Background: an optimization exercise with open tools, aiming at small area. Do not read the settings as production practice.
RTL that was checked went through simulation tests only; none was proved equivalent to the original.
Not every run is shown, and edits may drop behaviour that the tests do not exercise.
Function not checked in runs 2 to 11: the RTL went through the layout flow alone.

File: design.v
`timescale 1ns / 1ps
module clkdiv #(parameter N = 8, parameter LOG2_N = 3)(
    input clkin, reset,
    output reg clkout,
    output tick
    );
    reg [LOG2_N-1:0] div;
    assign tick = ~reset & ~clkout & (div == N-1);
    always@(posedge clkin)
    begin
    if (reset) begin div <= 0; clkout <= 1'b1; end
    else begin
        if(div == N-1)
        begin
            clkout <= ~clkout;
            div <= 0;
        end
        else begin clkout <= clkout; div <= div + 1; end
    end
    end
endmodule
`timescale 1ns / 1ps
module register #(parameter WIDTH_DATA = 8)(
    input [WIDTH_DATA-1:0] datain,
    input clk, enable, reset,
    output reg [WIDTH_DATA-1:0] dataout
    );   
    always@(posedge clk, posedge reset)
    begin
    if (reset)
        dataout <= 'b0;
    else 
        if (enable)
            dataout <= datain;
        else dataout <= dataout;
    end
endmodule
`timescale 1ns / 1ps
 module counter_up #(parameter LOG2_N_TAPS = 4)(
    input reset, clk,
    output reg [(LOG2_N_TAPS-1):0] counter
);
      always@(posedge clk)
      begin
      if (reset)
        counter <= 0;
      else
        counter <= (counter + 1);
      end
endmodule
`timescale 1ns / 1ps
module counter_down #(parameter LOG2_N_TAPS=8)(
    input reset, clk,
    output reg [(LOG2_N_TAPS-1):0] counter
);
  always@(posedge clk)
  begin
  if (reset)
    counter <= {LOG2_N_TAPS{1'b1}};
  else
    counter <= (counter - 1);
  end
endmodule
`timescale 1ns / 1ps
module asr #(parameter WIDTH_DATA = 8, parameter N_TAPS = 16, parameter LOG2_N_TAPS = 4)(
    input clk, reset,
    input [WIDTH_DATA-1:0] q,
    input [LOG2_N_TAPS-1:0] addr,
    input enable,
    output reg [WIDTH_DATA-1:0] dataout,
    output reg [WIDTH_DATA-1:0] en
    );
   reg [WIDTH_DATA-1:0] rom [N_TAPS-1:0];
   integer index;
   always@(posedge clk, posedge reset)
   begin
   if (reset)
        for(index = 0; index < N_TAPS; index = index + 1) rom[index] <= 0;
   else if (enable)
       begin
        rom[0] <= q;
        for(index = 1; index < N_TAPS; index = index + 1) rom[index] <= rom[index-1];
       end
   end
   always@(*) begin dataout = rom[addr]; en = rom[N_TAPS-1]; end
endmodule
`timescale 1ns / 1ps
module adder #(parameter WIDTH_DATA=8)(
    input clk, rst,
    input [WIDTH_DATA-1:0] sum1,
    input [WIDTH_DATA-1:0] sum2,
    output reg [WIDTH_DATA-1:0] res
    );
    always@(posedge clk) begin
        if(rst) res <= 0; 
        else res <= sum1 + sum2;
    end
endmodule
`timescale 1ns / 1ps
module rom #(parameter WIDTH_COEF0 = 8, parameter N_TAPS = 16, parameter LOG2_N_TAPS = 4)(
    input clk, reset,
    input [LOG2_N_TAPS-1:0] address,
    output reg [WIDTH_COEF0-1:0] data
    );
    reg [WIDTH_COEF0-1:0] rom [0:N_TAPS-1];
  always @(posedge clk) 
    begin
      if (reset)
          data <= 'b0;
      else 
          data <= rom[address];
      end
  initial begin
    $readmemb("rom.mem",rom);
  end
endmodule
`timescale 1ns / 1ps
module comparador #(parameter LOG2_N_TAPS = 4)(
    input [(LOG2_N_TAPS-1):0] datain,
    input clk, rst,
    output reg dataout
    );
    always@(posedge clk) begin
        if(rst) dataout <= 0;
        else begin 
		if (datain == 0) dataout <= 1;
        	else dataout <= 0; end
    end
endmodule
`timescale 1ns/1ns
module retardo #(parameter WIDTH = 8, parameter R = 2)(
    input [WIDTH - 1:0] datain,
    input clk, rst, enable,
    output reg [WIDTH - 1:0] dataout);
    integer i;
    reg [WIDTH-1:0] rf [R-1:0];
    always @(posedge clk)
    begin
    if (rst) 
	begin
        dataout <= 'b0;
        for(i = 0; i < R; i=i+1)
            rf[i] <= 0;
	end
    else 
        if (enable)
            begin
              rf[0] <= datain;
              for(i = 0; i < R-1; i = i+1) begin
                  rf[i+1] <= rf[i];
                  end
              dataout <= rf[R-1];
            end
        else dataout <= 0;
    end
endmodule
`timescale 1ns / 1ps
module mac #(parameter WIDTH_DATA = 8, parameter N_TAPS = 16, parameter WIDTH_MAC_OUT = 8, parameter WIDTH_COEF0 = 8)(
    input [WIDTH_DATA - 1:0] a,
    input [WIDTH_COEF0 - 1:0]b,
    input rst, reset, clk,
    output reg [WIDTH_MAC_OUT - 1:0] dataout);
    reg [WIDTH_MAC_OUT - 1:0] q;
    always@(*)begin
        q = dataout + a*b;
    end
    always@(posedge clk)
    begin
    if (rst)
        dataout <= 0;
    else if (reset)
        dataout <= a*b;
    else 
        dataout <= q;
    end
endmodule
`timescale 1ns / 1ps
module fir2n #(parameter WIDTH_DATA = 8, parameter N_TAPS = 16, parameter LOG2_N_TAPS = 4, parameter WIDTH_COEF0 = 8, parameter WIDTH_MAC_OUT = 8)(
    input clk, rst,
    input [WIDTH_DATA-1:0] din,
    output [WIDTH_MAC_OUT-1:0] dout
    );
    wire clkout;
    wire tick;
    wire [WIDTH_DATA-1:0] q;
    wire [WIDTH_DATA-1:0] a;
    wire [WIDTH_DATA-1:0] b;
    wire [(LOG2_N_TAPS-1):0] addr1;
    wire [(LOG2_N_TAPS-1):0] addr2;
    wire [WIDTH_DATA - 1:0] m1;
    wire [WIDTH_COEF0 - 1:0] m2;
    wire r2;
    wire r3;
    wire [WIDTH_MAC_OUT-1:0] q1;
    wire [WIDTH_MAC_OUT-1:0] qfinal;
    wire [WIDTH_DATA - 1:0] aux1;
    wire [WIDTH_DATA - 1:0] nada;
    clkdiv #(N_TAPS>>1,3) clk2(.clkin(clk),.clkout(clkout), .tick(tick), .reset(rst));
    register #(WIDTH_DATA) reg1(.datain(din), .dataout(q), .reset(rst) ,.clk(clk), .enable(tick));
    counter_up #(LOG2_N_TAPS) counterup(.reset(rst), .clk(clk), .counter(addr1));
    counter_down #(LOG2_N_TAPS) counterdown(.reset(rst), .clk(clk), .counter(addr2));
    asr #(WIDTH_DATA, N_TAPS, LOG2_N_TAPS) asr1(.q(q), .addr(addr1), .clk(clk), .reset(rst), .enable(tick), .dataout(a), .en(aux1));
    asr #(WIDTH_DATA, N_TAPS, LOG2_N_TAPS) asr2(.q(aux1), .addr(addr2), .clk(clk), .reset(rst), .enable(tick), .dataout(b), .en(nada));
    adder #(WIDTH_DATA) sumador(.sum1(a), .sum2(b), .clk(clk), .res(m1), .rst(rst));
    rom #(WIDTH_COEF0, N_TAPS, LOG2_N_TAPS) rom1(.clk(clk), .reset(rst), .address(addr1), .data(m2));
    comparador #(LOG2_N_TAPS) comp(.datain(addr1), .clk(clk), .dataout(r2), .rst(rst));
    retardo #(1, 15) ret2(.datain(r2), .dataout(r3), .clk(clk), .rst(rst), .enable(1'b1));
    mac #(WIDTH_DATA, N_TAPS, WIDTH_MAC_OUT, WIDTH_COEF0) mac1(.a(m1), .b(m2), .rst(rst), .reset(r3), .clk(clk), .dataout(q1));
    register #(WIDTH_DATA) reg2(.datain(q1), .dataout(qfinal), .reset(rst) ,.clk(clk), .enable(r3));
    register #(WIDTH_DATA) reg3(.datain(qfinal), .dataout(dout), .reset(rst) ,.clk(clk), .enable(tick));
endmodule
File: run.sh
#!/bin/bash
# synth_recipe.tcl (not shown) runs the flow's synth.tcl, then flattens the netlist and writes it again
# the make line also repeats each setting of config.mk as NAME=value (left out here)
make -C /OpenROAD-flow-scripts/flow DESIGN_CONFIG=/design/flow/config.mk WORK_HOME=/design/flow/orfs CLKGATE_MAP_FILE= SYNTH_SCRIPT=/design/flow/synth_recipe.tcl finish
File: rom.mem
0000_0001
0000_0010
0000_0011
0000_0100
0000_0101
0000_0110
0000_0111
0000_1000
0000_1001
0000_1010
0000_1011
0000_1100
0000_1101
0000_1110
0000_1111
0001_0000
File: config.mk
export PLATFORM = sky130hd
export DESIGN_NAME = fir2n
export DESIGN_NICKNAME = fir2n
export VERILOG_FILES = /design/flow/design.v
export SDC_FILE = /design/flow/constraint.sdc
export NUM_CORES = 4
export LEC_CHECK = 0
export CAP_MARGIN = 20
export CORE_MARGIN = 2
export CORE_UTILIZATION = 40
export SLEW_MARGIN = 20
File: constraint.sdc
create_clock -name core_clock -period 4.5 [get_ports {clk}]
set_input_delay 0.9000 -clock core_clock [delete_from_list [all_inputs] [get_ports {clk}]]
set_output_delay 0.9000 -clock core_clock [all_outputs]
set_load 0.01 [all_outputs]
==> run_1/met2.png <==
Drawn at 2 px/um. Cells faint in the background.
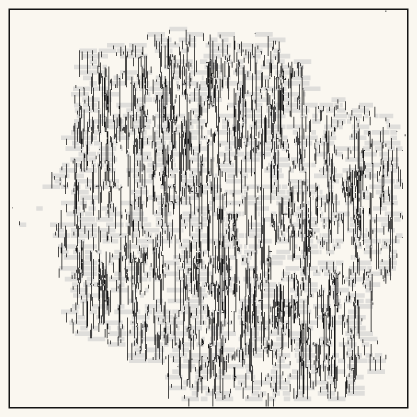
nets with wire on the layer: 1088
share of all routed wire: 46%
final wirelength: 29100 um
met2 GRT Util: 24.4%
detailed-route via count: 9175

==> run_1/met1.png <==
Drawn at 3 px/um. Supply wires on this layer in gray. Cells faint in the background.
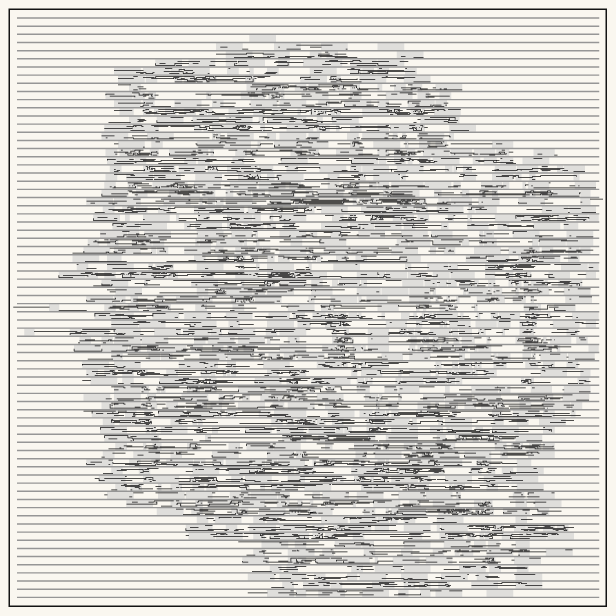
longest straight run: 46.5 um
nets with wire on the layer: 1185
wire length on this layer: 14100 um
global-route met1 utilization: 21.9%

==> run_1/final_placement.png <==
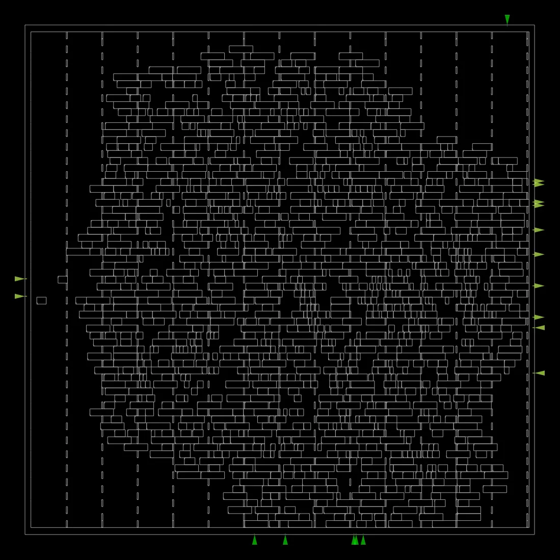
seq_cells: 328
non-filler instance count after layout: 1737
FILL cells: 3460
sequential fraction of total cell area: 46.7%
Tap Count: 511

==> results.sh, run 1 <==
export IMPL_outcome="complete, no violations"
export IMPL_critPathCapture="mac1.dataout[7]$_SDFF_PP0_"
export IMPL_drcViolationCount=0
export IMPL_setup_violations=0
export IMPL_max_slew_worst_pin_slew_ns=0.932
export IMPL_setup_worst_path_end_class="flop"
export IMPL_holdCritPathClass="flop to flop"
export IMPL_cp_data_arrival_time_ns=4.65
export IMPL_layout_cells_most_common="dfrtp_1"
export IMPL_most_frequent_cells_in_the_layout="280 x dfrtp_1, 264 x mux2_2, 54 x nand2_1, 47 x dfxtp_1"
export IMPL_timing_clock_skew_ns=0.0128
export IMPL_worst_ep_required_time_ns=4.95
export IMPL_tns_ns=0
export IMPL_post_route_cells_drive_above_1_share_pct=29.8
export IMPL_port_buffers=17
export IMPL_die_h_um=199
export IMPL_std_cell_rows=71
export IMPL_yosysUniqueCellTypes=52
export IMPL_fp_dieArea_um2=39400
export IMPL_element_type_at_the_critical_path_start="flop"
export IMPL_grt_ovfl_total=0
export IMPL_headroom_to_the_max_slew_limit_pct=37.8
export IMPL_yosysSeqAreaShare_pct=52.6
export IMPL_crit_fanout=6
export IMPL_grt_pass1_wl_um=49500
export IMPL_worstHoldPathCells=1
export IMPL_setup_repair_after_global_routing_missed_its_margin="no"
export IMPL_r2r_start="rom1.data[2]$_SDFF_PP0_"
export IMPL_post_cts_resize_count=0
export IMPL_worstHoldStart="clk2.div[0]$_SDFF_PP0_"
export IMPL_async_reset_ff_share_pct=85.4
export IMPL_reg2reg_depth=15
export IMPL_clk_transition_reported_paths_ns=0.06
export IMPL_r2r_path_end="mac1.dataout[7]$_SDFF_PP0_"
export IMPL_finalMaxSlewViolations=0
export IMPL_synth_area_um2=15100
export IMPL_detailed_place_hpwl_um=18500
export IMPL_syn_nets=1255
export IMPL_worst_path_dominant_cell_family="adder cells"
export IMPL_cts_buffers=37
export IMPL_maxcap_violations=0
export IMPL_post_cts_repair_setup_buffers=0
export IMPL_total_routing_resource_utilization_after_global_routing_pct=15.5
export IMPL_max_freq_mhz=238
export IMPL_finalCritPeriodShare_pct=93.2
export IMPL_type_of_the_worst_setup_path="flop to flop"
export IMPL_critPathLaunch="rom1.data[2]$_SDFF_PP0_"
export IMPL_die_w_um=199
export IMPL_postSynthRegisterBits=328
export IMPL_h_tree_levels=2
==> run 1: synthesized netlist by cell type (3+ instances only) <==
cell      number  area (um2)
nand3_1       27         135
nor2_1        41         154
a21oi_1       33         165
a31oi_1       12        75.1
nand2_1       54         203
a22o_1        14         123
xnor2_1       13         114
or3_1          3        18.8
ha_1          41         513
nor3b_1        6        45.0
a222oi_1      27         270
mux2_1        21         236
mux4_2         5         113
o211ai_1       5        37.5
a21o_1         5        37.5
nor2b_1       25         156
inv_1         31         116
o21ai_0       20         100
xor2_1         7        61.3
and2_1        23         144
mux2_2       264        2970
nor3_1        10        50.1
dfxtp_1       48         961
a221oi_1      16         140
buf_2         54         270
buf_1          9        33.8
clkbuf_1      13        48.8
fa_1          13         260
dfrtp_1      280        7010
a22oi_1       27         203
o21ai_1        7        35.0
a211oi_1       6        45.0
mux2i_1        5        50.1
==> run 1: flip-flops by register name (all words and copies together) (netlist names) <==
signal and cells:
asr1.rom 128, asr2.rom 128, clk2.clkout 1, clk2.div 3, comp.dataout 1, counterdown.counter 4
counterup.counter 4, mac1.dataout 8, reg1.dataout 8, reg2.dataout 8, reg3.dataout 8, ret2.dataout 1
ret2.rf 15, rom1.data 3, sumador.res 8
==> run 1: cell type report <==
| cell class | instances | share of cell area (%) |
|---|---|---|
| Tap cell | 511 | 3.75 |
| Clock inverter | 11 | 0.828 |
| Inverter | 33 | 0.748 |
| Timing Repair Buffer | 48 | 2.48 |
| Sequential cell | 328 | 46.7 |
| Multi-Input combinational cell | 752 | 39.1 |
| Clock buffer | 54 | 6.39 |
==> run 1: layer usage <==
metal / wire length, um / GRT usage, % / vias up
met5: 0 / 0 / -
met4: 758 / 5.09 / 0
met3: 874 / 2.34 / 48
met2: 13400 / 24.4 / 128
met1: 14100 / 21.9 / 4640
li1: - / - / 4359
==> run 1: cell families (layout without fill, tap and decap cells) <==
family,Yosys count,in the layout,synth area share [%]
xor gates and xnor gates,23,23,1.56
DFF,328,328,52.6
adders and majority gates,54,54,5.11
and+or+nand+nor,194,194,6.20
buffers and inverters,111,146,3.27
AOI/OAI and AO/OA,186,186,8.93
muxes,295,295,22.3
==> run_1/registers.png <==
Drawn at 3 px/um. Other sequential cells in the stronger gray, the rest of the logic in the fainter gray.
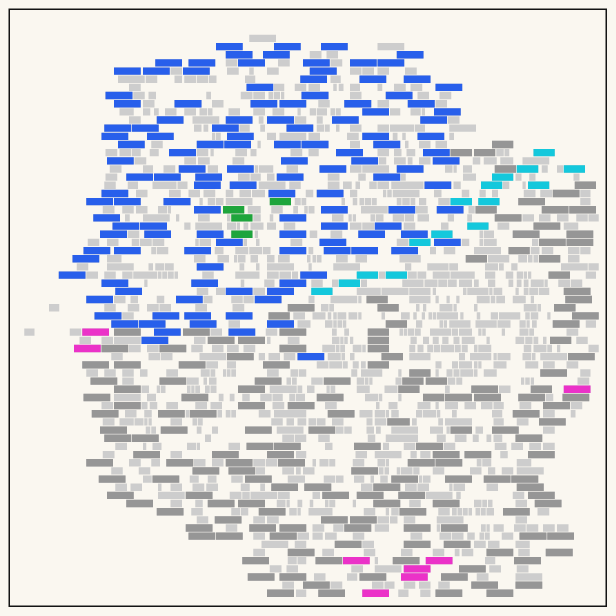

## Run 2: what changed since run 1
==> design.v (replaced) <==
`timescale 1ns / 1ps
module fir2n #(parameter WIDTH_DATA = 8, parameter N_TAPS = 16, parameter LOG2_N_TAPS = 4, parameter WIDTH_COEF0 = 8, parameter WIDTH_MAC_OUT = 8)(
    input clk, rst,
    input [WIDTH_DATA-1:0] din,
    output reg [WIDTH_MAC_OUT-1:0] dout
    );
    reg [4:0] cnt;           
    reg       flush;         
    wire [3:0] ph = cnt[3:0];
    always @(posedge clk) begin
        if (rst) begin
            cnt <= 5'd0;
            flush <= 1'b1;
        end else begin
            cnt <= cnt + 5'd1;
            if (cnt == 5'd30) flush <= 1'b0;
        end
    end
    reg [7:0] e0, e1;
    reg [7:0] l1 [0:16];
    reg [7:0] l2 [0:14];
    integer i;
    always @(posedge clk) begin
        if (ph == 4'd15) begin
            e0 <= din;
            e1 <= e0;
        end
        l1[0] <= flush ? 8'd0 : (ph == 4'd14 ? e1 : l1[16]);
        for (i = 1; i < 17; i = i + 1) l1[i] <= l1[i-1];
        l2[0] <= flush ? 8'd0 : (ph == 4'd13 ? l1[15] : l2[14]);
        for (i = 1; i < 15; i = i + 1) l2[i] <= l2[i-1];
    end
    reg [7:0] a, b;
    wire first = (ph == 4'd15);
    always @(posedge clk) begin
        a <= (first ? 8'd0 : a) + l1[0] + l2[0];
        b <= first ? 8'd0 : b - a;
    end
    always @(posedge clk) begin
        if (rst)
            dout <= 8'd0;
        else if (first)
            dout <= flush ? 8'd0 : {a[3:0] + b[7:4], b[3:0]};
    end
endmodule
--- a/config.mk
+++ b/config.mk
@@ -5,7 +5,8 @@
 export SDC_FILE = /design/flow/constraint.sdc
 export NUM_CORES = 4
 export LEC_CHECK = 0
+export ABC_AREA = 1
 export CAP_MARGIN = 20
 export CORE_MARGIN = 2
-export CORE_UTILIZATION = 40
+export CORE_UTILIZATION = 70
 export SLEW_MARGIN = 20
removed: rom.mem
==> run_2/registers.png <==
Drawn at 4 px/um. Other sequential cells in the stronger gray, the rest of the logic in the fainter gray.
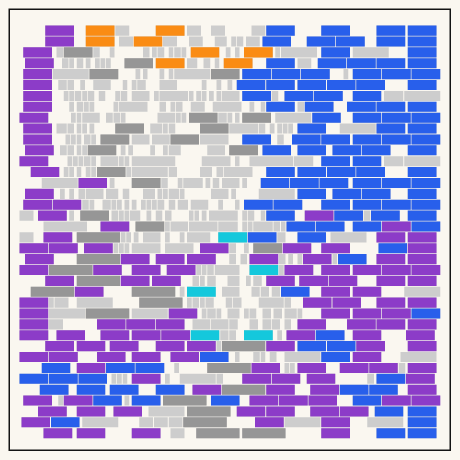
| netlist name | color | flops |
|---|---|---|
| dout | orange | 8 |
| cnt | cyan | 5 |
| l1 | purple | 136 |
| l2 | blue | 120 |

==> run_2/met1.png <==
Drawn at 6 px/um. Supply wires on this layer in gray. Cells faint in the background.
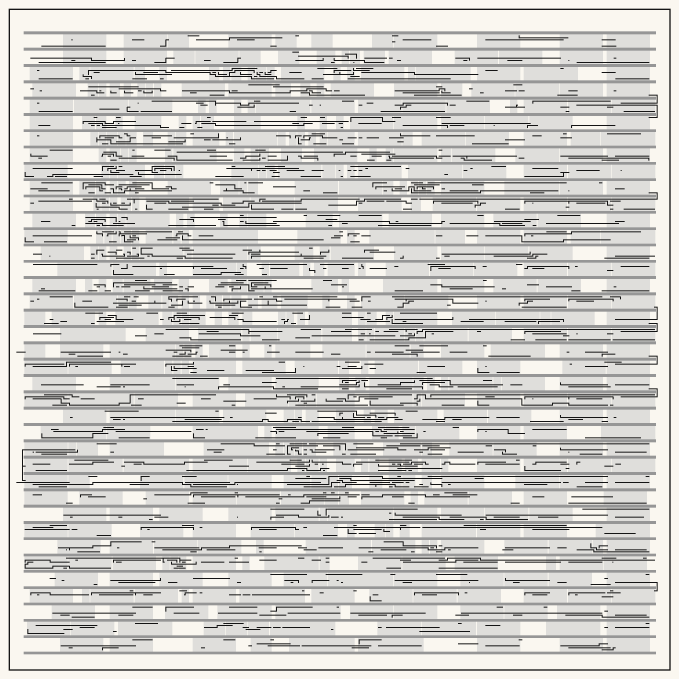
longest straight run: 41.4 um
main direction: horizontal
wire length on this layer: 5370 um
nets with wire on the layer: 626
share of all routed wire: 47%

==> run 2 against run 1 <==
Global-route usage up 5.1 points; cell area down 48%; sequential share of layout area up 23 points; setup slack better by 1.1 ns; critical path type unchanged; worst hold slack worse by 0.11 ns; largest cell class unchanged; first-iteration DRC count down 72%; non-clock buffer count down 31; area after synthesis down 48%; cell count down 56%.
==> results.sh, run 2 <==
export IMPL_synthDominantAreaCellType="dfxtp_1"
export IMPL_port_buffers=17
export IMPL_total_routing_resource_utilization_after_global_routing_pct=20.5
export IMPL_reg2reg_depth=10
export IMPL_crit_fanout=26
export IMPL_fp_dieArea_um2=12100
export IMPL_die_w_um=110
export IMPL_r2r_start="cnt[2]$_SDFF_PP0_"
export IMPL_post_cts_resize_count=0
export IMPL_drcViolationCount=0
export IMPL_clk_transition_reported_paths_ns=0.07
export IMPL_post_cts_repair_setup_buffers=0
export IMPL_async_reset_ff_share_pct=0
export IMPL_maxcap_violations=0
export IMPL_routed_wirelength_um=11500
export IMPL_worstHoldPathCells=0
export IMPL_biggestRegsByFlops="l1: 136 flops, l2: 120 flops"
export IMPL_post_route_cells_drive_above_1_share_pct=7.45
export IMPL_grt_pass1_wl_um=18900
export IMPL_outcome="complete, no violations"
export IMPL_tns_ns=0
export IMPL_detailed_place_hpwl_um=6840
export IMPL_synth_area_um2=7850
export IMPL_synth_top_cells_by_count="286 x dfxtp_1, 77 x nand2_1, 53 x inv_1, 35 x a21oi_1, 19 x ha_1"
export IMPL_h_tree_levels=1
export IMPL_synth_top_cell_area_share_pct=73.0
export IMPL_timing_clock_skew_ns=0.0197
export IMPL_r2r_path_end="a[7]$_DFF_P_"
export IMPL_type_of_the_worst_setup_path="flop to flop"
export IMPL_setup_worst_path_end_class="flop"
export IMPL_postSynthRegisterBits=302
export IMPL_netlist_top_cells_area="dfxtp_1 73%, edfxtp_1 6.1%, nand2_1 3.7%"
export IMPL_worstHoldStart="l1[2][5]$_DFF_P_"
export IMPL_worst_ep_required_time_ns=4.98
==> run_2/final_placement.png <==
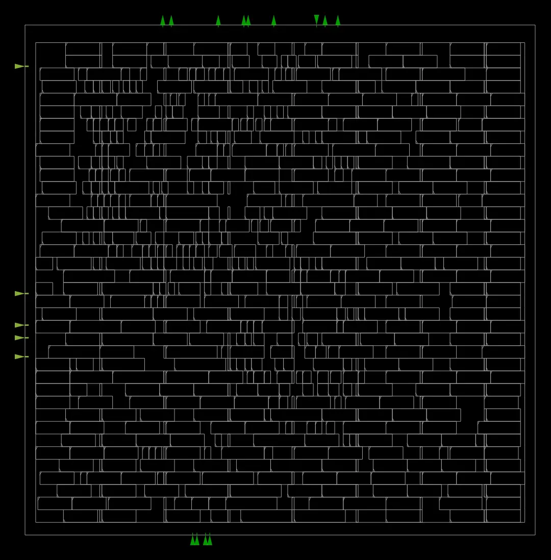
share of the core filled with cells: 82.1%
non-filler instance count after layout: 771
sequential fraction of total cell area: 69.5%
Placement Rows: 38
seq_cells: 302

-- run 2: kinds of logic (layout without fill, tap and decap cells) --
group | after synthesis | after routing | share of synthesized area, %
DFF | 302 | 302 | 79.1
and+or+nand+nor | 132 | 132 | 7.97
buffers and inverters | 64 | 117 | 3.67
AOI/OAI and AO/OA | 44 | 44 | 2.92
adders and majority gates | 29 | 29 | 5.58
xor gates and xnor gates | 7 | 7 | 0.781
-- run 2: how the worst max path moves through the flow --
stage / from / to
after detailed placement: cnt[2]$_SDFF_PP0_ / a[7]$_DFF_P_
final: cnt[2]$_SDFF_PP0_ / a[7]$_DFF_P_
after global placement: cnt[2]$_SDFF_PP0_ / a[7]$_DFF_P_
after floorplan: cnt[0]$_SDFF_PP0_ / a[7]$_DFF_P_
after CTS: cnt[2]$_SDFF_PP0_ / a[7]$_DFF_P_
after global routing: cnt[2]$_SDFF_PP0_ / a[7]$_DFF_P_
-- run 2: cell type report --
class	instances	area (um2)	area share (%)
flip-flops and latches	302	6210	69.5
clock buffers	38	692	7.75
multi-input cells	212	1350	15.2
repair buffers	17	170	1.90
clock inverters	9	138	1.54
well taps	140	175	1.96
inverters	53	199	2.23
-- run 2: metal layers --
layer	global-route usage, %	part of all wire (%)	vias to the layer above	wire length [um]
li1	-	-	1899	-
met1	27.9	47	1743	5370
met2	33.6	47	75	5370
met3	3.50	3.9	19	454
met4	7.05	2.6	0	301
met5	0	0	-	0
-- run 2: through the flow --
| step | std cells | utilization [%] | hold WS, ns | cell area, um2 |
|---|---|---|---|---|
| 6_report | 771 | 82.1 | 0.320 | 8930 |
| 5_1_grt | 771 | 82.1 | 0.324 | 8930 |
| 4_1_cts | 771 | 82.1 | 0.320 | 8930 |
| 3_5_place_dp | 724 | 74.4 | 0.312 | 8100 |
| 3_3_place_gp | 724 | 74.4 | 0.310 | 8100 |
| 2_1_floorplan | 578 | - | 0.310 | 7850 |
-- run 2: critical path, delay by kind of cell (launching register included) --
kind	cells	cell delay, ns
flops	1	0.82
fa+ha+maj	3	1.08
simple gates	6	0.98
buf+inv	1	0.07
==> run_2/port_nets.png <==
Drawn at 4 px/um.
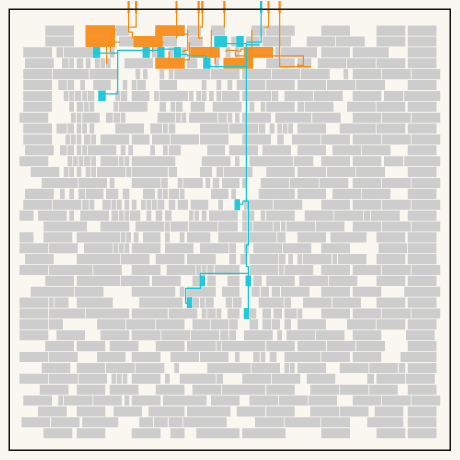

## Run 3: what changed since run 2
--- a/config.mk
+++ b/config.mk
@@ -5,8 +5,10 @@
 export SDC_FILE = /design/flow/constraint.sdc
 export NUM_CORES = 4
 export LEC_CHECK = 0
-export ABC_AREA = 1
 export CAP_MARGIN = 20
 export CORE_MARGIN = 2
 export CORE_UTILIZATION = 70
+export CTS_BUF_LIST = sky130_fd_sc_hd__clkbuf_4 sky130_fd_sc_hd__clkbuf_8
+export CTS_CLUSTER_DIAMETER = 40
+export CTS_CLUSTER_SIZE = 16
 export SLEW_MARGIN = 20
==> run_3/port_nets.png <==
Drawn at 6 px/um.
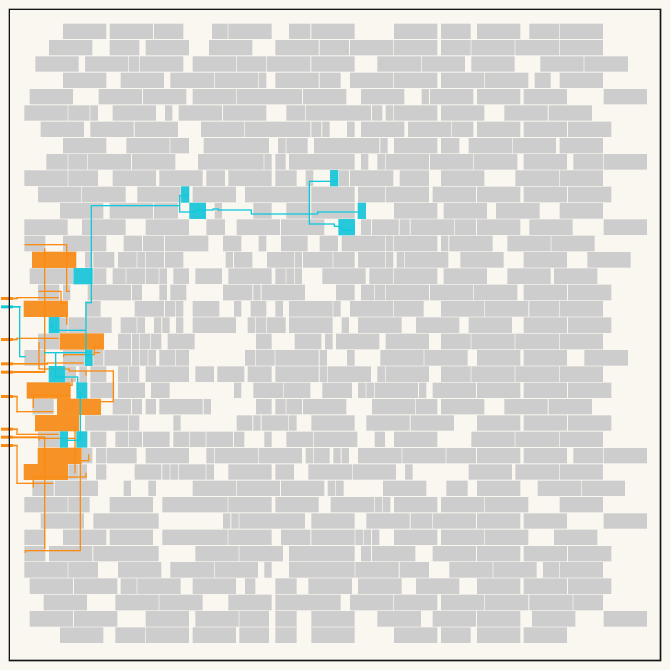
| port | color | bits | direction | end cells | buffers | wire |
|---|---|---|---|---|---|---|
| dout | orange | 8 | output | 8 | 8 | 229 um |
| rst | cyan | 1 | input | 14 | 1 | 145 um |
ports placed on the boundary: 18
count of input and output buffers: 17

==> run_3/registers.png <==
Drawn at 6 px/um. Other sequential cells in the stronger gray, the rest of the logic in the fainter gray.
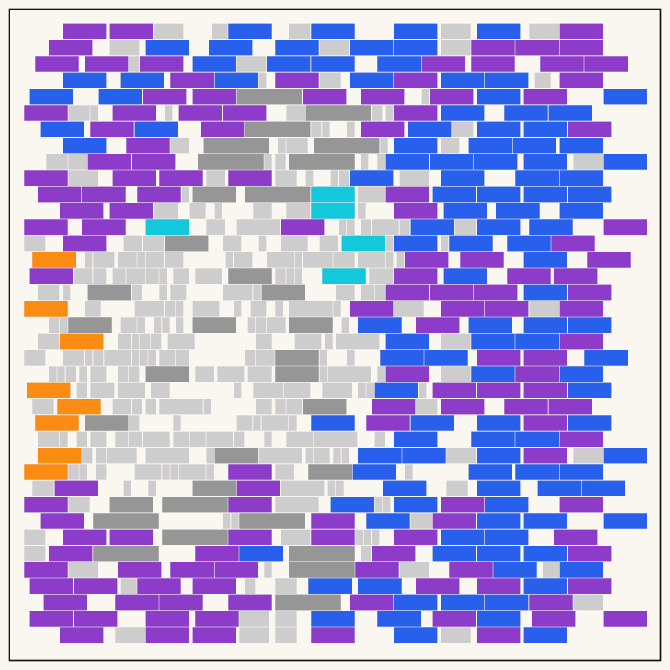
| netlist name | color | flops |
|---|---|---|
| dout | orange | 8 |
| l1 | purple | 136 |
| cnt | cyan | 5 |
| l2 | blue | 120 |
Register Area: 6210 um2
sequential fraction of total cell area: 73.2%
share of the core filled with cells: 78.9%

==> run 3 against run 2 <==
Still clean on timing, DRC and antenna; non-clock buffer count up 1; first-iteration DRC count shrank 37%; clock skew down 0.0018 ns; fmax shrank 15%; die area is 2.9% lower; utilization down 3.2 points; sequential share of layout area rose by 3.8 points; via count fell by 8.7%; register-to-register slack worse by 0.53 ns; highest routed layer unchanged.
==> results.sh, run 3 <==
export IMPL_outcome="complete, no violations"
export IMPL_instances_no_fill=708
export IMPL_post_cts_repair_setup_buffers=0
export IMPL_die_w_um=108
export IMPL_tns_ns=0
export IMPL_timing_clock_skew_ns=0.0179
export IMPL_grt_pass1_wl_um=17100
export IMPL_maxcap_violations=0
export IMPL_synthDominantAreaCellType="dfxtp_1"
export IMPL_total_routing_resource_utilization_after_global_routing_pct=19.1
export IMPL_async_reset_ff_share_pct=0
export IMPL_post_cts_resize_count=0
export IMPL_finalCritPeriodShare_pct=80.4
export IMPL_setup_worst_path_end_class="flop"
export IMPL_finalInstanceArea_um2=8470
export IMPL_post_route_cells_drive_above_1_share_pct=8.63
export IMPL_detailed_place_hpwl_um=6510
export IMPL_finalMaxSlewViolations=0
export IMPL_r2r_slack_ns=0.88
export IMPL_registers_top_by_ff_count="l1"
export IMPL_postSynthRegisterBits=302
export IMPL_setup_violations=0
export IMPL_netlist_top_cells_area="dfxtp_1 75%, edfxtp_1 6.3%, ha_1 3.1%"
export IMPL_clk_transition_reported_paths_ns=0.09
export IMPL_place_inst=663
export IMPL_synth_area_um2=7610
export IMPL_critPathBufInv=1
export IMPL_synth_top_cells_by_count="286 x dfxtp_1, 31 x nand2_1, 29 x inv_1, 27 x nor2_1, 21 x a21oi_1"
export IMPL_dpl_cell_area_um2=7930
export IMPL_std_cell_rows=38
export IMPL_synth_top_cell_area_share_pct=75.2
export IMPL_biggestRegsByFlops="l1: 136 flops, l2: 120 flops"
export IMPL_crit_fanout=26
export IMPL_max_freq_mhz=276
export IMPL_max_slew_worst_pin_slew_ns=1.06
export IMPL_synth_edff_count=16
export IMPL_element_type_at_the_critical_path_start="flop"
export IMPL_fp_dieArea_um2=11700
export IMPL_type_of_the_worst_setup_path="flop to flop"
export IMPL_h_tree_levels=1
export IMPL_worst_ep_required_time_ns=4.93
export IMPL_worst_path_dominant_cell_family="adder cells"
export IMPL_synth_most_common_cell="dfxtp_1"
export IMPL_cts_hold_buffers=0
export IMPL_clock_path_buffers=3
export IMPL_drcViolationCount=0
export IMPL_fin_hold_ws_ns=0.323
export IMPL_clkLatencyLatePin_ns=0.54
export IMPL_grt_antenna_before_repair=0
==> run_3/met2.png <==
Drawn at 4 px/um. Cells faint in the background.
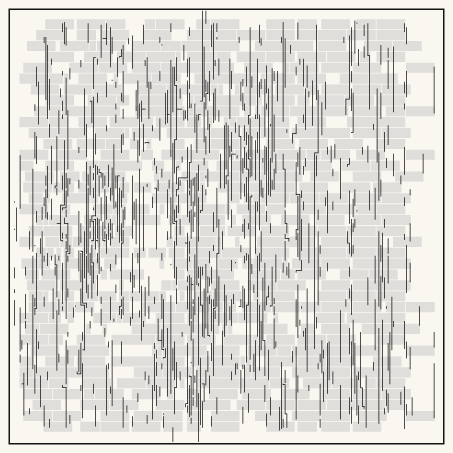
longest straight run: 49.0 um
nets with wire on the layer: 518
met2 GRT Util: 29.4%
detailed-route via count: 3410
final wirelength: 10300 um

==> run 3: worst paths after layout <==
path / startpoint / end / depth (start not counted)
worst min register to register: l2[11][5]$_DFF_P_ / l2[12][5]$_DFF_P_ / 0
worst max-delay path: cnt[0]$_SDFF_PP0_ / a[7]$_DFF_P_ / 12
worst max register to register: cnt[0]$_SDFF_PP0_ / a[7]$_DFF_P_ / 12
worst min-delay path: l2[11][5]$_DFF_P_ / l2[12][5]$_DFF_P_ / 0
==> run 3: per-stage QoR <==
step                      utilization [%]
after floorplan                         -
after global placement               73.8
after detailed placement             73.8
after CTS                            78.9
after global routing                 78.9
final                                78.9
==> run 3: metal layers <==
metal  part of all wire [%]  track usage (%)  vias up  wire [um]
met1                     50             27.1     1621       5110
met4                    3.0             7.05        0        307
li1                       -                -     1715          -
met2                     44             29.4       47       4550
met3                    3.2             3.92       27        329
met5                      0                0        -          0
==> run 3: cell families after synthesis <==
family,Yosys count,share of synthesized area (%)
AO/OA/AOI/OAI,38,3.02
buffers and inverters,37,1.91
adder cells (fa/ha/maj),29,5.75
XOR/XNOR,16,1.84
AND/OR/NAND/NOR,80,4.64
flip-flops,302,81.5
multiplexers,10,1.31
==> run 3: layout make-up <==
cell class | instances | area [um2]
Timing Repair Buffer | 18 | 178
Fill cell | 647 | 2270
Inverter | 30 | 113
Sequential cell | 302 | 6210
Multi-Input combinational cell | 173 | 1260
Tap cell | 140 | 175
Clock buffer | 33 | 435
Clock inverter | 12 | 106
==> run_3/met1.png <==
Drawn at 6 px/um. Supply wires on this layer in gray. Cells faint in the background.
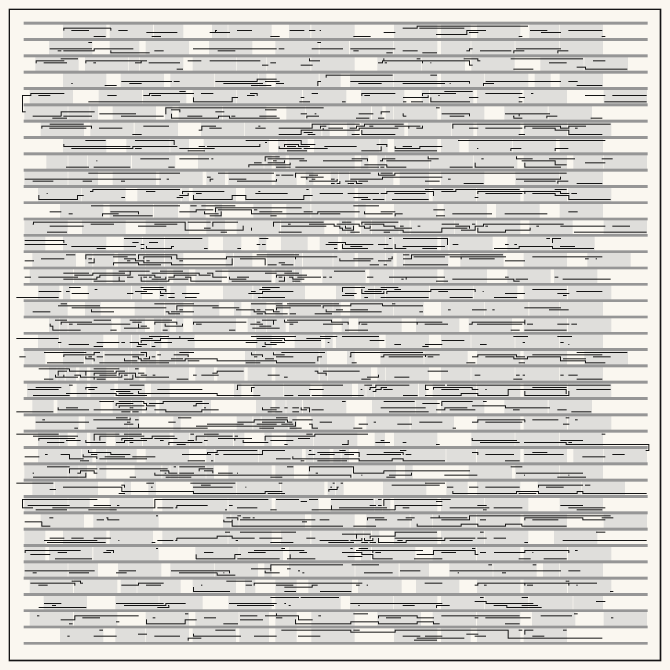

## Run 4: what changed since run 3
--- a/config.mk
+++ b/config.mk
@@ -8,7 +8,7 @@
 export CAP_MARGIN = 20
 export CORE_MARGIN = 2
 export CORE_UTILIZATION = 70
-export CTS_BUF_LIST = sky130_fd_sc_hd__clkbuf_4 sky130_fd_sc_hd__clkbuf_8
-export CTS_CLUSTER_DIAMETER = 40
-export CTS_CLUSTER_SIZE = 16
+export CTS_BUF_LIST = sky130_fd_sc_hd__clkbuf_8 sky130_fd_sc_hd__clkbuf_16
+export CTS_CLUSTER_DIAMETER = 50
+export CTS_CLUSTER_SIZE = 20
 export SLEW_MARGIN = 20
==> run_4/met1.png <==
Drawn at 6 px/um. Supply wires on this layer in gray. Cells faint in the background.
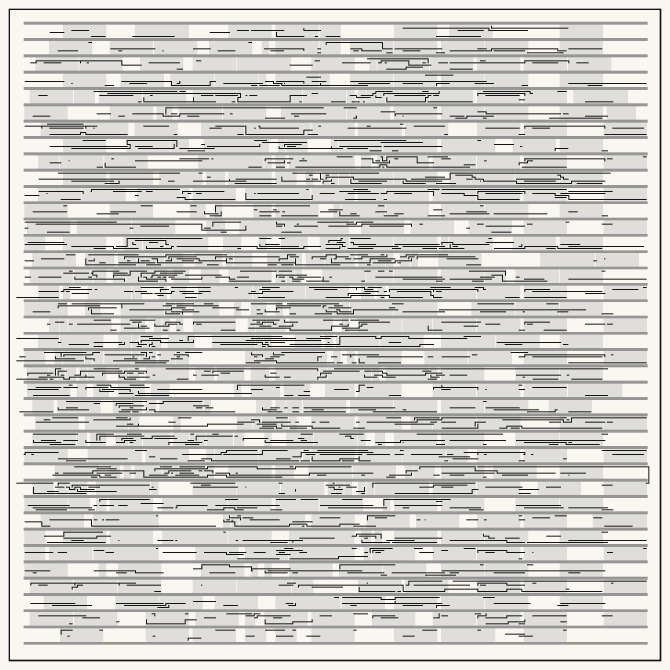
nets with wire on the layer: 562
main direction: horizontal

==> run_4/met2.png <==
Drawn at 4 px/um. Cells faint in the background.
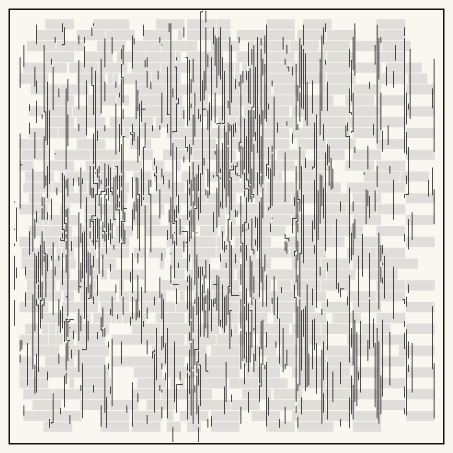
nets with wire on the layer: 517
share of all routed wire: 47%
main direction: vertical
wire length on this layer: 5410 um

==> run 4 against run 3 <==
Critical path depth did not move; sequential share of layout area rose by 0.39 points; routed wire length rose by 11%; global-route usage rose by 2.0 points; die area did not move; area after synthesis did not move; highest routed layer unchanged; setup slack got worse by 0.058 ns; non-clock buffer count did not move; clock skew rose by 0.0020 ns; critical path type unchanged; still clean on timing, DRC and antenna.
==> results.sh, run 4 <==
export IMPL_outcome="complete, no violations"
export IMPL_cts_buffers=19
export IMPL_type_of_the_worst_setup_path="flop to flop"
export IMPL_postSynthRegisterBits=302
export IMPL_biggestRegsByFlops="l1: 136 flops, l2: 120 flops"
export IMPL_cts_hold_buffers=0
export IMPL_netlist_top_cells_area="dfxtp_1 75%, edfxtp_1 6.3%, ha_1 3.1%"
export IMPL_tns_ns=0
export IMPL_ios=18
export IMPL_synth_top_cells_by_count="286 x dfxtp_1, 31 x nand2_1, 29 x inv_1, 27 x nor2_1, 21 x a21oi_1"
export IMPL_max_slew_worst_pin_slew_ns=1.03
export IMPL_detailed_place_hpwl_um=6510
export IMPL_async_reset_ff_share_pct=0
export IMPL_grt_antenna_before_repair=0
export IMPL_grt_use_met3_pct=3.44
export IMPL_worst_path_dominant_cell_family="adder cells"
export IMPL_floorplan_initialDensity_pct=70.8
export IMPL_finalInstanceArea_um2=8430
export IMPL_fp_dieArea_um2=11700
export IMPL_max_freq_mhz=272
export IMPL_routed_wirelength_um=11500
export IMPL_finalCritPeriodShare_pct=81.7
export IMPL_finalMaxSlewViolations=0
export IMPL_routed_via_count=3445
export IMPL_maxcap_violations=0
export IMPL_clk_transition_reported_paths_ns=0.08
export IMPL_r2r_slack_ns=0.82
export IMPL_grt_start_max_net_pins=27
export IMPL_registers_top_by_ff_count="l1"
export IMPL_setup_worst_path_end_class="flop"
export IMPL_element_type_at_the_critical_path_start="flop"
export IMPL_crit_fanout=26
export IMPL_grt_pass1_wl_um=18700
export IMPL_synth_area_um2=7610
export IMPL_use_met2_pct=34.3
export IMPL_synth_top_cell_area_share_pct=75.2
export IMPL_drcViolationCount=0
export IMPL_synth_most_common_cell="dfxtp_1"
export IMPL_h_tree_levels=1
export IMPL_total_routing_resource_utilization_after_global_routing_pct=21.1
export IMPL_timing_clock_skew_ns=0.0199
export IMPL_post_route_cells_drive_above_1_share_pct=5.09
export IMPL_clkLatencyLatePin_ns=0.55
export IMPL_grt_util_met1_pct=29.7
export IMPL_port_buffers=17
export IMPL_std_cell_rows=38
export IMPL_clock_path_buffers=3
export IMPL_setup_violations=0
export IMPL_post_cts_repair_setup_buffers=0
export IMPL_place_inst=663
export IMPL_synthDominantAreaCellType="dfxtp_1"
export IMPL_highest_utilization_routing_layer_at_the_global_route_stage="met2"
export IMPL_post_cts_resize_count=0
export IMPL_final_util_pct=78.4
==> run_4/final_placement.png <==
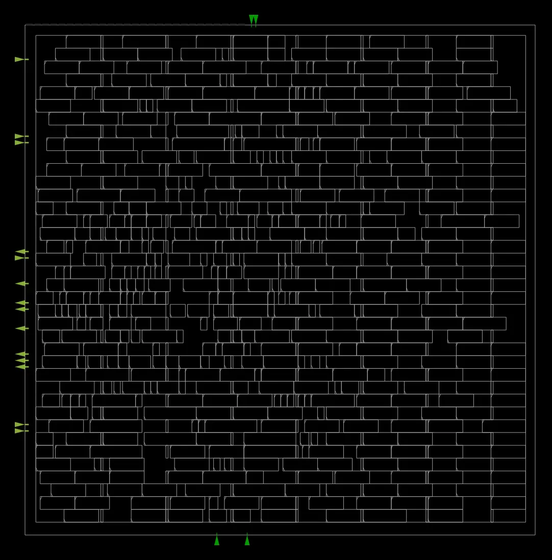
FILL cells: 634
CORE AREA: 10700 um2

run 4: cell count changes in the layout (fill, tap and decap cells not counted), moves of 2 or more:
| cell | previous run | this run |
|---|---|---|
| clkbuf_8 | 30 | 4 |
| clkbuf_16 | 0 | 16 |
| inv_8 | 5 | 0 |
| inv_1 | 29 | 33 |
| clkbuf_4 | 3 | 0 |
| clkinvlp_4 | 2 | 0 |
run 4: metrics by stage:
| stage | setup WS, ns | hold WS, ns |
|---|---|---|
| finish | 0.824 | 0.317 |
| global route | 0.565 | 0.325 |
| CTS | 0.831 | 0.318 |
| detailed placement | 0.878 | 0.312 |
| global placement | 1.09 | 0.310 |
| floorplan | 1.49 | 0.310 |
run 4: final cells by class:
class / count / area, um2
Clock inverter: 7 / 41.3
Sequential cell: 302 / 6210
Inverter: 30 / 113
Timing Repair Buffer: 18 / 178
Clock buffer: 20 / 455
Fill cell: 634 / 2320
Multi-Input combinational cell: 173 / 1260
Tap cell: 140 / 175
run 4: final timing paths:
check                         start           endpoint  cells past startpoint
setup / recovery  cnt[0]$_SDFF_PP0_       a[7]$_DFF_P_                     12
hold / removal    l1[13][2]$_DFF_P_  l1[14][2]$_DFF_P_                      0
setup reg to reg  cnt[0]$_SDFF_PP0_       a[7]$_DFF_P_                     12
hold reg to reg   l1[13][2]$_DFF_P_  l1[14][2]$_DFF_P_                      0
run 4: kinds of logic after synthesis:
| group | after synthesis | share of synthesized area (%) |
|---|---|---|
| AO/OA/AOI/OAI | 38 | 3.02 |
| XOR/XNOR | 16 | 1.84 |
| adder cells (fa/ha/maj) | 29 | 5.75 |
| buffers and inverters | 37 | 1.91 |
| flip-flops | 302 | 81.5 |
| multiplexers | 10 | 1.31 |
| AND/OR/NAND/NOR | 80 | 4.64 |
run 4: layer usage:
metal / share of wire, % / wire (um)
met3: 2.8 / 321
met1: 47 / 5420
met5: 0 / 0
met2: 47 / 5410
met4: 2.8 / 318
==> run_4/port_nets.png <==
Drawn at 6 px/um.
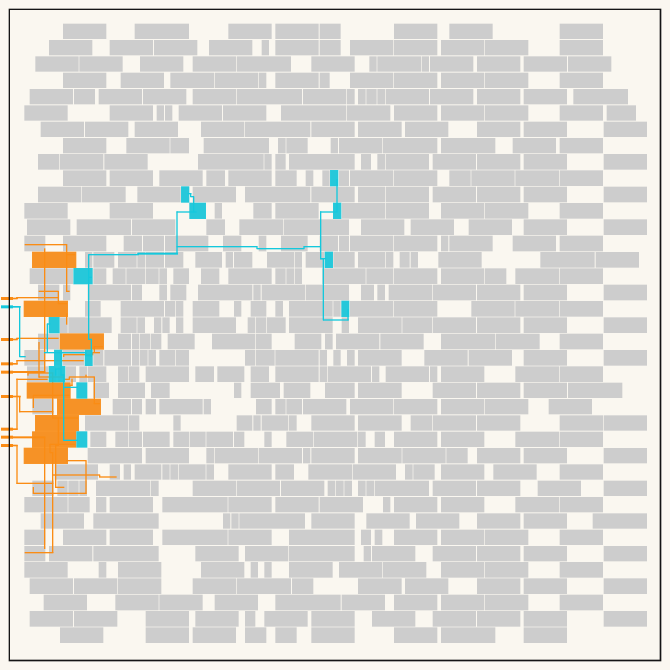

## Run 5: what changed since run 4
==> config.mk (replaced) <==
export PLATFORM = sky130hd
export DESIGN_NAME = fir2n
export DESIGN_NICKNAME = fir2n
export VERILOG_FILES = /design/flow/design.v
export SDC_FILE = /design/flow/constraint.sdc
export NUM_CORES = 4
export LEC_CHECK = 0
export CAP_MARGIN = 20
export CORE_MARGIN = 2
export CORE_UTILIZATION = 80
export CTS_BUF_LIST = sky130_fd_sc_hd__clkbuf_16
export CTS_CLUSTER_DIAMETER = 60
export CTS_CLUSTER_SIZE = 30
export SLEW_MARGIN = 20
==> run_5/port_nets.png <==
Drawn at 6 px/um.
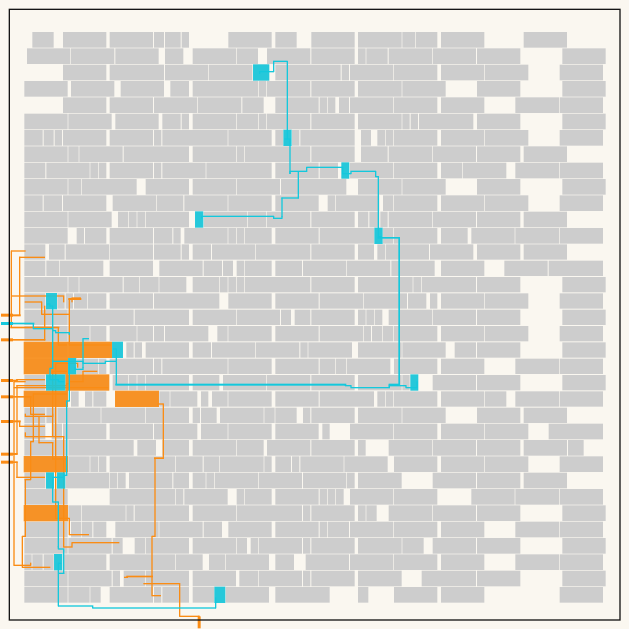
| port | color | bits | direction | end cells | buffers | wire |
|---|---|---|---|---|---|---|
| dout | orange | 8 | output | 8 | 8 | 398 um |
| rst | cyan | 1 | input | 14 | 1 | 292 um |

==> run_5/final_placement.png <==
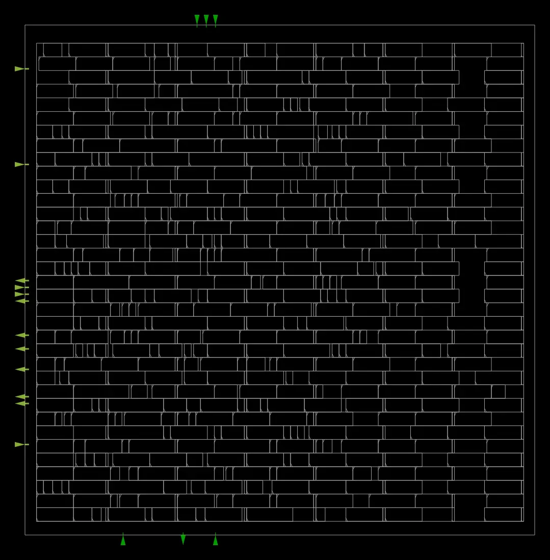
non-filler instance count after layout: 675
Placement Rows: 35

==> run 5 against run 4 <==
Die area fell by 12%; clock skew rose by 0.0057 ns; critical path depth rose by 1; area after synthesis did not move; flip-flop and latch count did not move; global-route usage rose by 17 points; fmax fell by 11%; count of clock-buffer cells in the layout fell by 5; utilization rose by 12 points; via count rose by 18%.
==> results.sh, run 5 <==
export IMPL_outcome="complete, no violations"
export IMPL_finalMaxSlewViolations=0
export IMPL_detailed_place_hpwl_um=8480
export IMPL_grt_antenna_before_repair=1
export IMPL_ios=18
export IMPL_netlist_top_cells_area="dfxtp_1 75%, edfxtp_1 6.3%, ha_1 3.1%"
export IMPL_post_cts_resize_count=0
export IMPL_synth_area_um2=7610
export IMPL_r2r_slack_ns=0.39
export IMPL_max_slew_worst_pin_slew_ns=1.07
export IMPL_setup_violations=0
export IMPL_synth_top_cell_area_share_pct=75.2
export IMPL_registers_top_by_ff_count="l1"
export IMPL_final_util_pct=90.4
export IMPL_drcViolationCount=0
export IMPL_grt_pass1_wl_um=27400
export IMPL_port_buffers=17
export IMPL_pre_cts_ws_ns=1.03
export IMPL_setup_worst_path_end_class="flop"
export IMPL_maxcap_violations=0
export IMPL_r2r_start="cnt[0]$_SDFF_PP0_"
export IMPL_timing_clock_skew_ns=0.0256
export IMPL_post_cts_repair_setup_buffers=0
export IMPL_cts_buffers=14
export IMPL_type_of_the_worst_setup_path="flop to flop"
export IMPL_max_freq_mhz=243
export IMPL_element_type_at_the_critical_path_start="flop"
export IMPL_setup_ws_ns=0.392
export IMPL_grt_start_max_net_pins=32
export IMPL_postSynthRegisterBits=302
export IMPL_cts_hold_buffers=0
export IMPL_place_inst=653
export IMPL_fp_dieArea_um2=10300
export IMPL_finalInstanceArea_um2=8350
export IMPL_clk_transition_reported_paths_ns=0.12
export IMPL_fin_hold_ws_ns=0.332
export IMPL_r2r_path_end="a[7]$_DFF_P_"
export IMPL_worstHoldPathCells=0
export IMPL_finalCritPeriodShare_pct=91.3
export IMPL_synthDominantAreaCellType="dfxtp_1"
export IMPL_crit_fanout=26
export IMPL_core_area_um2=9240
export IMPL_tns_ns=0
export IMPL_reg2reg_depth=13
export IMPL_synth_most_common_cell="dfxtp_1"
export IMPL_post_route_cells_drive_above_1_share_pct=4.58
==> run_5/met1.png <==
Drawn at 6 px/um. Supply wires on this layer in gray. Cells faint in the background.
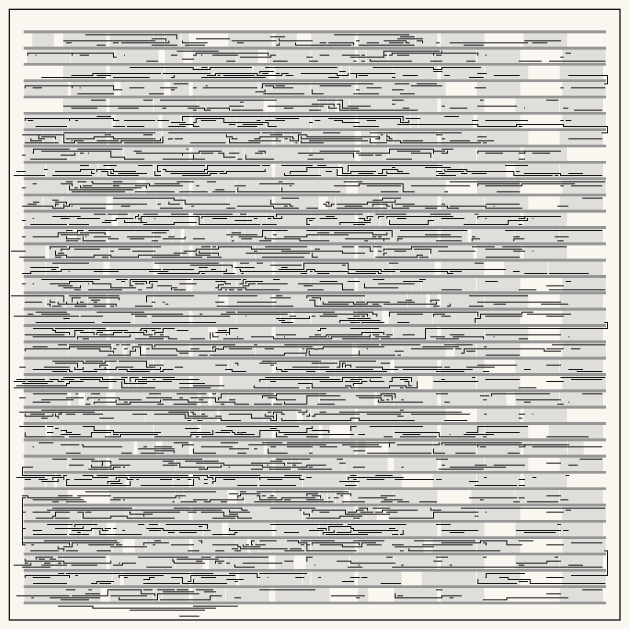
share of all routed wire: 34%
nets with wire on the layer: 563

[run 5: cell counts after synthesis]
Identical to the previous run, type by type.
[run 5: kinds of logic after synthesis]
group	after synthesis	synth area share [%]
DFF	302	81.5
and+or+nand+nor	80	4.64
AOI/OAI and AO/OA	38	3.02
buffers and inverters	37	1.91
adders and majority gates	29	5.75
xor gates and xnor gates	16	1.84
muxes	10	1.31
[run 5: cell type report]
class | instances | area [um2]
sequential | 302 | 6210
multi-input combinational | 173 | 1260
fill | 238 | 890
clock buffer | 15 | 375
timing repair buffer | 19 | 185
tap | 129 | 161
inverter | 30 | 113
clock inverter | 7 | 48.8
[run 5: how the worst max path moves through the flow]
stage | cells past startpoint | startpoint | to
after floorplan | 13 | cnt[0]$_SDFF_PP0_ | a[7]$_DFF_P_
after global placement | 13 | cnt[0]$_SDFF_PP0_ | a[7]$_DFF_P_
after detailed placement | 13 | cnt[0]$_SDFF_PP0_ | a[7]$_DFF_P_
after CTS | 13 | cnt[0]$_SDFF_PP0_ | a[7]$_DFF_P_
after global routing | 13 | cnt[0]$_SDFF_PP0_ | a[7]$_DFF_P_
final | 13 | cnt[0]$_SDFF_PP0_ | a[7]$_DFF_P_
[run 5: worst register-to-register path, stage by stage (launching register included)]
cell	delay, ns
dfxtp_1	0.48
ha_1	0.33
nand3_2	0.14
buf_4	0.28
inv_2	0.33
nor2_1	0.15
fa_1	0.48
ha_1	0.27
fa_1	0.44
a21o_1	0.21
a21oi_1	0.34
o21bai_1	0.12
a21oi_1	0.27
xnor2_1	0.19
[run 5: per-layer routing]
layer | share of wire (%) | track usage (%) | up-vias
li1 | - | - | 1671
met1 | 34 | 41.9 | 1958
met2 | 51 | 67.5 | 309
met3 | 7.4 | 7.94 | 122
met4 | 7.4 | 23.3 | 0
met5 | 0 | 0 | -
==> run_5/registers.png <==
Drawn at 6 px/um. Other sequential cells in the stronger gray, the rest of the logic in the fainter gray.
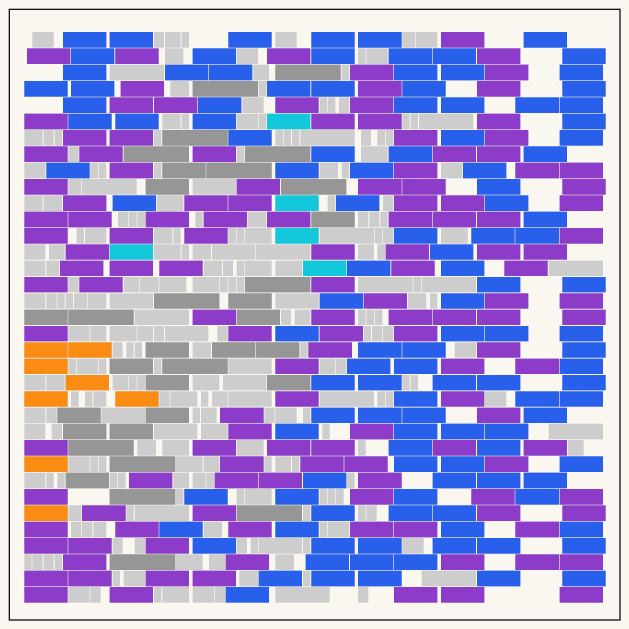

## Run 6: what changed since run 5
--- a/design.v
+++ b/design.v
@@ -13,7 +13,7 @@
             flush <= 1'b1;
         end else begin
             cnt <= cnt + 5'd1;
-            if (cnt == 5'd30) flush <= 1'b0;
+            if (cnt == 5'd31) flush <= 1'b0;
         end
     end
     reg [7:0] e0, e1;
@@ -27,7 +27,7 @@
         end
         l1[0] <= flush ? 8'd0 : (ph == 4'd14 ? e1 : l1[16]);
         for (i = 1; i < 17; i = i + 1) l1[i] <= l1[i-1];
-        l2[0] <= flush ? 8'd0 : (ph == 4'd13 ? l1[15] : l2[14]);
+        l2[0] <= (flush | ph == 4'd13) ? l1[15] : l2[14];
         for (i = 1; i < 15; i = i + 1) l2[i] <= l2[i-1];
     end
     reg [7:0] a, b;
--- a/config.mk
+++ b/config.mk
@@ -7,8 +7,8 @@
 export LEC_CHECK = 0
 export CAP_MARGIN = 20
 export CORE_MARGIN = 2
-export CORE_UTILIZATION = 80
+export CORE_UTILIZATION = 70
 export CTS_BUF_LIST = sky130_fd_sc_hd__clkbuf_16
-export CTS_CLUSTER_DIAMETER = 60
-export CTS_CLUSTER_SIZE = 30
+export CTS_CLUSTER_DIAMETER = 50
+export CTS_CLUSTER_SIZE = 40
 export SLEW_MARGIN = 20
==> run_6/registers.png <==
Drawn at 6 px/um. Other sequential cells in the stronger gray, the rest of the logic in the fainter gray.
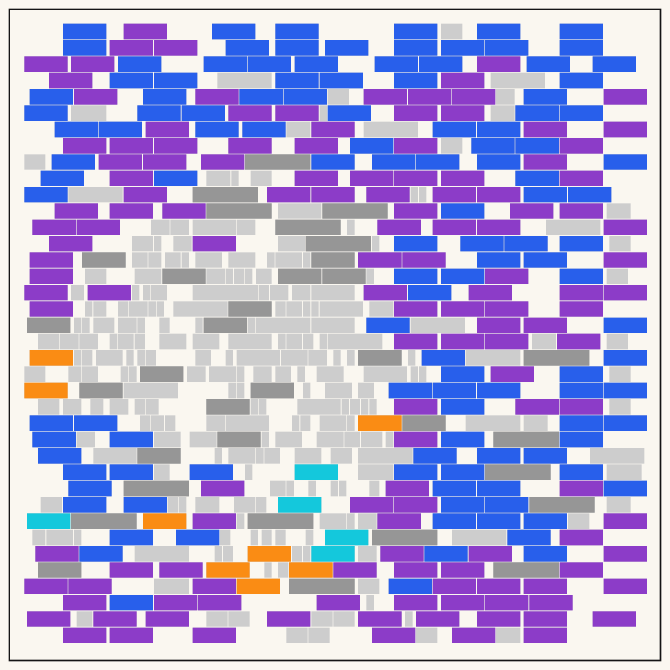
| netlist name | color | flops |
|---|---|---|
| dout | orange | 8 |
| cnt | cyan | 5 |
| l1 | purple | 136 |
| l2 | blue | 120 |
not colored: 33

==> run_6/met2.png <==
Drawn at 4 px/um. Cells faint in the background.
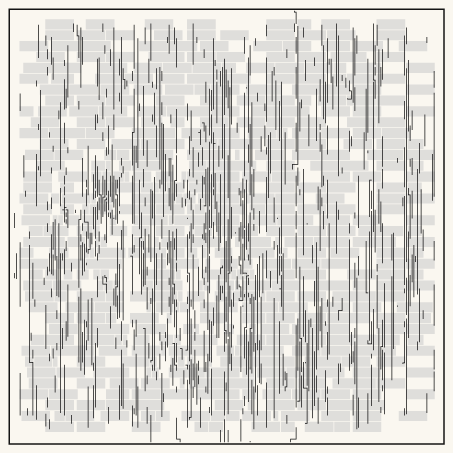
share of all routed wire: 48%
nets with wire on the layer: 513

==> run_6/met1.png <==
Drawn at 6 px/um. Supply wires on this layer in gray. Cells faint in the background.
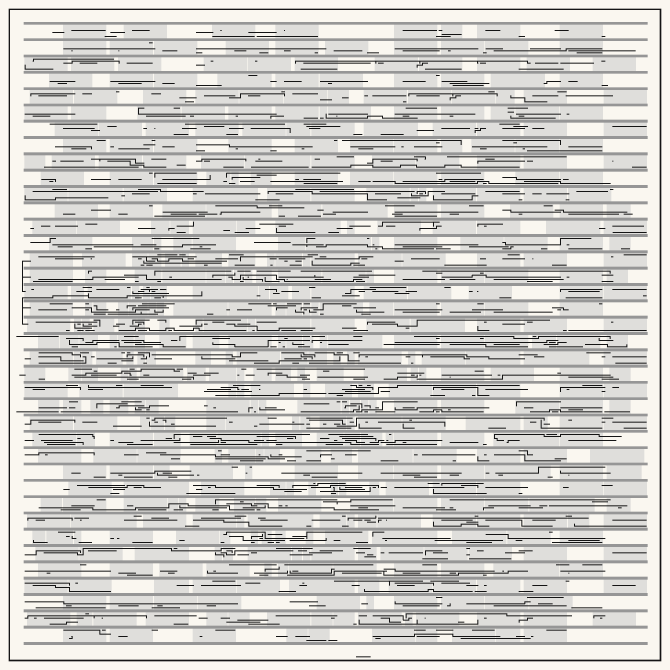
share of all routed wire: 48%
wire length on this layer: 5310 um
longest straight run: 38.6 um
nets with wire on the layer: 549
main direction: horizontal
global-route met1 utilization: 28.6%
final wirelength: 11100 um
detailed-route via count: 3274

==> run 6 against run 5 <==
Still clean on timing, DRC and antenna; count of clock-buffer cells in the layout up 1; register-to-register slack better by 0.89 ns; critical endpoint unchanged; largest cell class unchanged.
==> results.sh, run 6 <==
export IMPL_setup_ws_ns=1.29
export IMPL_maxcap_violations=0
export IMPL_finalCritPeriodShare_pct=71.4
export IMPL_cts_buffers=15
export IMPL_grt_antenna_before_repair=0
export IMPL_die_w_um=108
export IMPL_postSynthRegisterBits=302
export IMPL_element_type_at_the_critical_path_start="flop"
export IMPL_post_route_cells_drive_above_1_share_pct=7.69
export IMPL_instances_no_fill=673
export IMPL_fp_dieArea_um2=11700
export IMPL_cts_hold_buffers=0
export IMPL_setup_violations=0
export IMPL_final_fill_count=597
export IMPL_type_of_the_worst_setup_path="flop to flop"
export IMPL_post_cts_resize_count=0
export IMPL_core_area_um2=10700
export IMPL_ios=18
export IMPL_outcome="complete, no violations"
export IMPL_clk_transition_reported_paths_ns=0.12
export IMPL_fin_hold_ws_ns=0.328
export IMPL_grt_start_max_net_pins=38
export IMPL_max_freq_mhz=311
export IMPL_port_buffers=17
export IMPL_layout_cells_most_common="dfxtp_1"
export IMPL_detailed_place_hpwl_um=6640
export IMPL_post_cts_repair_setup_buffers=0
export IMPL_setup_worst_path_end_class="flop"
export IMPL_pre_cts_ws_ns=1.34
export IMPL_synth_most_common_cell="dfxtp_1"
export IMPL_std_cell_rows=38
export IMPL_max_slew_worst_pin_slew_ns=0.846
export IMPL_synthDominantAreaCellType="dfxtp_1"
export IMPL_grt_pass1_wl_um=18200
export IMPL_tns_ns=0
export IMPL_finalMaxSlewViolations=0
export IMPL_registers_top_by_ff_count="l1"
export IMPL_drcViolationCount=0
[run 6: critical path, stage by stage, from the launching register on]
cell and delay [ns]:
dfxtp_1 0.43, ha_1 0.25, nand3_2 0.09, inv_1 0.33, nor2_1 0.11, fa_1 0.46
ha_1 0.25, fa_1 0.41, a21o_1 0.19, a21oi_1 0.21, o21bai_1 0.09, a21oi_1 0.17
xnor2_1 0.13
[run 6: final timing paths]
kind,start,to,slack [ns],depth (start not counted)
setup / recovery,cnt[0]$_SDFF_PP0_,a[7]$_DFF_P_,1.29,12
hold / removal,l1[12][7]$_DFF_P_,l1[13][7]$_DFF_P_,0.33,0
setup reg to reg,cnt[0]$_SDFF_PP0_,a[7]$_DFF_P_,1.29,12
hold reg to reg,l1[12][7]$_DFF_P_,l1[13][7]$_DFF_P_,0.33,0
[run 6: layout make-up]
type,count,area (um2),share of cell area (%)
multi-input combinational,155,1260,14.8
timing repair buffer,19,185,2.18
clock inverter,10,155,1.83
sequential,302,6210,73.0
inverter,31,116,1.37
clock buffer,16,400,4.71
tap,140,175,2.06
[run 6: cells by family (layout without fill, tap and decap cells)]
| kind of cell | count (synthesis) | in the layout | share of synthesized area, % |
|---|---|---|---|
| simple gates | 61 | 61 | 3.75 |
| xor+xnor | 15 | 15 | 1.72 |
| mux | 18 | 18 | 2.50 |
| flops | 302 | 302 | 81.5 |
| fa+ha+maj | 30 | 30 | 5.91 |
| buf+inv | 38 | 76 | 1.97 |
| compound gates | 31 | 31 | 2.66 |
[run 6: routing by layer]
layer	track usage (%)	routed length (um)
met1	28.6	5310
met2	35.2	5370
met3	3.19	262
met4	4.49	182
met5	0	0
[run 6: through the flow]
stage,area (um2),utilization (%)
floorplan,7620,-
global placement,7940,73.9
detailed placement,7940,73.9
CTS,8500,79.1
global route,8500,79.1
finish,8500,79.1
==> run_6/final_placement.png <==
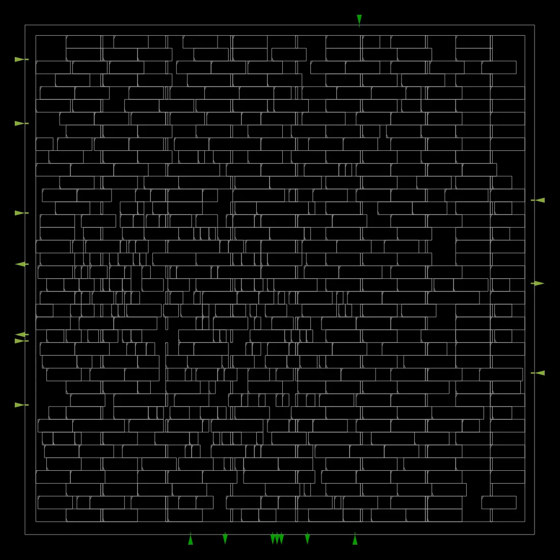

## Run 7: what changed since run 6
--- a/config.mk
+++ b/config.mk
@@ -9,6 +9,6 @@
 export CORE_MARGIN = 2
 export CORE_UTILIZATION = 70
 export CTS_BUF_LIST = sky130_fd_sc_hd__clkbuf_16
-export CTS_CLUSTER_DIAMETER = 50
-export CTS_CLUSTER_SIZE = 40
+export CTS_CLUSTER_DIAMETER = 60
+export CTS_CLUSTER_SIZE = 35
 export SLEW_MARGIN = 20
==> run_7/final_placement.png <==
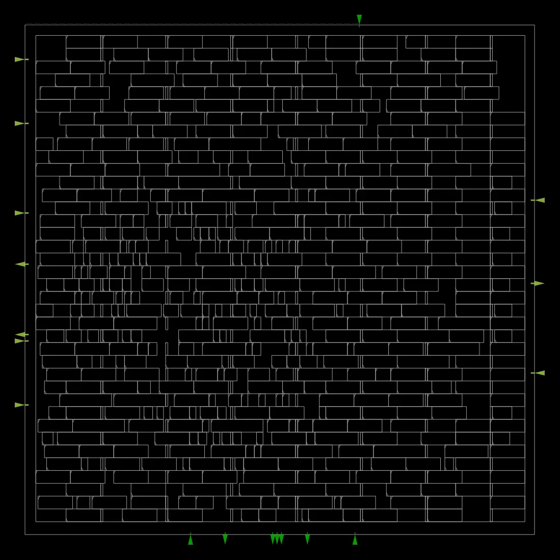
non-filler instance count after layout: 670
Placement Rows: 38
sequential fraction of total cell area: 73.8%

==> run_7/port_nets.png <==
Drawn at 6 px/um.
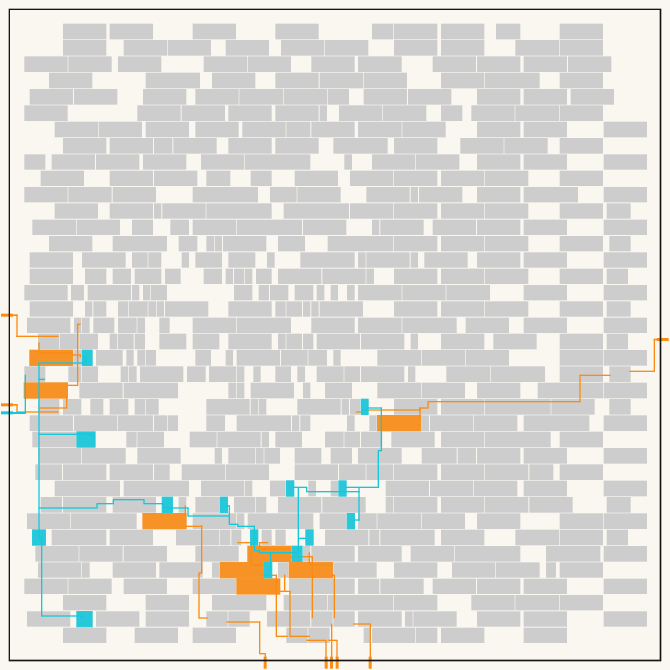
| port | color | bits | direction | end cells | buffers | wire |
|---|---|---|---|---|---|---|
| dout | orange | 8 | output | 8 | 8 | 239 um |
| rst | cyan | 1 | input | 14 | 1 | 189 um |

==> run 7 against run 6 <==
Area after synthesis did not move; setup slack improved by 0.027 ns; via count fell by 1.1%; still clean on timing, DRC and antenna.
==> results.sh, run 7 <==
export IMPL_r2r_slack_ns=1.31
export IMPL_clk_transition_reported_paths_ns=0.11
export IMPL_type_of_the_worst_setup_path="flop to flop"
export IMPL_postSynthRegisterBits=302
export IMPL_finalInstanceArea_um2=8410
export IMPL_routed_wirelength_um=11300
export IMPL_port_buffers=17
export IMPL_synthDominantAreaCellType="dfxtp_1"
export IMPL_fin_hold_ws_ns=0.315
export IMPL_setup_violations=0
export IMPL_die_w_um=108
export IMPL_pre_cts_ws_ns=1.34
export IMPL_max_freq_mhz=314
export IMPL_floorplan_initialDensity_pct=70.9
export IMPL_grt_antenna_before_repair=0
export IMPL_crit_path_max_incr_delay_ns=0.46
export IMPL_post_cts_repair_setup_buffers=0
export IMPL_outcome="complete, no violations"
export IMPL_dpl_cell_area_um2=7940
export IMPL_max_slew_worst_pin_slew_ns=0.840
export IMPL_reg2reg_depth=12
export IMPL_core_area_um2=10700
export IMPL_synth_avg_cell_area_um2=15.4
export IMPL_timing_critical_path_cells="ha_1 -> nand3_2 -> inv_1 -> nor2_1 -> fa_1 -> ha_1 -> fa_1 -> a21o_1 -> a21oi_1 -> o21bai_1 -> a21oi_1 -> xnor2_1"
export IMPL_element_type_at_the_critical_path_start="flop"
export IMPL_finalMaxSlewViolations=0
export IMPL_drcViolationCount=0
export IMPL_post_route_cells_drive_above_1_share_pct=6.79
export IMPL_registers_top_by_ff_count="l1"
export IMPL_diodes=0
export IMPL_cp_slowest_cell="fa_1"
export IMPL_flip_flop_count_of_the_largest_register_all_copies_and_words_added=136
export IMPL_grt_pass1_wl_um=18300
export IMPL_hold_end="l1[7][3]$_DFF_P_"
export IMPL_cts_hold_buffers=0
export IMPL_fp_dieArea_um2=11700
export IMPL_setup_ws_ns=1.31
export IMPL_grt_start_max_net_pins=37
export IMPL_detailed_place_hpwl_um=6640
export IMPL_finalCritPeriodShare_pct=70.8
export IMPL_post_cts_resize_count=0
export IMPL_r2r_path_end="a[7]$_DFF_P_"
export IMPL_setup_worst_path_end_class="flop"
export IMPL_critPathBufInv=1
export IMPL_tns_ns=0
export IMPL_layout_cells_most_common="dfxtp_1"
==> run_7/registers.png <==
Drawn at 6 px/um. Other sequential cells in the stronger gray, the rest of the logic in the fainter gray.
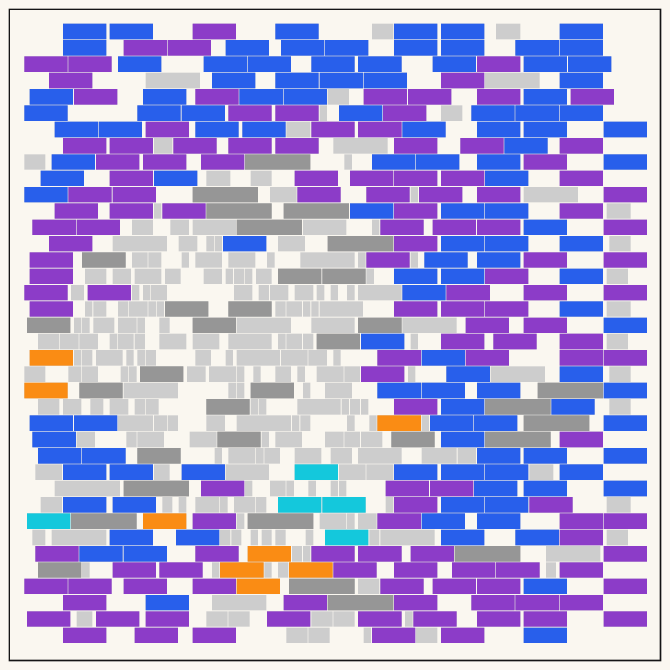
| netlist name | color | flops |
|---|---|---|
| l1 | purple | 136 |
| l2 | blue | 120 |
| cnt | cyan | 5 |
| dout | orange | 8 |
not colored: 33
share of the core filled with cells: 78.3%

run 7: cell counts after synthesis:
No cell type changed its count.
run 7: area by class of cell:
class / instances / area [um2]
Tap cell: 140 / 175
Timing Repair Buffer: 19 / 185
Fill cell: 615 / 2330
Multi-Input combinational cell: 155 / 1260
Sequential cell: 302 / 6210
Inverter: 31 / 116
Clock inverter: 8 / 92.6
Clock buffer: 15 / 375
run 7: cell families (layout without fill, tap and decap cells):
logic type	Yosys count	count (layout)	synth area share, %
flip-flops	302	302	81.5
buffers and inverters	38	73	1.97
AO/OA/AOI/OAI	31	31	2.66
AND/OR/NAND/NOR	61	61	3.75
multiplexers	18	18	2.50
adder cells (fa/ha/maj)	30	30	5.91
XOR/XNOR	15	15	1.72
run 7: worst max-delay path by stage:
stage                    to  slack, ns  depth (start not counted)              start
5_1_grt        a[7]$_DFF_P_       1.08                         12  cnt[0]$_SDFF_PP0_
6_report       a[7]$_DFF_P_       1.31                         12  cnt[0]$_SDFF_PP0_
3_3_place_gp   a[7]$_DFF_P_       1.48                         12  cnt[0]$_SDFF_PP0_
2_1_floorplan  a[7]$_DFF_P_       1.48                         13  cnt[0]$_SDFF_PP0_
4_1_cts        a[7]$_DFF_P_       1.31                         12  cnt[0]$_SDFF_PP0_
3_5_place_dp   a[7]$_DFF_P_       1.34                         12  cnt[0]$_SDFF_PP0_
run 7: metal layers:
| layer | vias to the layer above | routed length [um] | global-route usage [%] |
|---|---|---|---|
| met3 | 12 | 236 | 3.13 |
| met4 | 0 | 190 | 4.40 |
| li1 | 1633 | - | - |
| met2 | 32 | 5410 | 34.9 |
| met5 | - | 0 | 0 |
| met1 | 1560 | 5450 | 29.3 |
run 7: metrics by stage:
step	util [%]	cells
floorplan	-	495
global route	78.3	670
detailed placement	73.9	647
CTS	78.3	670
finish	78.3	670
global placement	73.9	647
==> run_7/met2.png <==
Drawn at 4 px/um. Cells faint in the background.
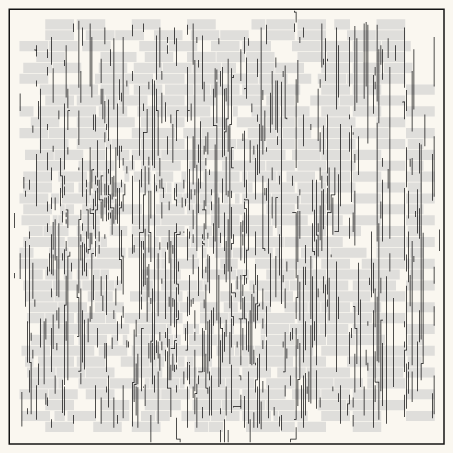

## Run 8: what changed since run 7
==> flow/run.sh (new file) <==
#!/bin/bash
# Standard layout, with small port buffers and power (size) recovery.
bash standard.sh BUFFER_PORTS_ARGS="-buffer_cell sky130_fd_sc_hd__buf_1" RECOVER_POWER=100 finish > standard.log 2>&1
==> standard.sh (new file) <==
#!/bin/bash
# synth_recipe.tcl (not shown) runs the flow's synth.tcl, then flattens the netlist and writes it again
# the make line also repeats each setting of config.mk as NAME=value (left out here)
make -C /OpenROAD-flow-scripts/flow DESIGN_CONFIG=/design/flow/config.mk WORK_HOME=/design/flow/orfs CLKGATE_MAP_FILE= SYNTH_SCRIPT=/design/flow/synth_recipe.tcl "${@:-finish}"
removed: run.sh
==> run_8/met2.png <==
Drawn at 4 px/um. Cells faint in the background.
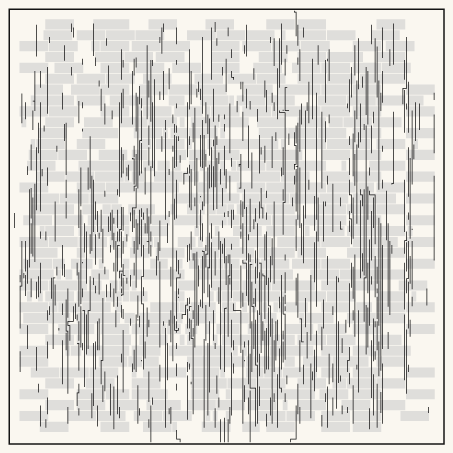
longest straight run: 51.0 um
nets with wire on the layer: 495
wire length on this layer: 5130 um
final wirelength: 10900 um
detailed-route via count: 3235
met2 GRT Util: 31.8%

==> run_8/final_placement.png <==
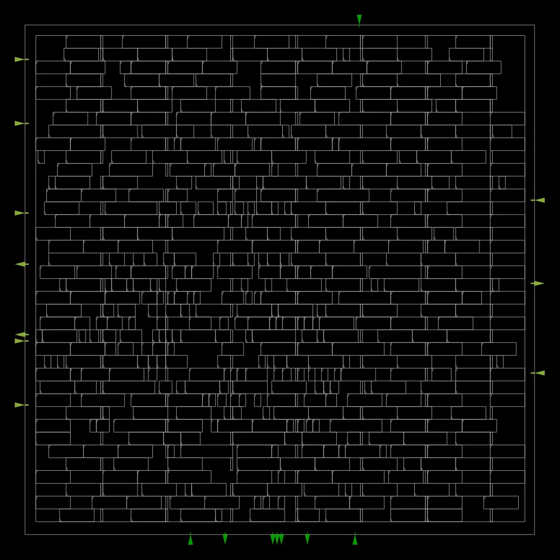
share of the core filled with cells: 76.5%
FILL cells: 618
Tap Count: 140
sequential fraction of total cell area: 75.5%
non-filler instance count after layout: 667

==> run 8 against run 7 <==
Area after synthesis is the same; non-clock buffer count is the same; worst hold slack gained 0.014 ns; count of clock-buffer cells in the layout shrank 2; cell count shrank 0.45%; fmax grew 1.4%; die area is the same; critical path depth grew 1; flip-flop and latch count is the same; critical path type unchanged; largest cell class unchanged.
==> results.sh, run 8 <==
export IMPL_critPathBufInv=2
export IMPL_post_synth_mux_area_share_pct=2.50
export IMPL_outcome="complete, no violations"
export IMPL_met1Wirelength_um=5150
export IMPL_max_freq_mhz=318
export IMPL_synthXorXnorAreaFrac_pct=1.72
export IMPL_floorplan_initialDensity_pct=70.9
export IMPL_synth_top_family_by_area="adder cells"
export IMPL_synthAdderAreaFrac_pct=5.91
export IMPL_area_used_by_multi_input_combinational_logic_um2=1240
export IMPL_postSynthRegisterBits=302
export IMPL_clk_transition_reported_paths_ns=0.12
export IMPL_flip_flop_count_of_the_largest_register_all_copies_and_words_added=136
export IMPL_met3WireLength_um=427
export IMPL_cp_slowest_cell="fa_1"
export IMPL_registers_top_by_ff_count="l1"
export IMPL_crit_path_max_incr_delay_ns=0.43
export IMPL_reg2reg_depth=13
export IMPL_grt_antenna_before_repair=0
export IMPL_timing_critical_path_depth=13
export IMPL_fp_dieArea_um2=11700
export IMPL_max_slew_worst_pin_slew_ns=1.33
export IMPL_cts_hold_buffers=0
export IMPL_dr_wl_met2_um=5130
export IMPL_finalMaxSlewViolations=0
export IMPL_port_buffers=17
export IMPL_setup_worst_path_end_class="flop"
export IMPL_synth_simple_area_share_pct=3.75
export IMPL_synthDominantAreaCellType="dfxtp_1"
export IMPL_std_cell_rows=38
export IMPL_tns_ns=0
export IMPL_synth_compound_gate_area_share_pct=2.66
export IMPL_core_area_um2=10700
export IMPL_synth_avg_cell_area_um2=15.4
export IMPL_drcViolationCount=0
export IMPL_ff_latch_area_um2=6210
export IMPL_type_of_the_worst_setup_path="flop to flop"
export IMPL_post_cts_resize_count=0
export IMPL_post_cts_repair_setup_buffers=0
export IMPL_grt_start_max_net_pins=37
export IMPL_diodes=0
==> run_8/port_nets.png <==
Drawn at 6 px/um.
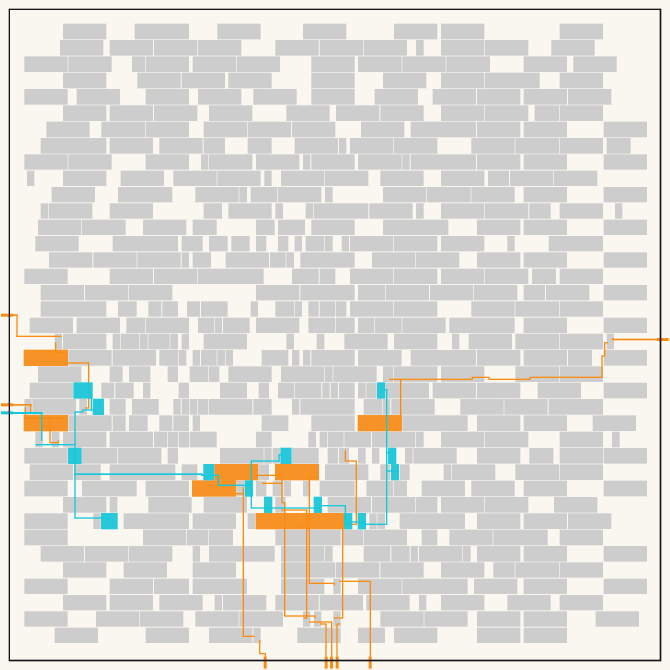
| port | color | bits | direction | end cells | buffers | wire |
|---|---|---|---|---|---|---|
| dout | orange | 8 | output | 8 | 8 | 293 um |
| rst | cyan | 1 | input | 14 | 1 | 145 um |

run 8: cell types whose count changed in the layout (fill, tap and decap cells not counted), sizes merged:
| cell | previous run | this run |
|---|---|---|
| clkinv | 6 | 3 |
| clkdlybuf4s50 | 17 | 0 |
| inv | 33 | 35 |
| clkbuf | 15 | 14 |
| buf | 2 | 18 |
run 8: path summary, 6_finish.rpt:
path	from	endpoint	slack, ns
worst min register to register	l2[9][6]$_DFF_P_	l2[10][6]$_DFF_P_	0.33
worst min-delay path	l2[9][6]$_DFF_P_	l2[10][6]$_DFF_P_	0.33
worst max-delay path	cnt[0]$_SDFF_PP0_	a[7]$_DFF_P_	1.36
worst max register to register	cnt[0]$_SDFF_PP0_	a[7]$_DFF_P_	1.36
run 8: area by class of cell:
type / instances / area share, %
multi-input combinational: 155 / 15.1
clock inverter: 7 / 0.868
sequential: 302 / 75.5
tap: 140 / 2.13
inverter: 31 / 1.42
clock buffer: 13 / 3.96
timing repair buffer: 19 / 0.959
run 8: kinds of logic (layout without fill, tap and decap cells):
kind of cell	after synthesis	count (layout)
flops	302	302
simple gates	61	61
buf+inv	38	70
compound gates	31	31
fa+ha+maj	30	30
mux	18	18
xor+xnor	15	15
run 8: routing by layer:
layer	vias to the layer above	global-route usage, %
met5	-	0
met4	0	5.49
met3	16	4.04
met2	46	31.8
met1	1554	28.1
li1	1619	-
run 8: metrics by stage:
stage	cell area [um2]	hold WS [ns]	worst slack [ns]
2_1_floorplan	7620	0.310	1.48
3_3_place_gp	7840	0.310	1.47
3_5_place_dp	7840	0.312	1.33
4_1_cts	8230	0.328	1.34
5_1_grt	8220	0.332	1.15
6_report	8220	0.329	1.36
run 8: worst reg2reg max path, stage by stage, from the launching register on:
cell	delay, ns
dfxtp_1	0.37
ha_1	0.25
nand3_2	0.08
buf_4	0.27
inv_1	0.12
nor2_1	0.15
fa_1	0.43
ha_1	0.23
fa_1	0.40
a21o_1	0.19
a21oi_1	0.22
o21bai_1	0.09
a21oi_1	0.17
xnor2_1	0.13
==> run_8/met1.png <==
Drawn at 6 px/um. Supply wires on this layer in gray. Cells faint in the background.
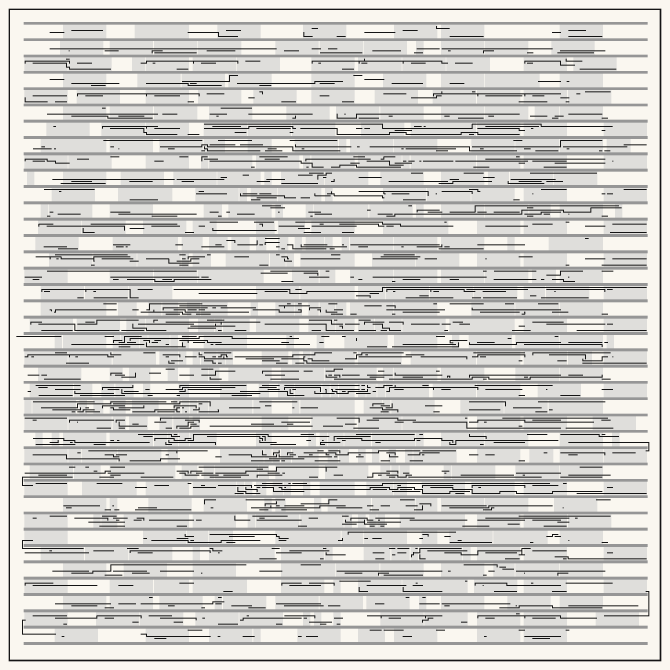

## Run 9: what changed since run 8
==> flow/run.sh (replaced) <==
#!/bin/bash
# Standard layout, with small port buffers and power (size) recovery.
bash standard.sh BUFFER_PORTS_ARGS="-buffer_cell sky130_fd_sc_hd__buf_1" finish > standard.log 2>&1
==> run_9/met1.png <==
Drawn at 6 px/um. Supply wires on this layer in gray. Cells faint in the background.
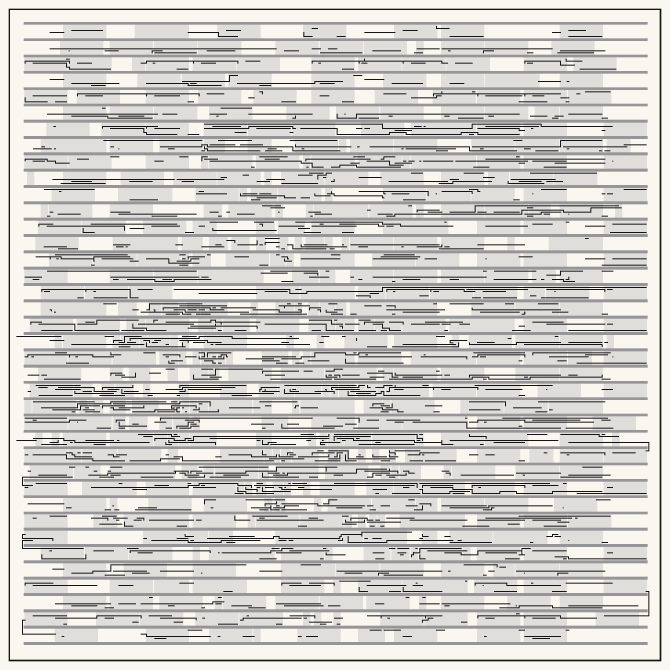
share of all routed wire: 48%
longest straight run: 43.9 um

==> run_9/registers.png <==
Drawn at 6 px/um. Other sequential cells in the stronger gray, the rest of the logic in the fainter gray.
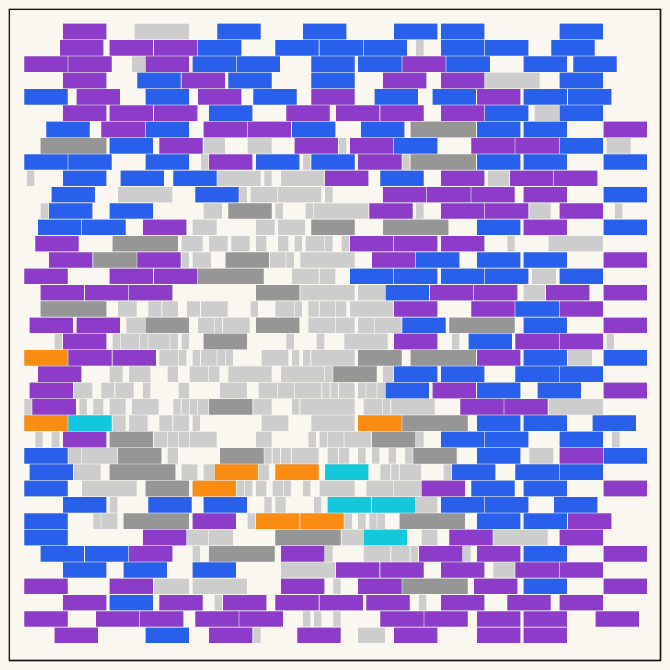
| netlist name | color | flops |
|---|---|---|
| dout | orange | 8 |
| l2 | blue | 120 |
| cnt | cyan | 5 |
| l1 | purple | 136 |
share of the core filled with cells: 76.6%
sequential fraction of total cell area: 75.4%

==> run 9 against run 8 <==
Die area unchanged; critical endpoint unchanged; flip-flop and latch count unchanged; utilization increased by 0.14 points; critical path depth unchanged; count of clock-buffer cells in the layout unchanged; global-route usage unchanged.
==> results.sh, run 9 <==
export IMPL_outcome="complete, no violations"
export IMPL_holdCritPathClass="flop to flop"
export IMPL_tns_ns=0
export IMPL_finalMaxSlewViolations=0
export IMPL_fp_dieArea_um2=11700
export IMPL_grt_start_max_net_pins=37
export IMPL_dpl_cell_area_um2=7840
export IMPL_postSynthRegisterBits=302
export IMPL_setup_worst_path_end_class="flop"
export IMPL_finalInstanceArea_um2=8230
export IMPL_synth_most_common_cell="dfxtp_1"
export IMPL_setup_ws_ns=1.34
export IMPL_std_cell_rows=38
export IMPL_floorplan_initialDensity_pct=70.9
export IMPL_clock_path_buffers=3
export IMPL_cts_hold_buffers=0
export IMPL_grt_ovfl_total=0
export IMPL_diodes=0
export IMPL_routed_wirelength_um=10900
export IMPL_type_of_the_worst_setup_path="flop to flop"
export IMPL_met1Wirelength_um=5240
export IMPL_element_type_at_the_critical_path_start="flop"
export IMPL_critPathBufInv=2
export IMPL_cp_slowest_cell="fa_1"
export IMPL_post_cts_repair_setup_buffers=0
export IMPL_area_delta_synth_final_pct=8.10
export IMPL_registers_top_by_ff_count="l1"
export IMPL_drcViolationCount=0
export IMPL_max_slew_worst_pin_slew_ns=0.796
export IMPL_pre_cts_ws_ns=1.33
export IMPL_timing_critical_path_cells="ha_1 -> nand3_2 -> buf_4 -> inv_1 -> nor2_1 -> fa_1 -> ha_1 -> fa_1 -> a21o_1 -> a21oi_1 -> o21bai_1 -> a21oi_1 -> xnor2_1"
export IMPL_grt_pass1_wl_um=17600
export IMPL_flip_flop_count_of_the_largest_register_all_copies_and_words_added=136
export IMPL_crit_path_max_incr_delay_ns=0.43
export IMPL_post_cts_resize_count=0
export IMPL_clk_transition_reported_paths_ns=0.12
export IMPL_root_buffer="clkbuf_16"
export IMPL_synth_area_um2=7620
export IMPL_core_area_um2=10700
export IMPL_dr_wl_met2_um=5080
export IMPL_met3WireLength_um=356
export IMPL_routed_via_count=3244
export IMPL_port_buffers=17
export IMPL_synth_avg_cell_area_um2=15.4
export IMPL_headroom_to_the_max_slew_limit_pct=46.9
export IMPL_grt_antenna_before_repair=0
export IMPL_synthDominantAreaCellType="dfxtp_1"
export IMPL_max_freq_mhz=317
export IMPL_most_frequent_cells_in_the_layout="286 x dfxtp_1, 33 x inv_1, 26 x nor2_1, 20 x ha_1, 17 x buf_1"
export IMPL_r2r_slack_ns=1.34
export IMPL_detailed_place_hpwl_um=6290
==> run_9/final_placement.png <==
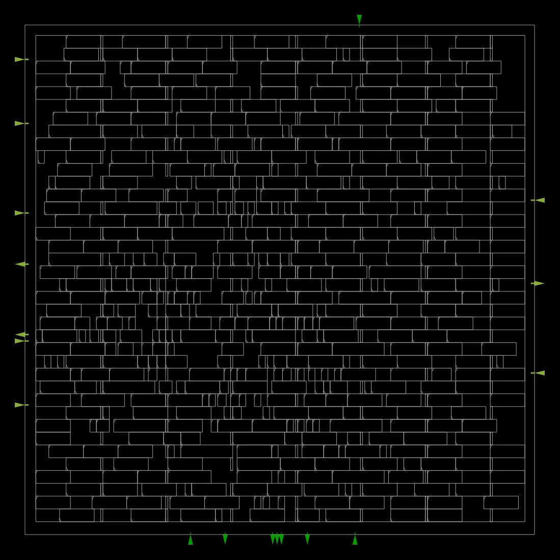
FILL cells: 614

run 9: cell counts after synthesis:
Identical to the previous run, type by type.
run 9: per-layer routing:
metal | GRT usage [%] | up-vias
li1 | - | 1623
met1 | 28.1 | 1563
met2 | 31.8 | 39
met3 | 4.04 | 19
met4 | 5.49 | 0
met5 | 0 | -
run 9: metrics by stage:
step,hold WS (ns),instances,util (%)
2_1_floorplan,0.310,495,-
3_3_place_gp,0.310,647,72.9
3_5_place_dp,0.312,647,72.9
4_1_cts,0.328,667,76.6
5_1_grt,0.332,667,76.6
6_report,0.329,667,76.6
run 9: cell type report:
cell class              count  area [um2]
clock buffers              13         325
clock inverters             7        71.3
fillers                   614        2510
inverters                  31         116
multi-input cells         155        1260
flip-flops and latches    302        6210
well taps                 140         175
repair buffers             19        78.8
run 9: worst reg2reg max path, cell delays in order (launching register included):
cell and delay [ns]:
dfxtp_1 0.37, ha_1 0.26, nand3_2 0.08, buf_4 0.27, inv_1 0.12, nor2_1 0.15, fa_1 0.43, ha_1 0.23
fa_1 0.40, a21o_1 0.19, a21oi_1 0.22, o21bai_1 0.09, a21oi_1 0.17, xnor2_1 0.13
run 9: kinds of logic after synthesis:
kind of cell | after synthesis | synth area share [%]
flip-flops | 302 | 81.5
AND/OR/NAND/NOR | 61 | 3.75
buffers and inverters | 38 | 1.97
AO/OA/AOI/OAI | 31 | 2.66
adder cells (fa/ha/maj) | 30 | 5.91
multiplexers | 18 | 2.50
XOR/XNOR | 15 | 1.72
run 9: path summary, 6_finish.rpt:
kind / startpoint / end / cells after the start
worst max-delay path: cnt[0]$_SDFF_PP0_ / a[7]$_DFF_P_ / 13
worst min-delay path: l2[9][6]$_DFF_P_ / l2[10][6]$_DFF_P_ / 0
worst max register to register: cnt[0]$_SDFF_PP0_ / a[7]$_DFF_P_ / 13
worst min register to register: l2[9][6]$_DFF_P_ / l2[10][6]$_DFF_P_ / 0
## Run 10: what changed since run 9
==> flow/run.sh (replaced) <==
#!/bin/bash
# Standard layout, with small port buffers, no CTS dummy loads and power (size) recovery.
bash standard.sh BUFFER_PORTS_ARGS="-buffer_cell sky130_fd_sc_hd__buf_1" RECOVER_POWER=100 \
  CTS_ARGS="-sink_clustering_enable -repair_clock_nets -dont_use_dummy_load -buf_list sky130_fd_sc_hd__clkbuf_16 -sink_clustering_size 45 -sink_clustering_max_diameter 50" \
  finish > standard.log 2>&1
==> config.mk (replaced) <==
export PLATFORM = sky130hd
export DESIGN_NAME = fir2n
export DESIGN_NICKNAME = fir2n
export VERILOG_FILES = /design/flow/design.v
export SDC_FILE = /design/flow/constraint.sdc
export NUM_CORES = 4
export LEC_CHECK = 0
export CAP_MARGIN = 20
export CORE_MARGIN = 2
export CORE_UTILIZATION = 85
export PLACE_DENSITY = 0.9
export SLEW_MARGIN = 20
==> run 10 against run 9 <==
The run now fails in clock tree synthesis (4_1_cts); synthesized cell count is the same; area after synthesis did not move.
==> results.sh, run 10 <==
export IMPL_dpl_cell_area_um2=7800
export IMPL_std_cell_rows=34
export IMPL_synth_avg_cell_area_um2=15.4
export IMPL_pre_cts_ws_ns=0.751
export IMPL_syn_nets=535
export IMPL_post_cts_repair_setup_buffers=0
export IMPL_port_buffers=17
export IMPL_postSynthRegisterBits=302
export IMPL_die_h_um=98.7
export IMPL_ios=18
export IMPL_synth_area_um2=7620
export IMPL_cts_hold_buffers=0
export IMPL_detailed_place_hpwl_um=8470
export IMPL_synth_top_cell_area_share_pct=75.2
export IMPL_h_tree_levels=1
export IMPL_post_cts_resize_count=0
export IMPL_syn_instance_count=495
export IMPL_stop_stage="clock tree synthesis (4_1_cts)"
export IMPL_synth_main_ff_cell="dfxtp_1"
export IMPL_floorplan_initialDensity_pct=87.3
export IMPL_yosysSeqAreaShare_pct=81.5
export IMPL_netlist_top_cells_area="dfxtp_1 75%, edfxtp_1 6.3%, ha_1 3.3%"
export IMPL_sink_count=302
export IMPL_firstError="[ERROR DPL-0033] detailed placement checks failed during check placement."
export IMPL_synthDominantAreaCellType="dfxtp_1"
export IMPL_yosysUniqueCellTypes=35
export IMPL_synth_most_common_cell="dfxtp_1"
export IMPL_synth_top_cells_by_count="286 x dfxtp_1, 31 x inv_1, 26 x nor2_1, 20 x ha_1, 16 x edfxtp_1"
export IMPL_clock_path_buffers=3
export IMPL_root_buffer="clkbuf_16"
export IMPL_outcome="stopped before the end"
==> run 10: cell counts after synthesis <==
No cell type changed its count.
==> run 10: through the flow <==
stage / util (%) / instances
after floorplan: - / 495
after global placement: 89.4 / 615
after detailed placement: 89.4 / 615
==> run 10: worst max path at each step <==
stage                     slack (ns)           end  depth (start not counted)              start
after detailed placement        0.75  a[7]$_DFF_P_                         13  cnt[0]$_SDFF_PP0_
after global placement          1.31  a[7]$_DFF_P_                         13  cnt[0]$_SDFF_PP0_
after floorplan                 1.48  a[7]$_DFF_P_                         13  cnt[0]$_SDFF_PP0_
==> run 10: logic make-up after synthesis <==
| logic type | count (synthesis) | synth area share (%) |
|---|---|---|
| flops | 302 | 81.5 |
| simple gates | 61 | 3.75 |
| buf+inv | 38 | 1.97 |
| compound gates | 31 | 2.66 |
| fa+ha+maj | 30 | 5.91 |
| mux | 18 | 2.50 |
| xor+xnor | 15 | 1.72 |
## Run 11: what changed since run 10
==> flow/run.sh (replaced) <==
#!/bin/bash
# Standard layout, with small port buffers, no CTS dummy loads and power (size) recovery.
bash standard.sh BUFFER_PORTS_ARGS="-buffer_cell sky130_fd_sc_hd__buf_1" RECOVER_POWER=100 \
  CTS_ARGS="-sink_clustering_enable -repair_clock_nets -dont_use_dummy_load -buf_list sky130_fd_sc_hd__clkbuf_16 -sink_clustering_size 35 -sink_clustering_max_diameter 60" \
  finish > standard.log 2>&1
--- a/config.mk
+++ b/config.mk
@@ -7,6 +7,5 @@
 export LEC_CHECK = 0
 export CAP_MARGIN = 20
 export CORE_MARGIN = 2
-export CORE_UTILIZATION = 85
-export PLACE_DENSITY = 0.9
+export CORE_UTILIZATION = 70
 export SLEW_MARGIN = 20
==> run_11/final_placement.png <==
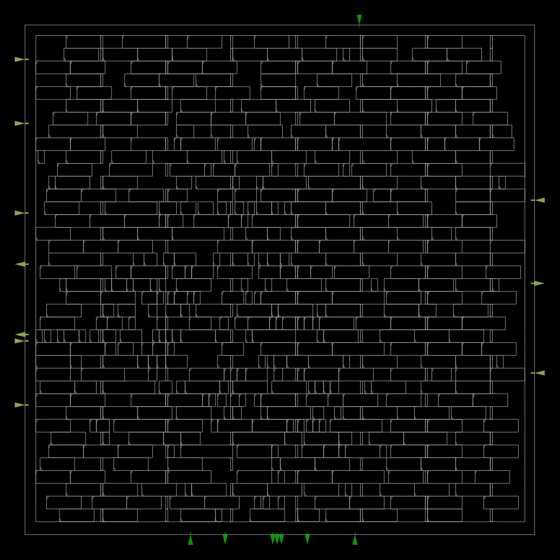
sequential fraction of total cell area: 76.2%
FILL cells: 621
share of the core filled with cells: 75.8%
non-filler instance count after layout: 660

==> run_11/met1.png <==
Drawn at 6 px/um. Supply wires on this layer in gray. Cells faint in the background.
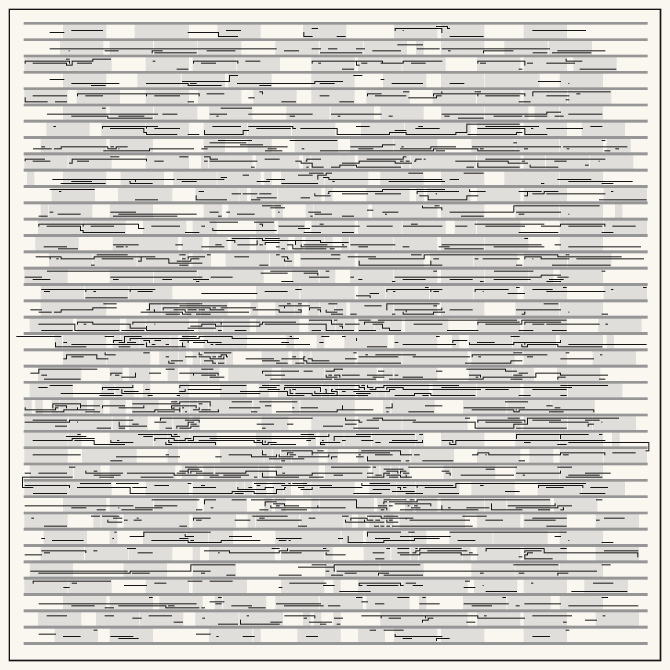
share of all routed wire: 48%
main direction: horizontal
longest straight run: 43.2 um
global-route met1 utilization: 27.0%
final wirelength: 10500 um

==> run 11 against run 10 <==
The run now finishes clean; area after synthesis unchanged; synthesized cell count unchanged.
==> results.sh, run 11 <==
export IMPL_registers_top_by_ff_count="l1"
export IMPL_post_cts_resize_count=0
export IMPL_clock_path_buffers=3
export IMPL_grt_ovfl_total=0
export IMPL_outcome="complete, no violations"
export IMPL_synth_area_um2=7620
export IMPL_tns_ns=0
export IMPL_synth_simple_area_share_pct=3.75
export IMPL_yosysUniqueCellTypes=35
export IMPL_synth_top_family_by_area="adder cells"
export IMPL_syn_nets=535
export IMPL_synth_most_common_cell="dfxtp_1"
export IMPL_h_tree_levels=1
export IMPL_ios=18
export IMPL_synthAdderAreaFrac_pct=5.91
export IMPL_syn_instance_count=495
export IMPL_synth_compound_gate_area_share_pct=2.66
export IMPL_post_cts_repair_setup_buffers=0
export IMPL_floorplan_initialDensity_pct=70.9
export IMPL_fin_hold_ws_ns=0.306
export IMPL_synth_avg_cell_area_um2=15.4
export IMPL_post_synth_mux_area_share_pct=2.50
export IMPL_synthXorXnorAreaFrac_pct=1.72
export IMPL_type_of_the_worst_setup_path="flop to flop"
export IMPL_synth_main_ff_cell="dfxtp_1"
export IMPL_std_cell_rows=38
export IMPL_layout_cells_most_common="dfxtp_1"
export IMPL_synth_top_cell_area_share_pct=75.2
export IMPL_sink_count=302
export IMPL_die_h_um=108
export IMPL_postSynthRegisterBits=302
export IMPL_yosysSeqAreaShare_pct=81.5
export IMPL_detailed_place_hpwl_um=6290
export IMPL_root_buffer="clkbuf_16"
export IMPL_most_frequent_cells_in_the_layout="286 x dfxtp_1, 31 x inv_1, 26 x nor2_1, 20 x ha_1"
export IMPL_setup_violations=0
export IMPL_netlist_top_cells_area="dfxtp_1 75%, edfxtp_1 6.3%, ha_1 3.3%"
==> run_11/met2.png <==
Drawn at 4 px/um. Cells faint in the background.
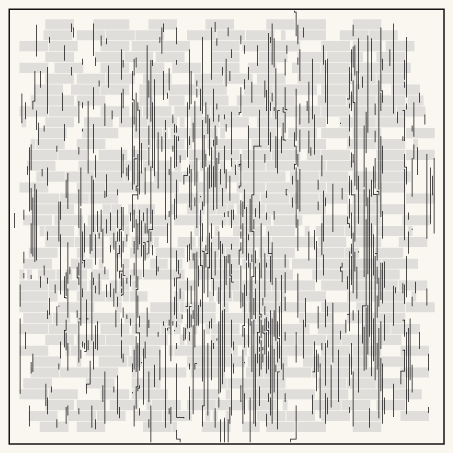
main direction: vertical
share of all routed wire: 46%
detailed-route via count: 3210
met2 GRT Util: 30.6%

==> run 11: cell counts after synthesis <==
Identical to the previous run, type by type.
==> run 11: critical path: cells and delay by family (launching register included) <==
family / cells / cell delay, ns
adders and majority gates: 4 / 1.31
AOI/OAI and AO/OA: 4 / 0.67
buffers and inverters: 2 / 0.38
DFF: 1 / 0.36
and+or+nand+nor: 2 / 0.23
xor gates and xnor gates: 1 / 0.13
==> run 11: per-stage QoR <==
| stage | cell area, um2 | utilization (%) | instances | setup WS [ns] |
|---|---|---|---|---|
| 2_1_floorplan | 7620 | - | 495 | 1.48 |
| 3_3_place_gp | 7840 | 72.9 | 647 | 1.47 |
| 3_5_place_dp | 7840 | 72.9 | 647 | 1.33 |
| 4_1_cts | 8160 | 76.0 | 660 | 1.34 |
| 5_1_grt | 8150 | 75.8 | 660 | 1.17 |
| 6_report | 8150 | 75.8 | 660 | 1.37 |
==> run 11: final cells by class <==
cell class                 instances  area (um2)
fill                             621        2600
inverter                          31         116
sequential                       302        6210
timing repair buffer              19        78.8
multi-input combinational        155        1240
clock buffer                      13         325
tap                              140         175
==> run 11: final timing paths <==
check                     from                to
min reg2reg   l2[6][0]$_DFF_P_  l2[7][0]$_DFF_P_
max reg2reg  cnt[0]$_SDFF_PP0_      a[7]$_DFF_P_
min           l2[6][0]$_DFF_P_  l2[7][0]$_DFF_P_
max          cnt[0]$_SDFF_PP0_      a[7]$_DFF_P_
==> run 11: cell families (layout without fill, tap and decap cells) <==
group | count (synthesis) | in the layout
AO/OA/AOI/OAI | 31 | 31
multiplexers | 18 | 18
XOR/XNOR | 15 | 15
flip-flops | 302 | 302
adder cells (fa/ha/maj) | 30 | 30
buffers and inverters | 38 | 63
AND/OR/NAND/NOR | 61 | 61
==> run 11: metal layers <==
metal	vias to the layer above	share of wire, %	GRT usage [%]
met2	46	46	30.6
met1	1535	48	27.0
li1	1612	-	-
met3	17	3.8	3.38
met4	0	1.8	5.40
met5	-	0	0
==> run_11/port_nets.png <==
Drawn at 6 px/um.
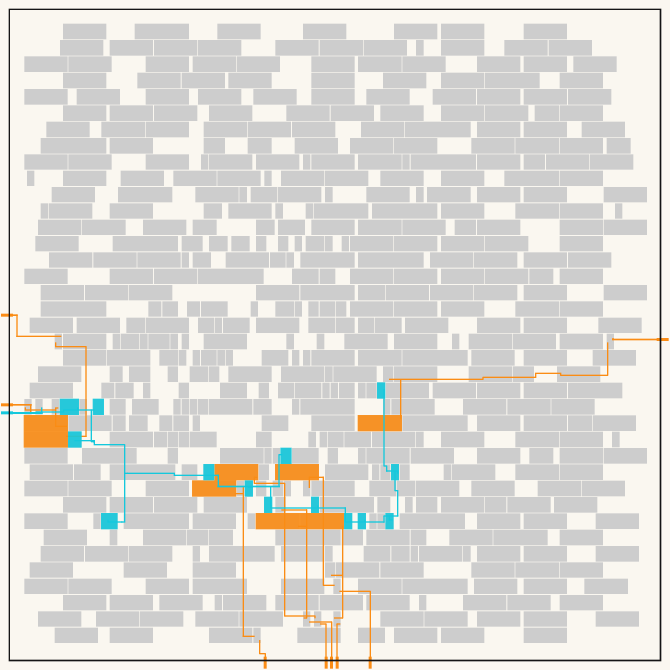

## Run 12: what changed since run 11
--- a/design.v
+++ b/design.v
@@ -13,7 +13,7 @@
             flush <= 1'b1;
         end else begin
             cnt <= cnt + 5'd1;
-            if (cnt == 5'd31) flush <= 1'b0;
+            if (cnt == 5'd30) flush <= 1'b0;
         end
     end
     reg [7:0] e0, e1;
@@ -27,19 +27,19 @@
         end
         l1[0] <= flush ? 8'd0 : (ph == 4'd14 ? e1 : l1[16]);
         for (i = 1; i < 17; i = i + 1) l1[i] <= l1[i-1];
-        l2[0] <= (flush | ph == 4'd13) ? l1[15] : l2[14];
+        l2[0] <= flush ? 8'd0 : (ph == 4'd13 ? l1[15] : l2[14]);
         for (i = 1; i < 15; i = i + 1) l2[i] <= l2[i-1];
     end
     reg [7:0] a, b;
     wire first = (ph == 4'd15);
     always @(posedge clk) begin
         a <= (first ? 8'd0 : a) + l1[0] + l2[0];
-        b <= first ? 8'd0 : b - a;
+        b <= first ? 8'd0 : b + a;
     end
     always @(posedge clk) begin
         if (rst)
             dout <= 8'd0;
         else if (first)
-            dout <= flush ? 8'd0 : {a[3:0] + b[7:4], b[3:0]};
+            dout <= flush ? 8'd0 : {a[3:0], 4'd0} - b;
     end
 endmodule
==> run.sh (new file) <==
#!/bin/bash
# synth_recipe.tcl (not shown) runs the flow's synth.tcl, then flattens the netlist and writes it again
# the make line also repeats each setting of config.mk as NAME=value (left out here)
make -C /OpenROAD-flow-scripts/flow DESIGN_CONFIG=/design/flow/config.mk WORK_HOME=/design/flow/orfs CLKGATE_MAP_FILE= SYNTH_SCRIPT=/design/flow/synth_recipe.tcl finish
--- a/config.mk
+++ b/config.mk
@@ -7,5 +7,5 @@
 export LEC_CHECK = 0
 export CAP_MARGIN = 20
 export CORE_MARGIN = 2
-export CORE_UTILIZATION = 70
+export CORE_UTILIZATION = 40
 export SLEW_MARGIN = 20
removed: flow/run.sh
removed: standard.sh
==> run_12/port_nets.png <==
Drawn at 4 px/um.
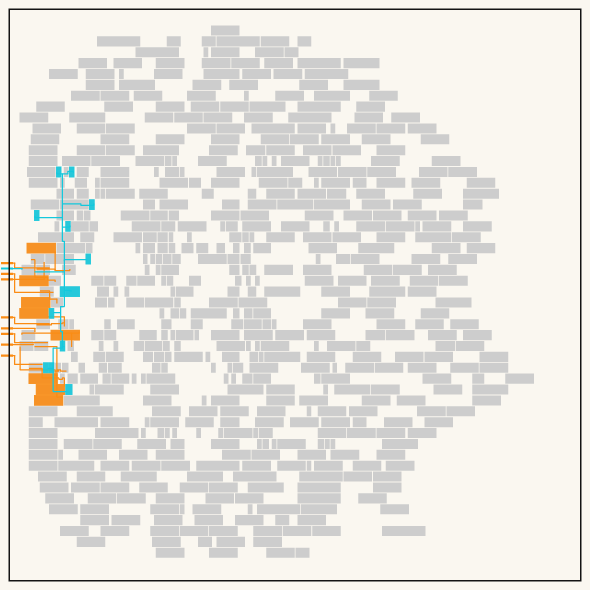
| port | color | bits | direction | end cells | buffers | wire |
|---|---|---|---|---|---|---|
| rst | cyan | 1 | input | 13 | 1 | 107 um |
| dout | orange | 8 | output | 8 | 8 | 200 um |

==> run_12/met2.png <==
Drawn at 3 px/um. Cells faint in the background.
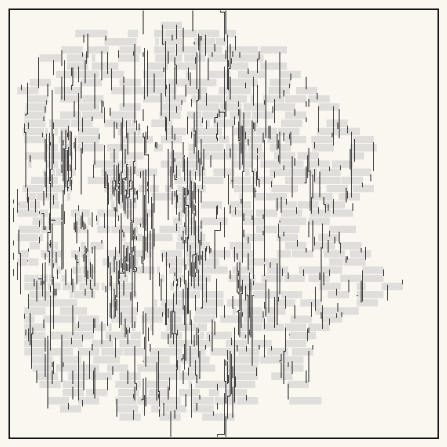
longest straight run: 50.3 um
main direction: vertical
nets with wire on the layer: 513
wire length on this layer: 4650 um

==> run_12/registers.png <==
Drawn at 4 px/um. Other sequential cells in the stronger gray, the rest of the logic in the fainter gray.
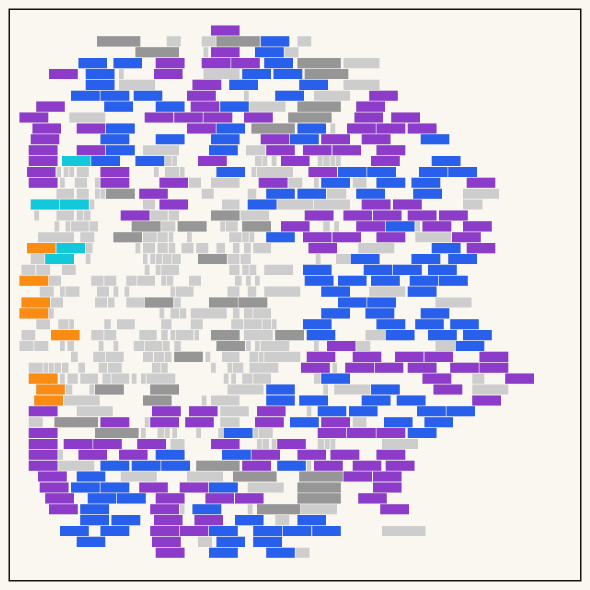
| netlist name | color | flops |
|---|---|---|
| cnt | cyan | 5 |
| l1 | purple | 136 |
| dout | orange | 8 |
| l2 | blue | 120 |

==> run 12 against run 11 <==
Via count increased by 8.1%; critical path type unchanged; cell area increased by 11%; utilization decreased by 28 points; count of clock-buffer cells in the layout increased by 34; routed wire length decreased by 0.88%; die area increased by 73%; critical endpoint unchanged; first-iteration DRC count decreased by 20%.
==> results.sh, run 12 <==
export IMPL_ant_nets=0
export IMPL_use_met2_pct=17.0
export IMPL_critPathCapture="a[7]$_DFF_P_"
export IMPL_crit_path_max_incr_delay_ns=0.51
export IMPL_final_gp_congestion=0.744
export IMPL_area_used_by_multi_input_combinational_logic_um2=1350
export IMPL_syn_nets=555
export IMPL_ios=18
export IMPL_synth_avg_cell_area_um2=14.9
export IMPL_h_tree_levels=1
export IMPL_registers_top_by_ff_count="l1"
export IMPL_grt_antenna_before_repair=0
export IMPL_grt_use_met3_pct=2.59
export IMPL_grt_ovfl_total=0
export IMPL_via_count_of_the_first_global_routing_pass=3709
export IMPL_hold_end="l1[3][5]$_DFF_P_"
export IMPL_netlist_top_cells_area="dfxtp_1 75%, edfxtp_1 6.3%, ha_1 3.3%"
export IMPL_final_fill_count=1647
export IMPL_sink_count=302
export IMPL_worstHoldStart="l1[2][5]$_DFF_P_"
export IMPL_root_buffer="clkbuf_16"
export IMPL_r2r_path_end="a[7]$_DFF_P_"
export IMPL_layout_cells_most_common="dfxtp_1"
export IMPL_yosysUniqueCellTypes=42
export IMPL_synth_top_cell_area_share_pct=74.6
export IMPL_post_cts_repair_setup_buffers=0
export IMPL_layout_nets=597
export IMPL_std_cell_rows=50
export IMPL_post_cts_resize_count=0
export IMPL_grt_util_met1_pct=14.9
export IMPL_instances_no_fill=812
export IMPL_floorplan_initialDensity_pct=40.9
export IMPL_most_frequent_cells_in_the_layout="286 x dfxtp_1, 31 x nor2_1, 31 x clkbuf_16, 24 x nand2_1, 22 x inv_1"
export IMPL_type_of_the_worst_setup_path="flop to flop"
export IMPL_synth_area_um2=7670
export IMPL_routed_via_count=3470
export IMPL_synth_main_ff_cell="dfxtp_1"
export IMPL_detailed_place_hpwl_um=6100
export IMPL_diodes=0
export IMPL_die_h_um=142
export IMPL_syn_instance_count=516
export IMPL_critPathLaunch="cnt[0]$_SDFF_PP0_"
export IMPL_outcome="complete, no violations"
export IMPL_finalInstanceArea_um2=9060
export IMPL_dpl_cell_area_um2=8110
export IMPL_yosysSeqAreaShare_pct=80.9
export IMPL_place_inst=761
export IMPL_ys_warnings_count=3
export IMPL_postSynthRegisterBits=302
export IMPL_routed_wirelength_um=10400
export IMPL_setup_violations=0
export IMPL_ff_latch_area_um2=6210
export IMPL_final_util_pct=48.3
[run 12: layer usage]
layer,vias to the layer above,routed length (um)
met5,-,0
met4,0,142
met3,13,345
met2,38,4650
met1,1664,5250
li1,1755,-
[run 12: critical path: cells and delay by family, from the launching register on]
| kind | cells | cell delay [ns] |
|---|---|---|
| fa+ha+maj | 3 | 1.19 |
| simple gates | 4 | 1.02 |
| flops | 1 | 0.41 |
| compound gates | 2 | 0.25 |
| xor+xnor | 1 | 0.13 |
| buf+inv | 1 | 0.07 |
[run 12: layout make-up]
type / count / area share [%]
repair buffers: 18 / 1.96
clock buffers: 47 / 9.88
inverters: 23 / 0.952
well taps: 234 / 3.23
flip-flops and latches: 302 / 68.5
clock inverters: 4 / 0.621
multi-input cells: 184 / 14.9
[run 12: stage by stage]
step / hold WS, ns / worst slack [ns]
after floorplan: 0.310 / 1.59
after global placement: 0.311 / 1.48
after detailed placement: 0.312 / 1.35
after CTS: 0.322 / 1.34
after global routing: 0.330 / 1.12
final: 0.319 / 1.30
[run 12: logic make-up (layout without fill, tap and decap cells)]
| group | after synthesis | in the layout | synth area share (%) |
|---|---|---|---|
| flip-flops | 302 | 302 | 80.9 |
| AND/OR/NAND/NOR | 82 | 82 | 4.97 |
| AO/OA/AOI/OAI | 45 | 45 | 3.67 |
| buffers and inverters | 30 | 92 | 1.50 |
| adder cells (fa/ha/maj) | 29 | 29 | 5.61 |
| XOR/XNOR | 19 | 19 | 2.17 |
| multiplexers | 9 | 9 | 1.17 |

## Gallery

Port wiring.
image #1
Drawn at 6 px/um.
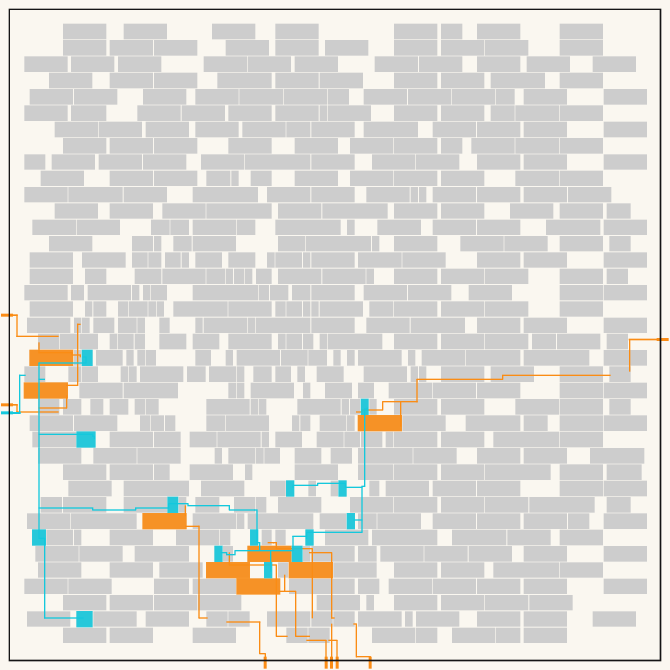
image #2
Drawn at 6 px/um.
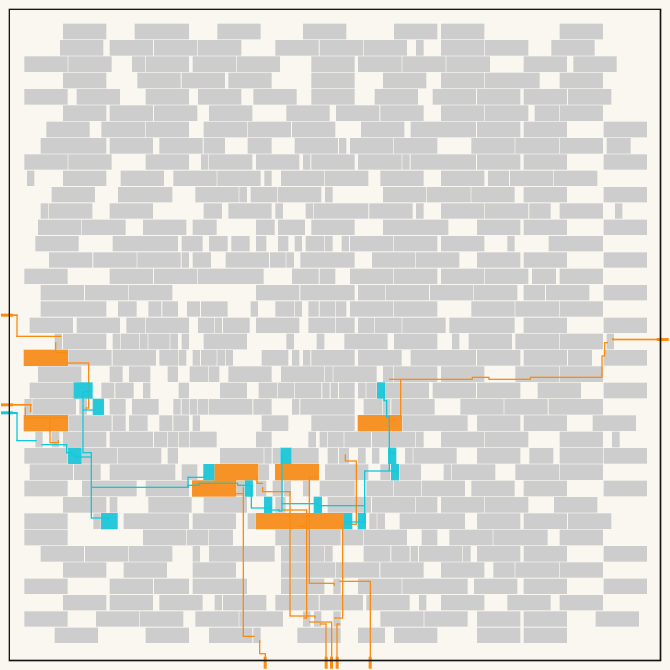
image #3
Drawn at 3 px/um.
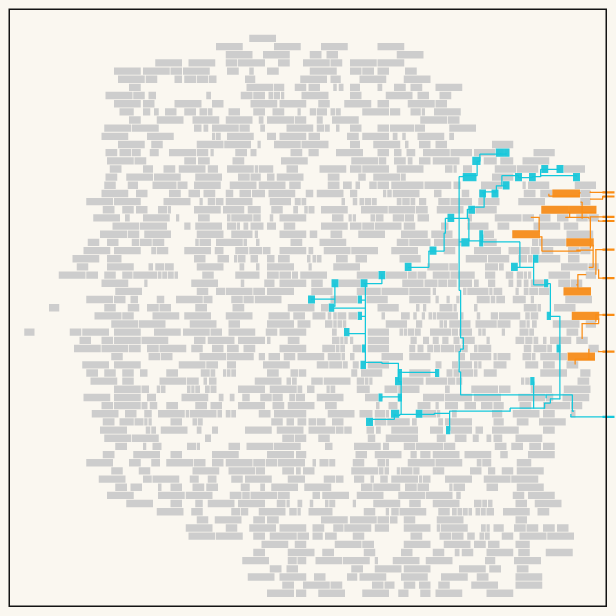
- most cells: image #3
Image #1 is run 6.
Image #2 is run 9.
Image #3 is run 1.


==> layout pictures side by side <==
Met2 routing.
Drawn at 4 px/um. Cells faint in the background.
panel A
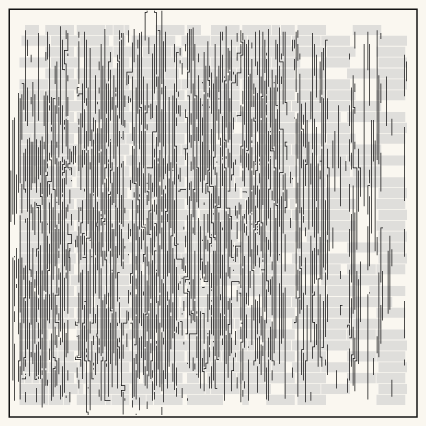
panel B
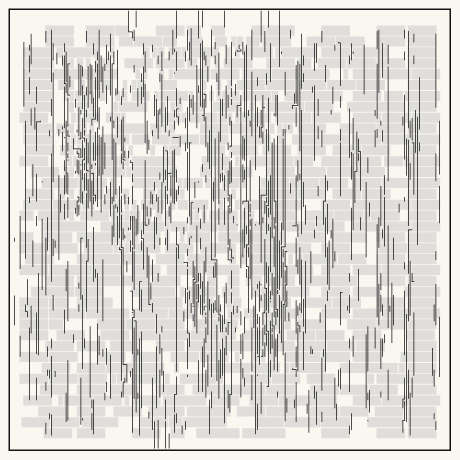
panel C
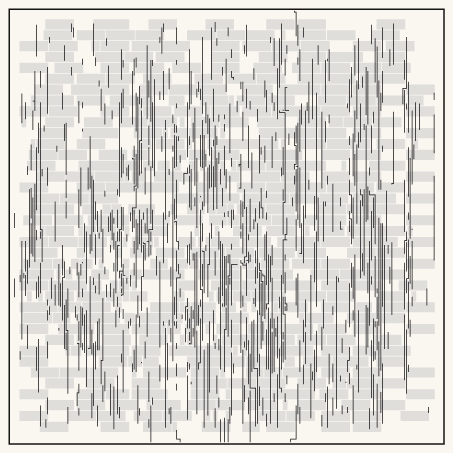
Panel B is run 2.
Panel C is run 9.
Panel A is run 5.

Key to panel C:
share of all routed wire: 47%
wire length on this layer: 5080 um

-- re-timing with driven ports --
The flow's constraints put no driver on any port. The routed layouts listed below were extracted and timed again, unchanged, in two steps. Step 1: set_driving_cell puts a clkbuf_16 on clk and a buf_2 on each other input, an assumption about the parent block. Step 2 adds t to the input delays and takes it off the output delays; t is the mean of the earliest and latest rising clock arrival at the registers after step 1. Input paths then give back, and output paths get back, about the clock's delay inside the block. a / b / c = ideal ports / drivers / drivers and shift; a / b = the first two.
run | shift t [ns] | setup WS [ns] | worst setup path at the end | latest minus earliest clock arrival (ns) | worst register clock-pin slew, ns
run 1 | 0.568 | 0.304 / 0.304 / 0.304 | register to register | 0.018 / 0.018 | 0.06 / 0.06
run 2 | 0.622 | 1.410 / 1.410 / 1.410 | register to register | 0.022 / 0.022 | 0.07 / 0.07
run 3 | 0.566 | 0.881 / 0.881 / 0.881 | register to register | 0.024 / 0.023 | 0.09 / 0.09
run 4 | 0.575 | 0.824 / 0.824 / 0.824 | register to register | 0.021 / 0.020 | 0.08 / 0.08
run 5 | 0.529 | 0.392 / 0.392 / 0.392 | register to register | 0.025 / 0.026 | 0.12 / 0.12
run 6 | 0.518 | 1.286 / 1.286 / 1.286 | register to register | 0.025 / 0.025 | 0.12 / 0.12
run 7 | 0.513 | 1.313 / 1.313 / 1.313 | register to register | 0.028 / 0.028 | 0.12 / 0.12
run 8 | 0.506 | 1.356 / 1.356 / 1.356 | register to register | 0.018 / 0.019 | 0.12 / 0.12
run 9 | 0.506 | 1.343 / 1.343 / 1.343 | register to register | 0.019 / 0.019 | 0.12 / 0.12
run 11 | 0.495 | 1.366 / 1.366 / 1.366 | register to register | 0.037 / 0.038 | 0.12 / 0.12
run 12 | 0.549 | 1.303 / 1.303 / 1.303 | register to register | 0.014 / 0.014 | 0.06 / 0.06
After both steps setup and hold are still met in every run listed.
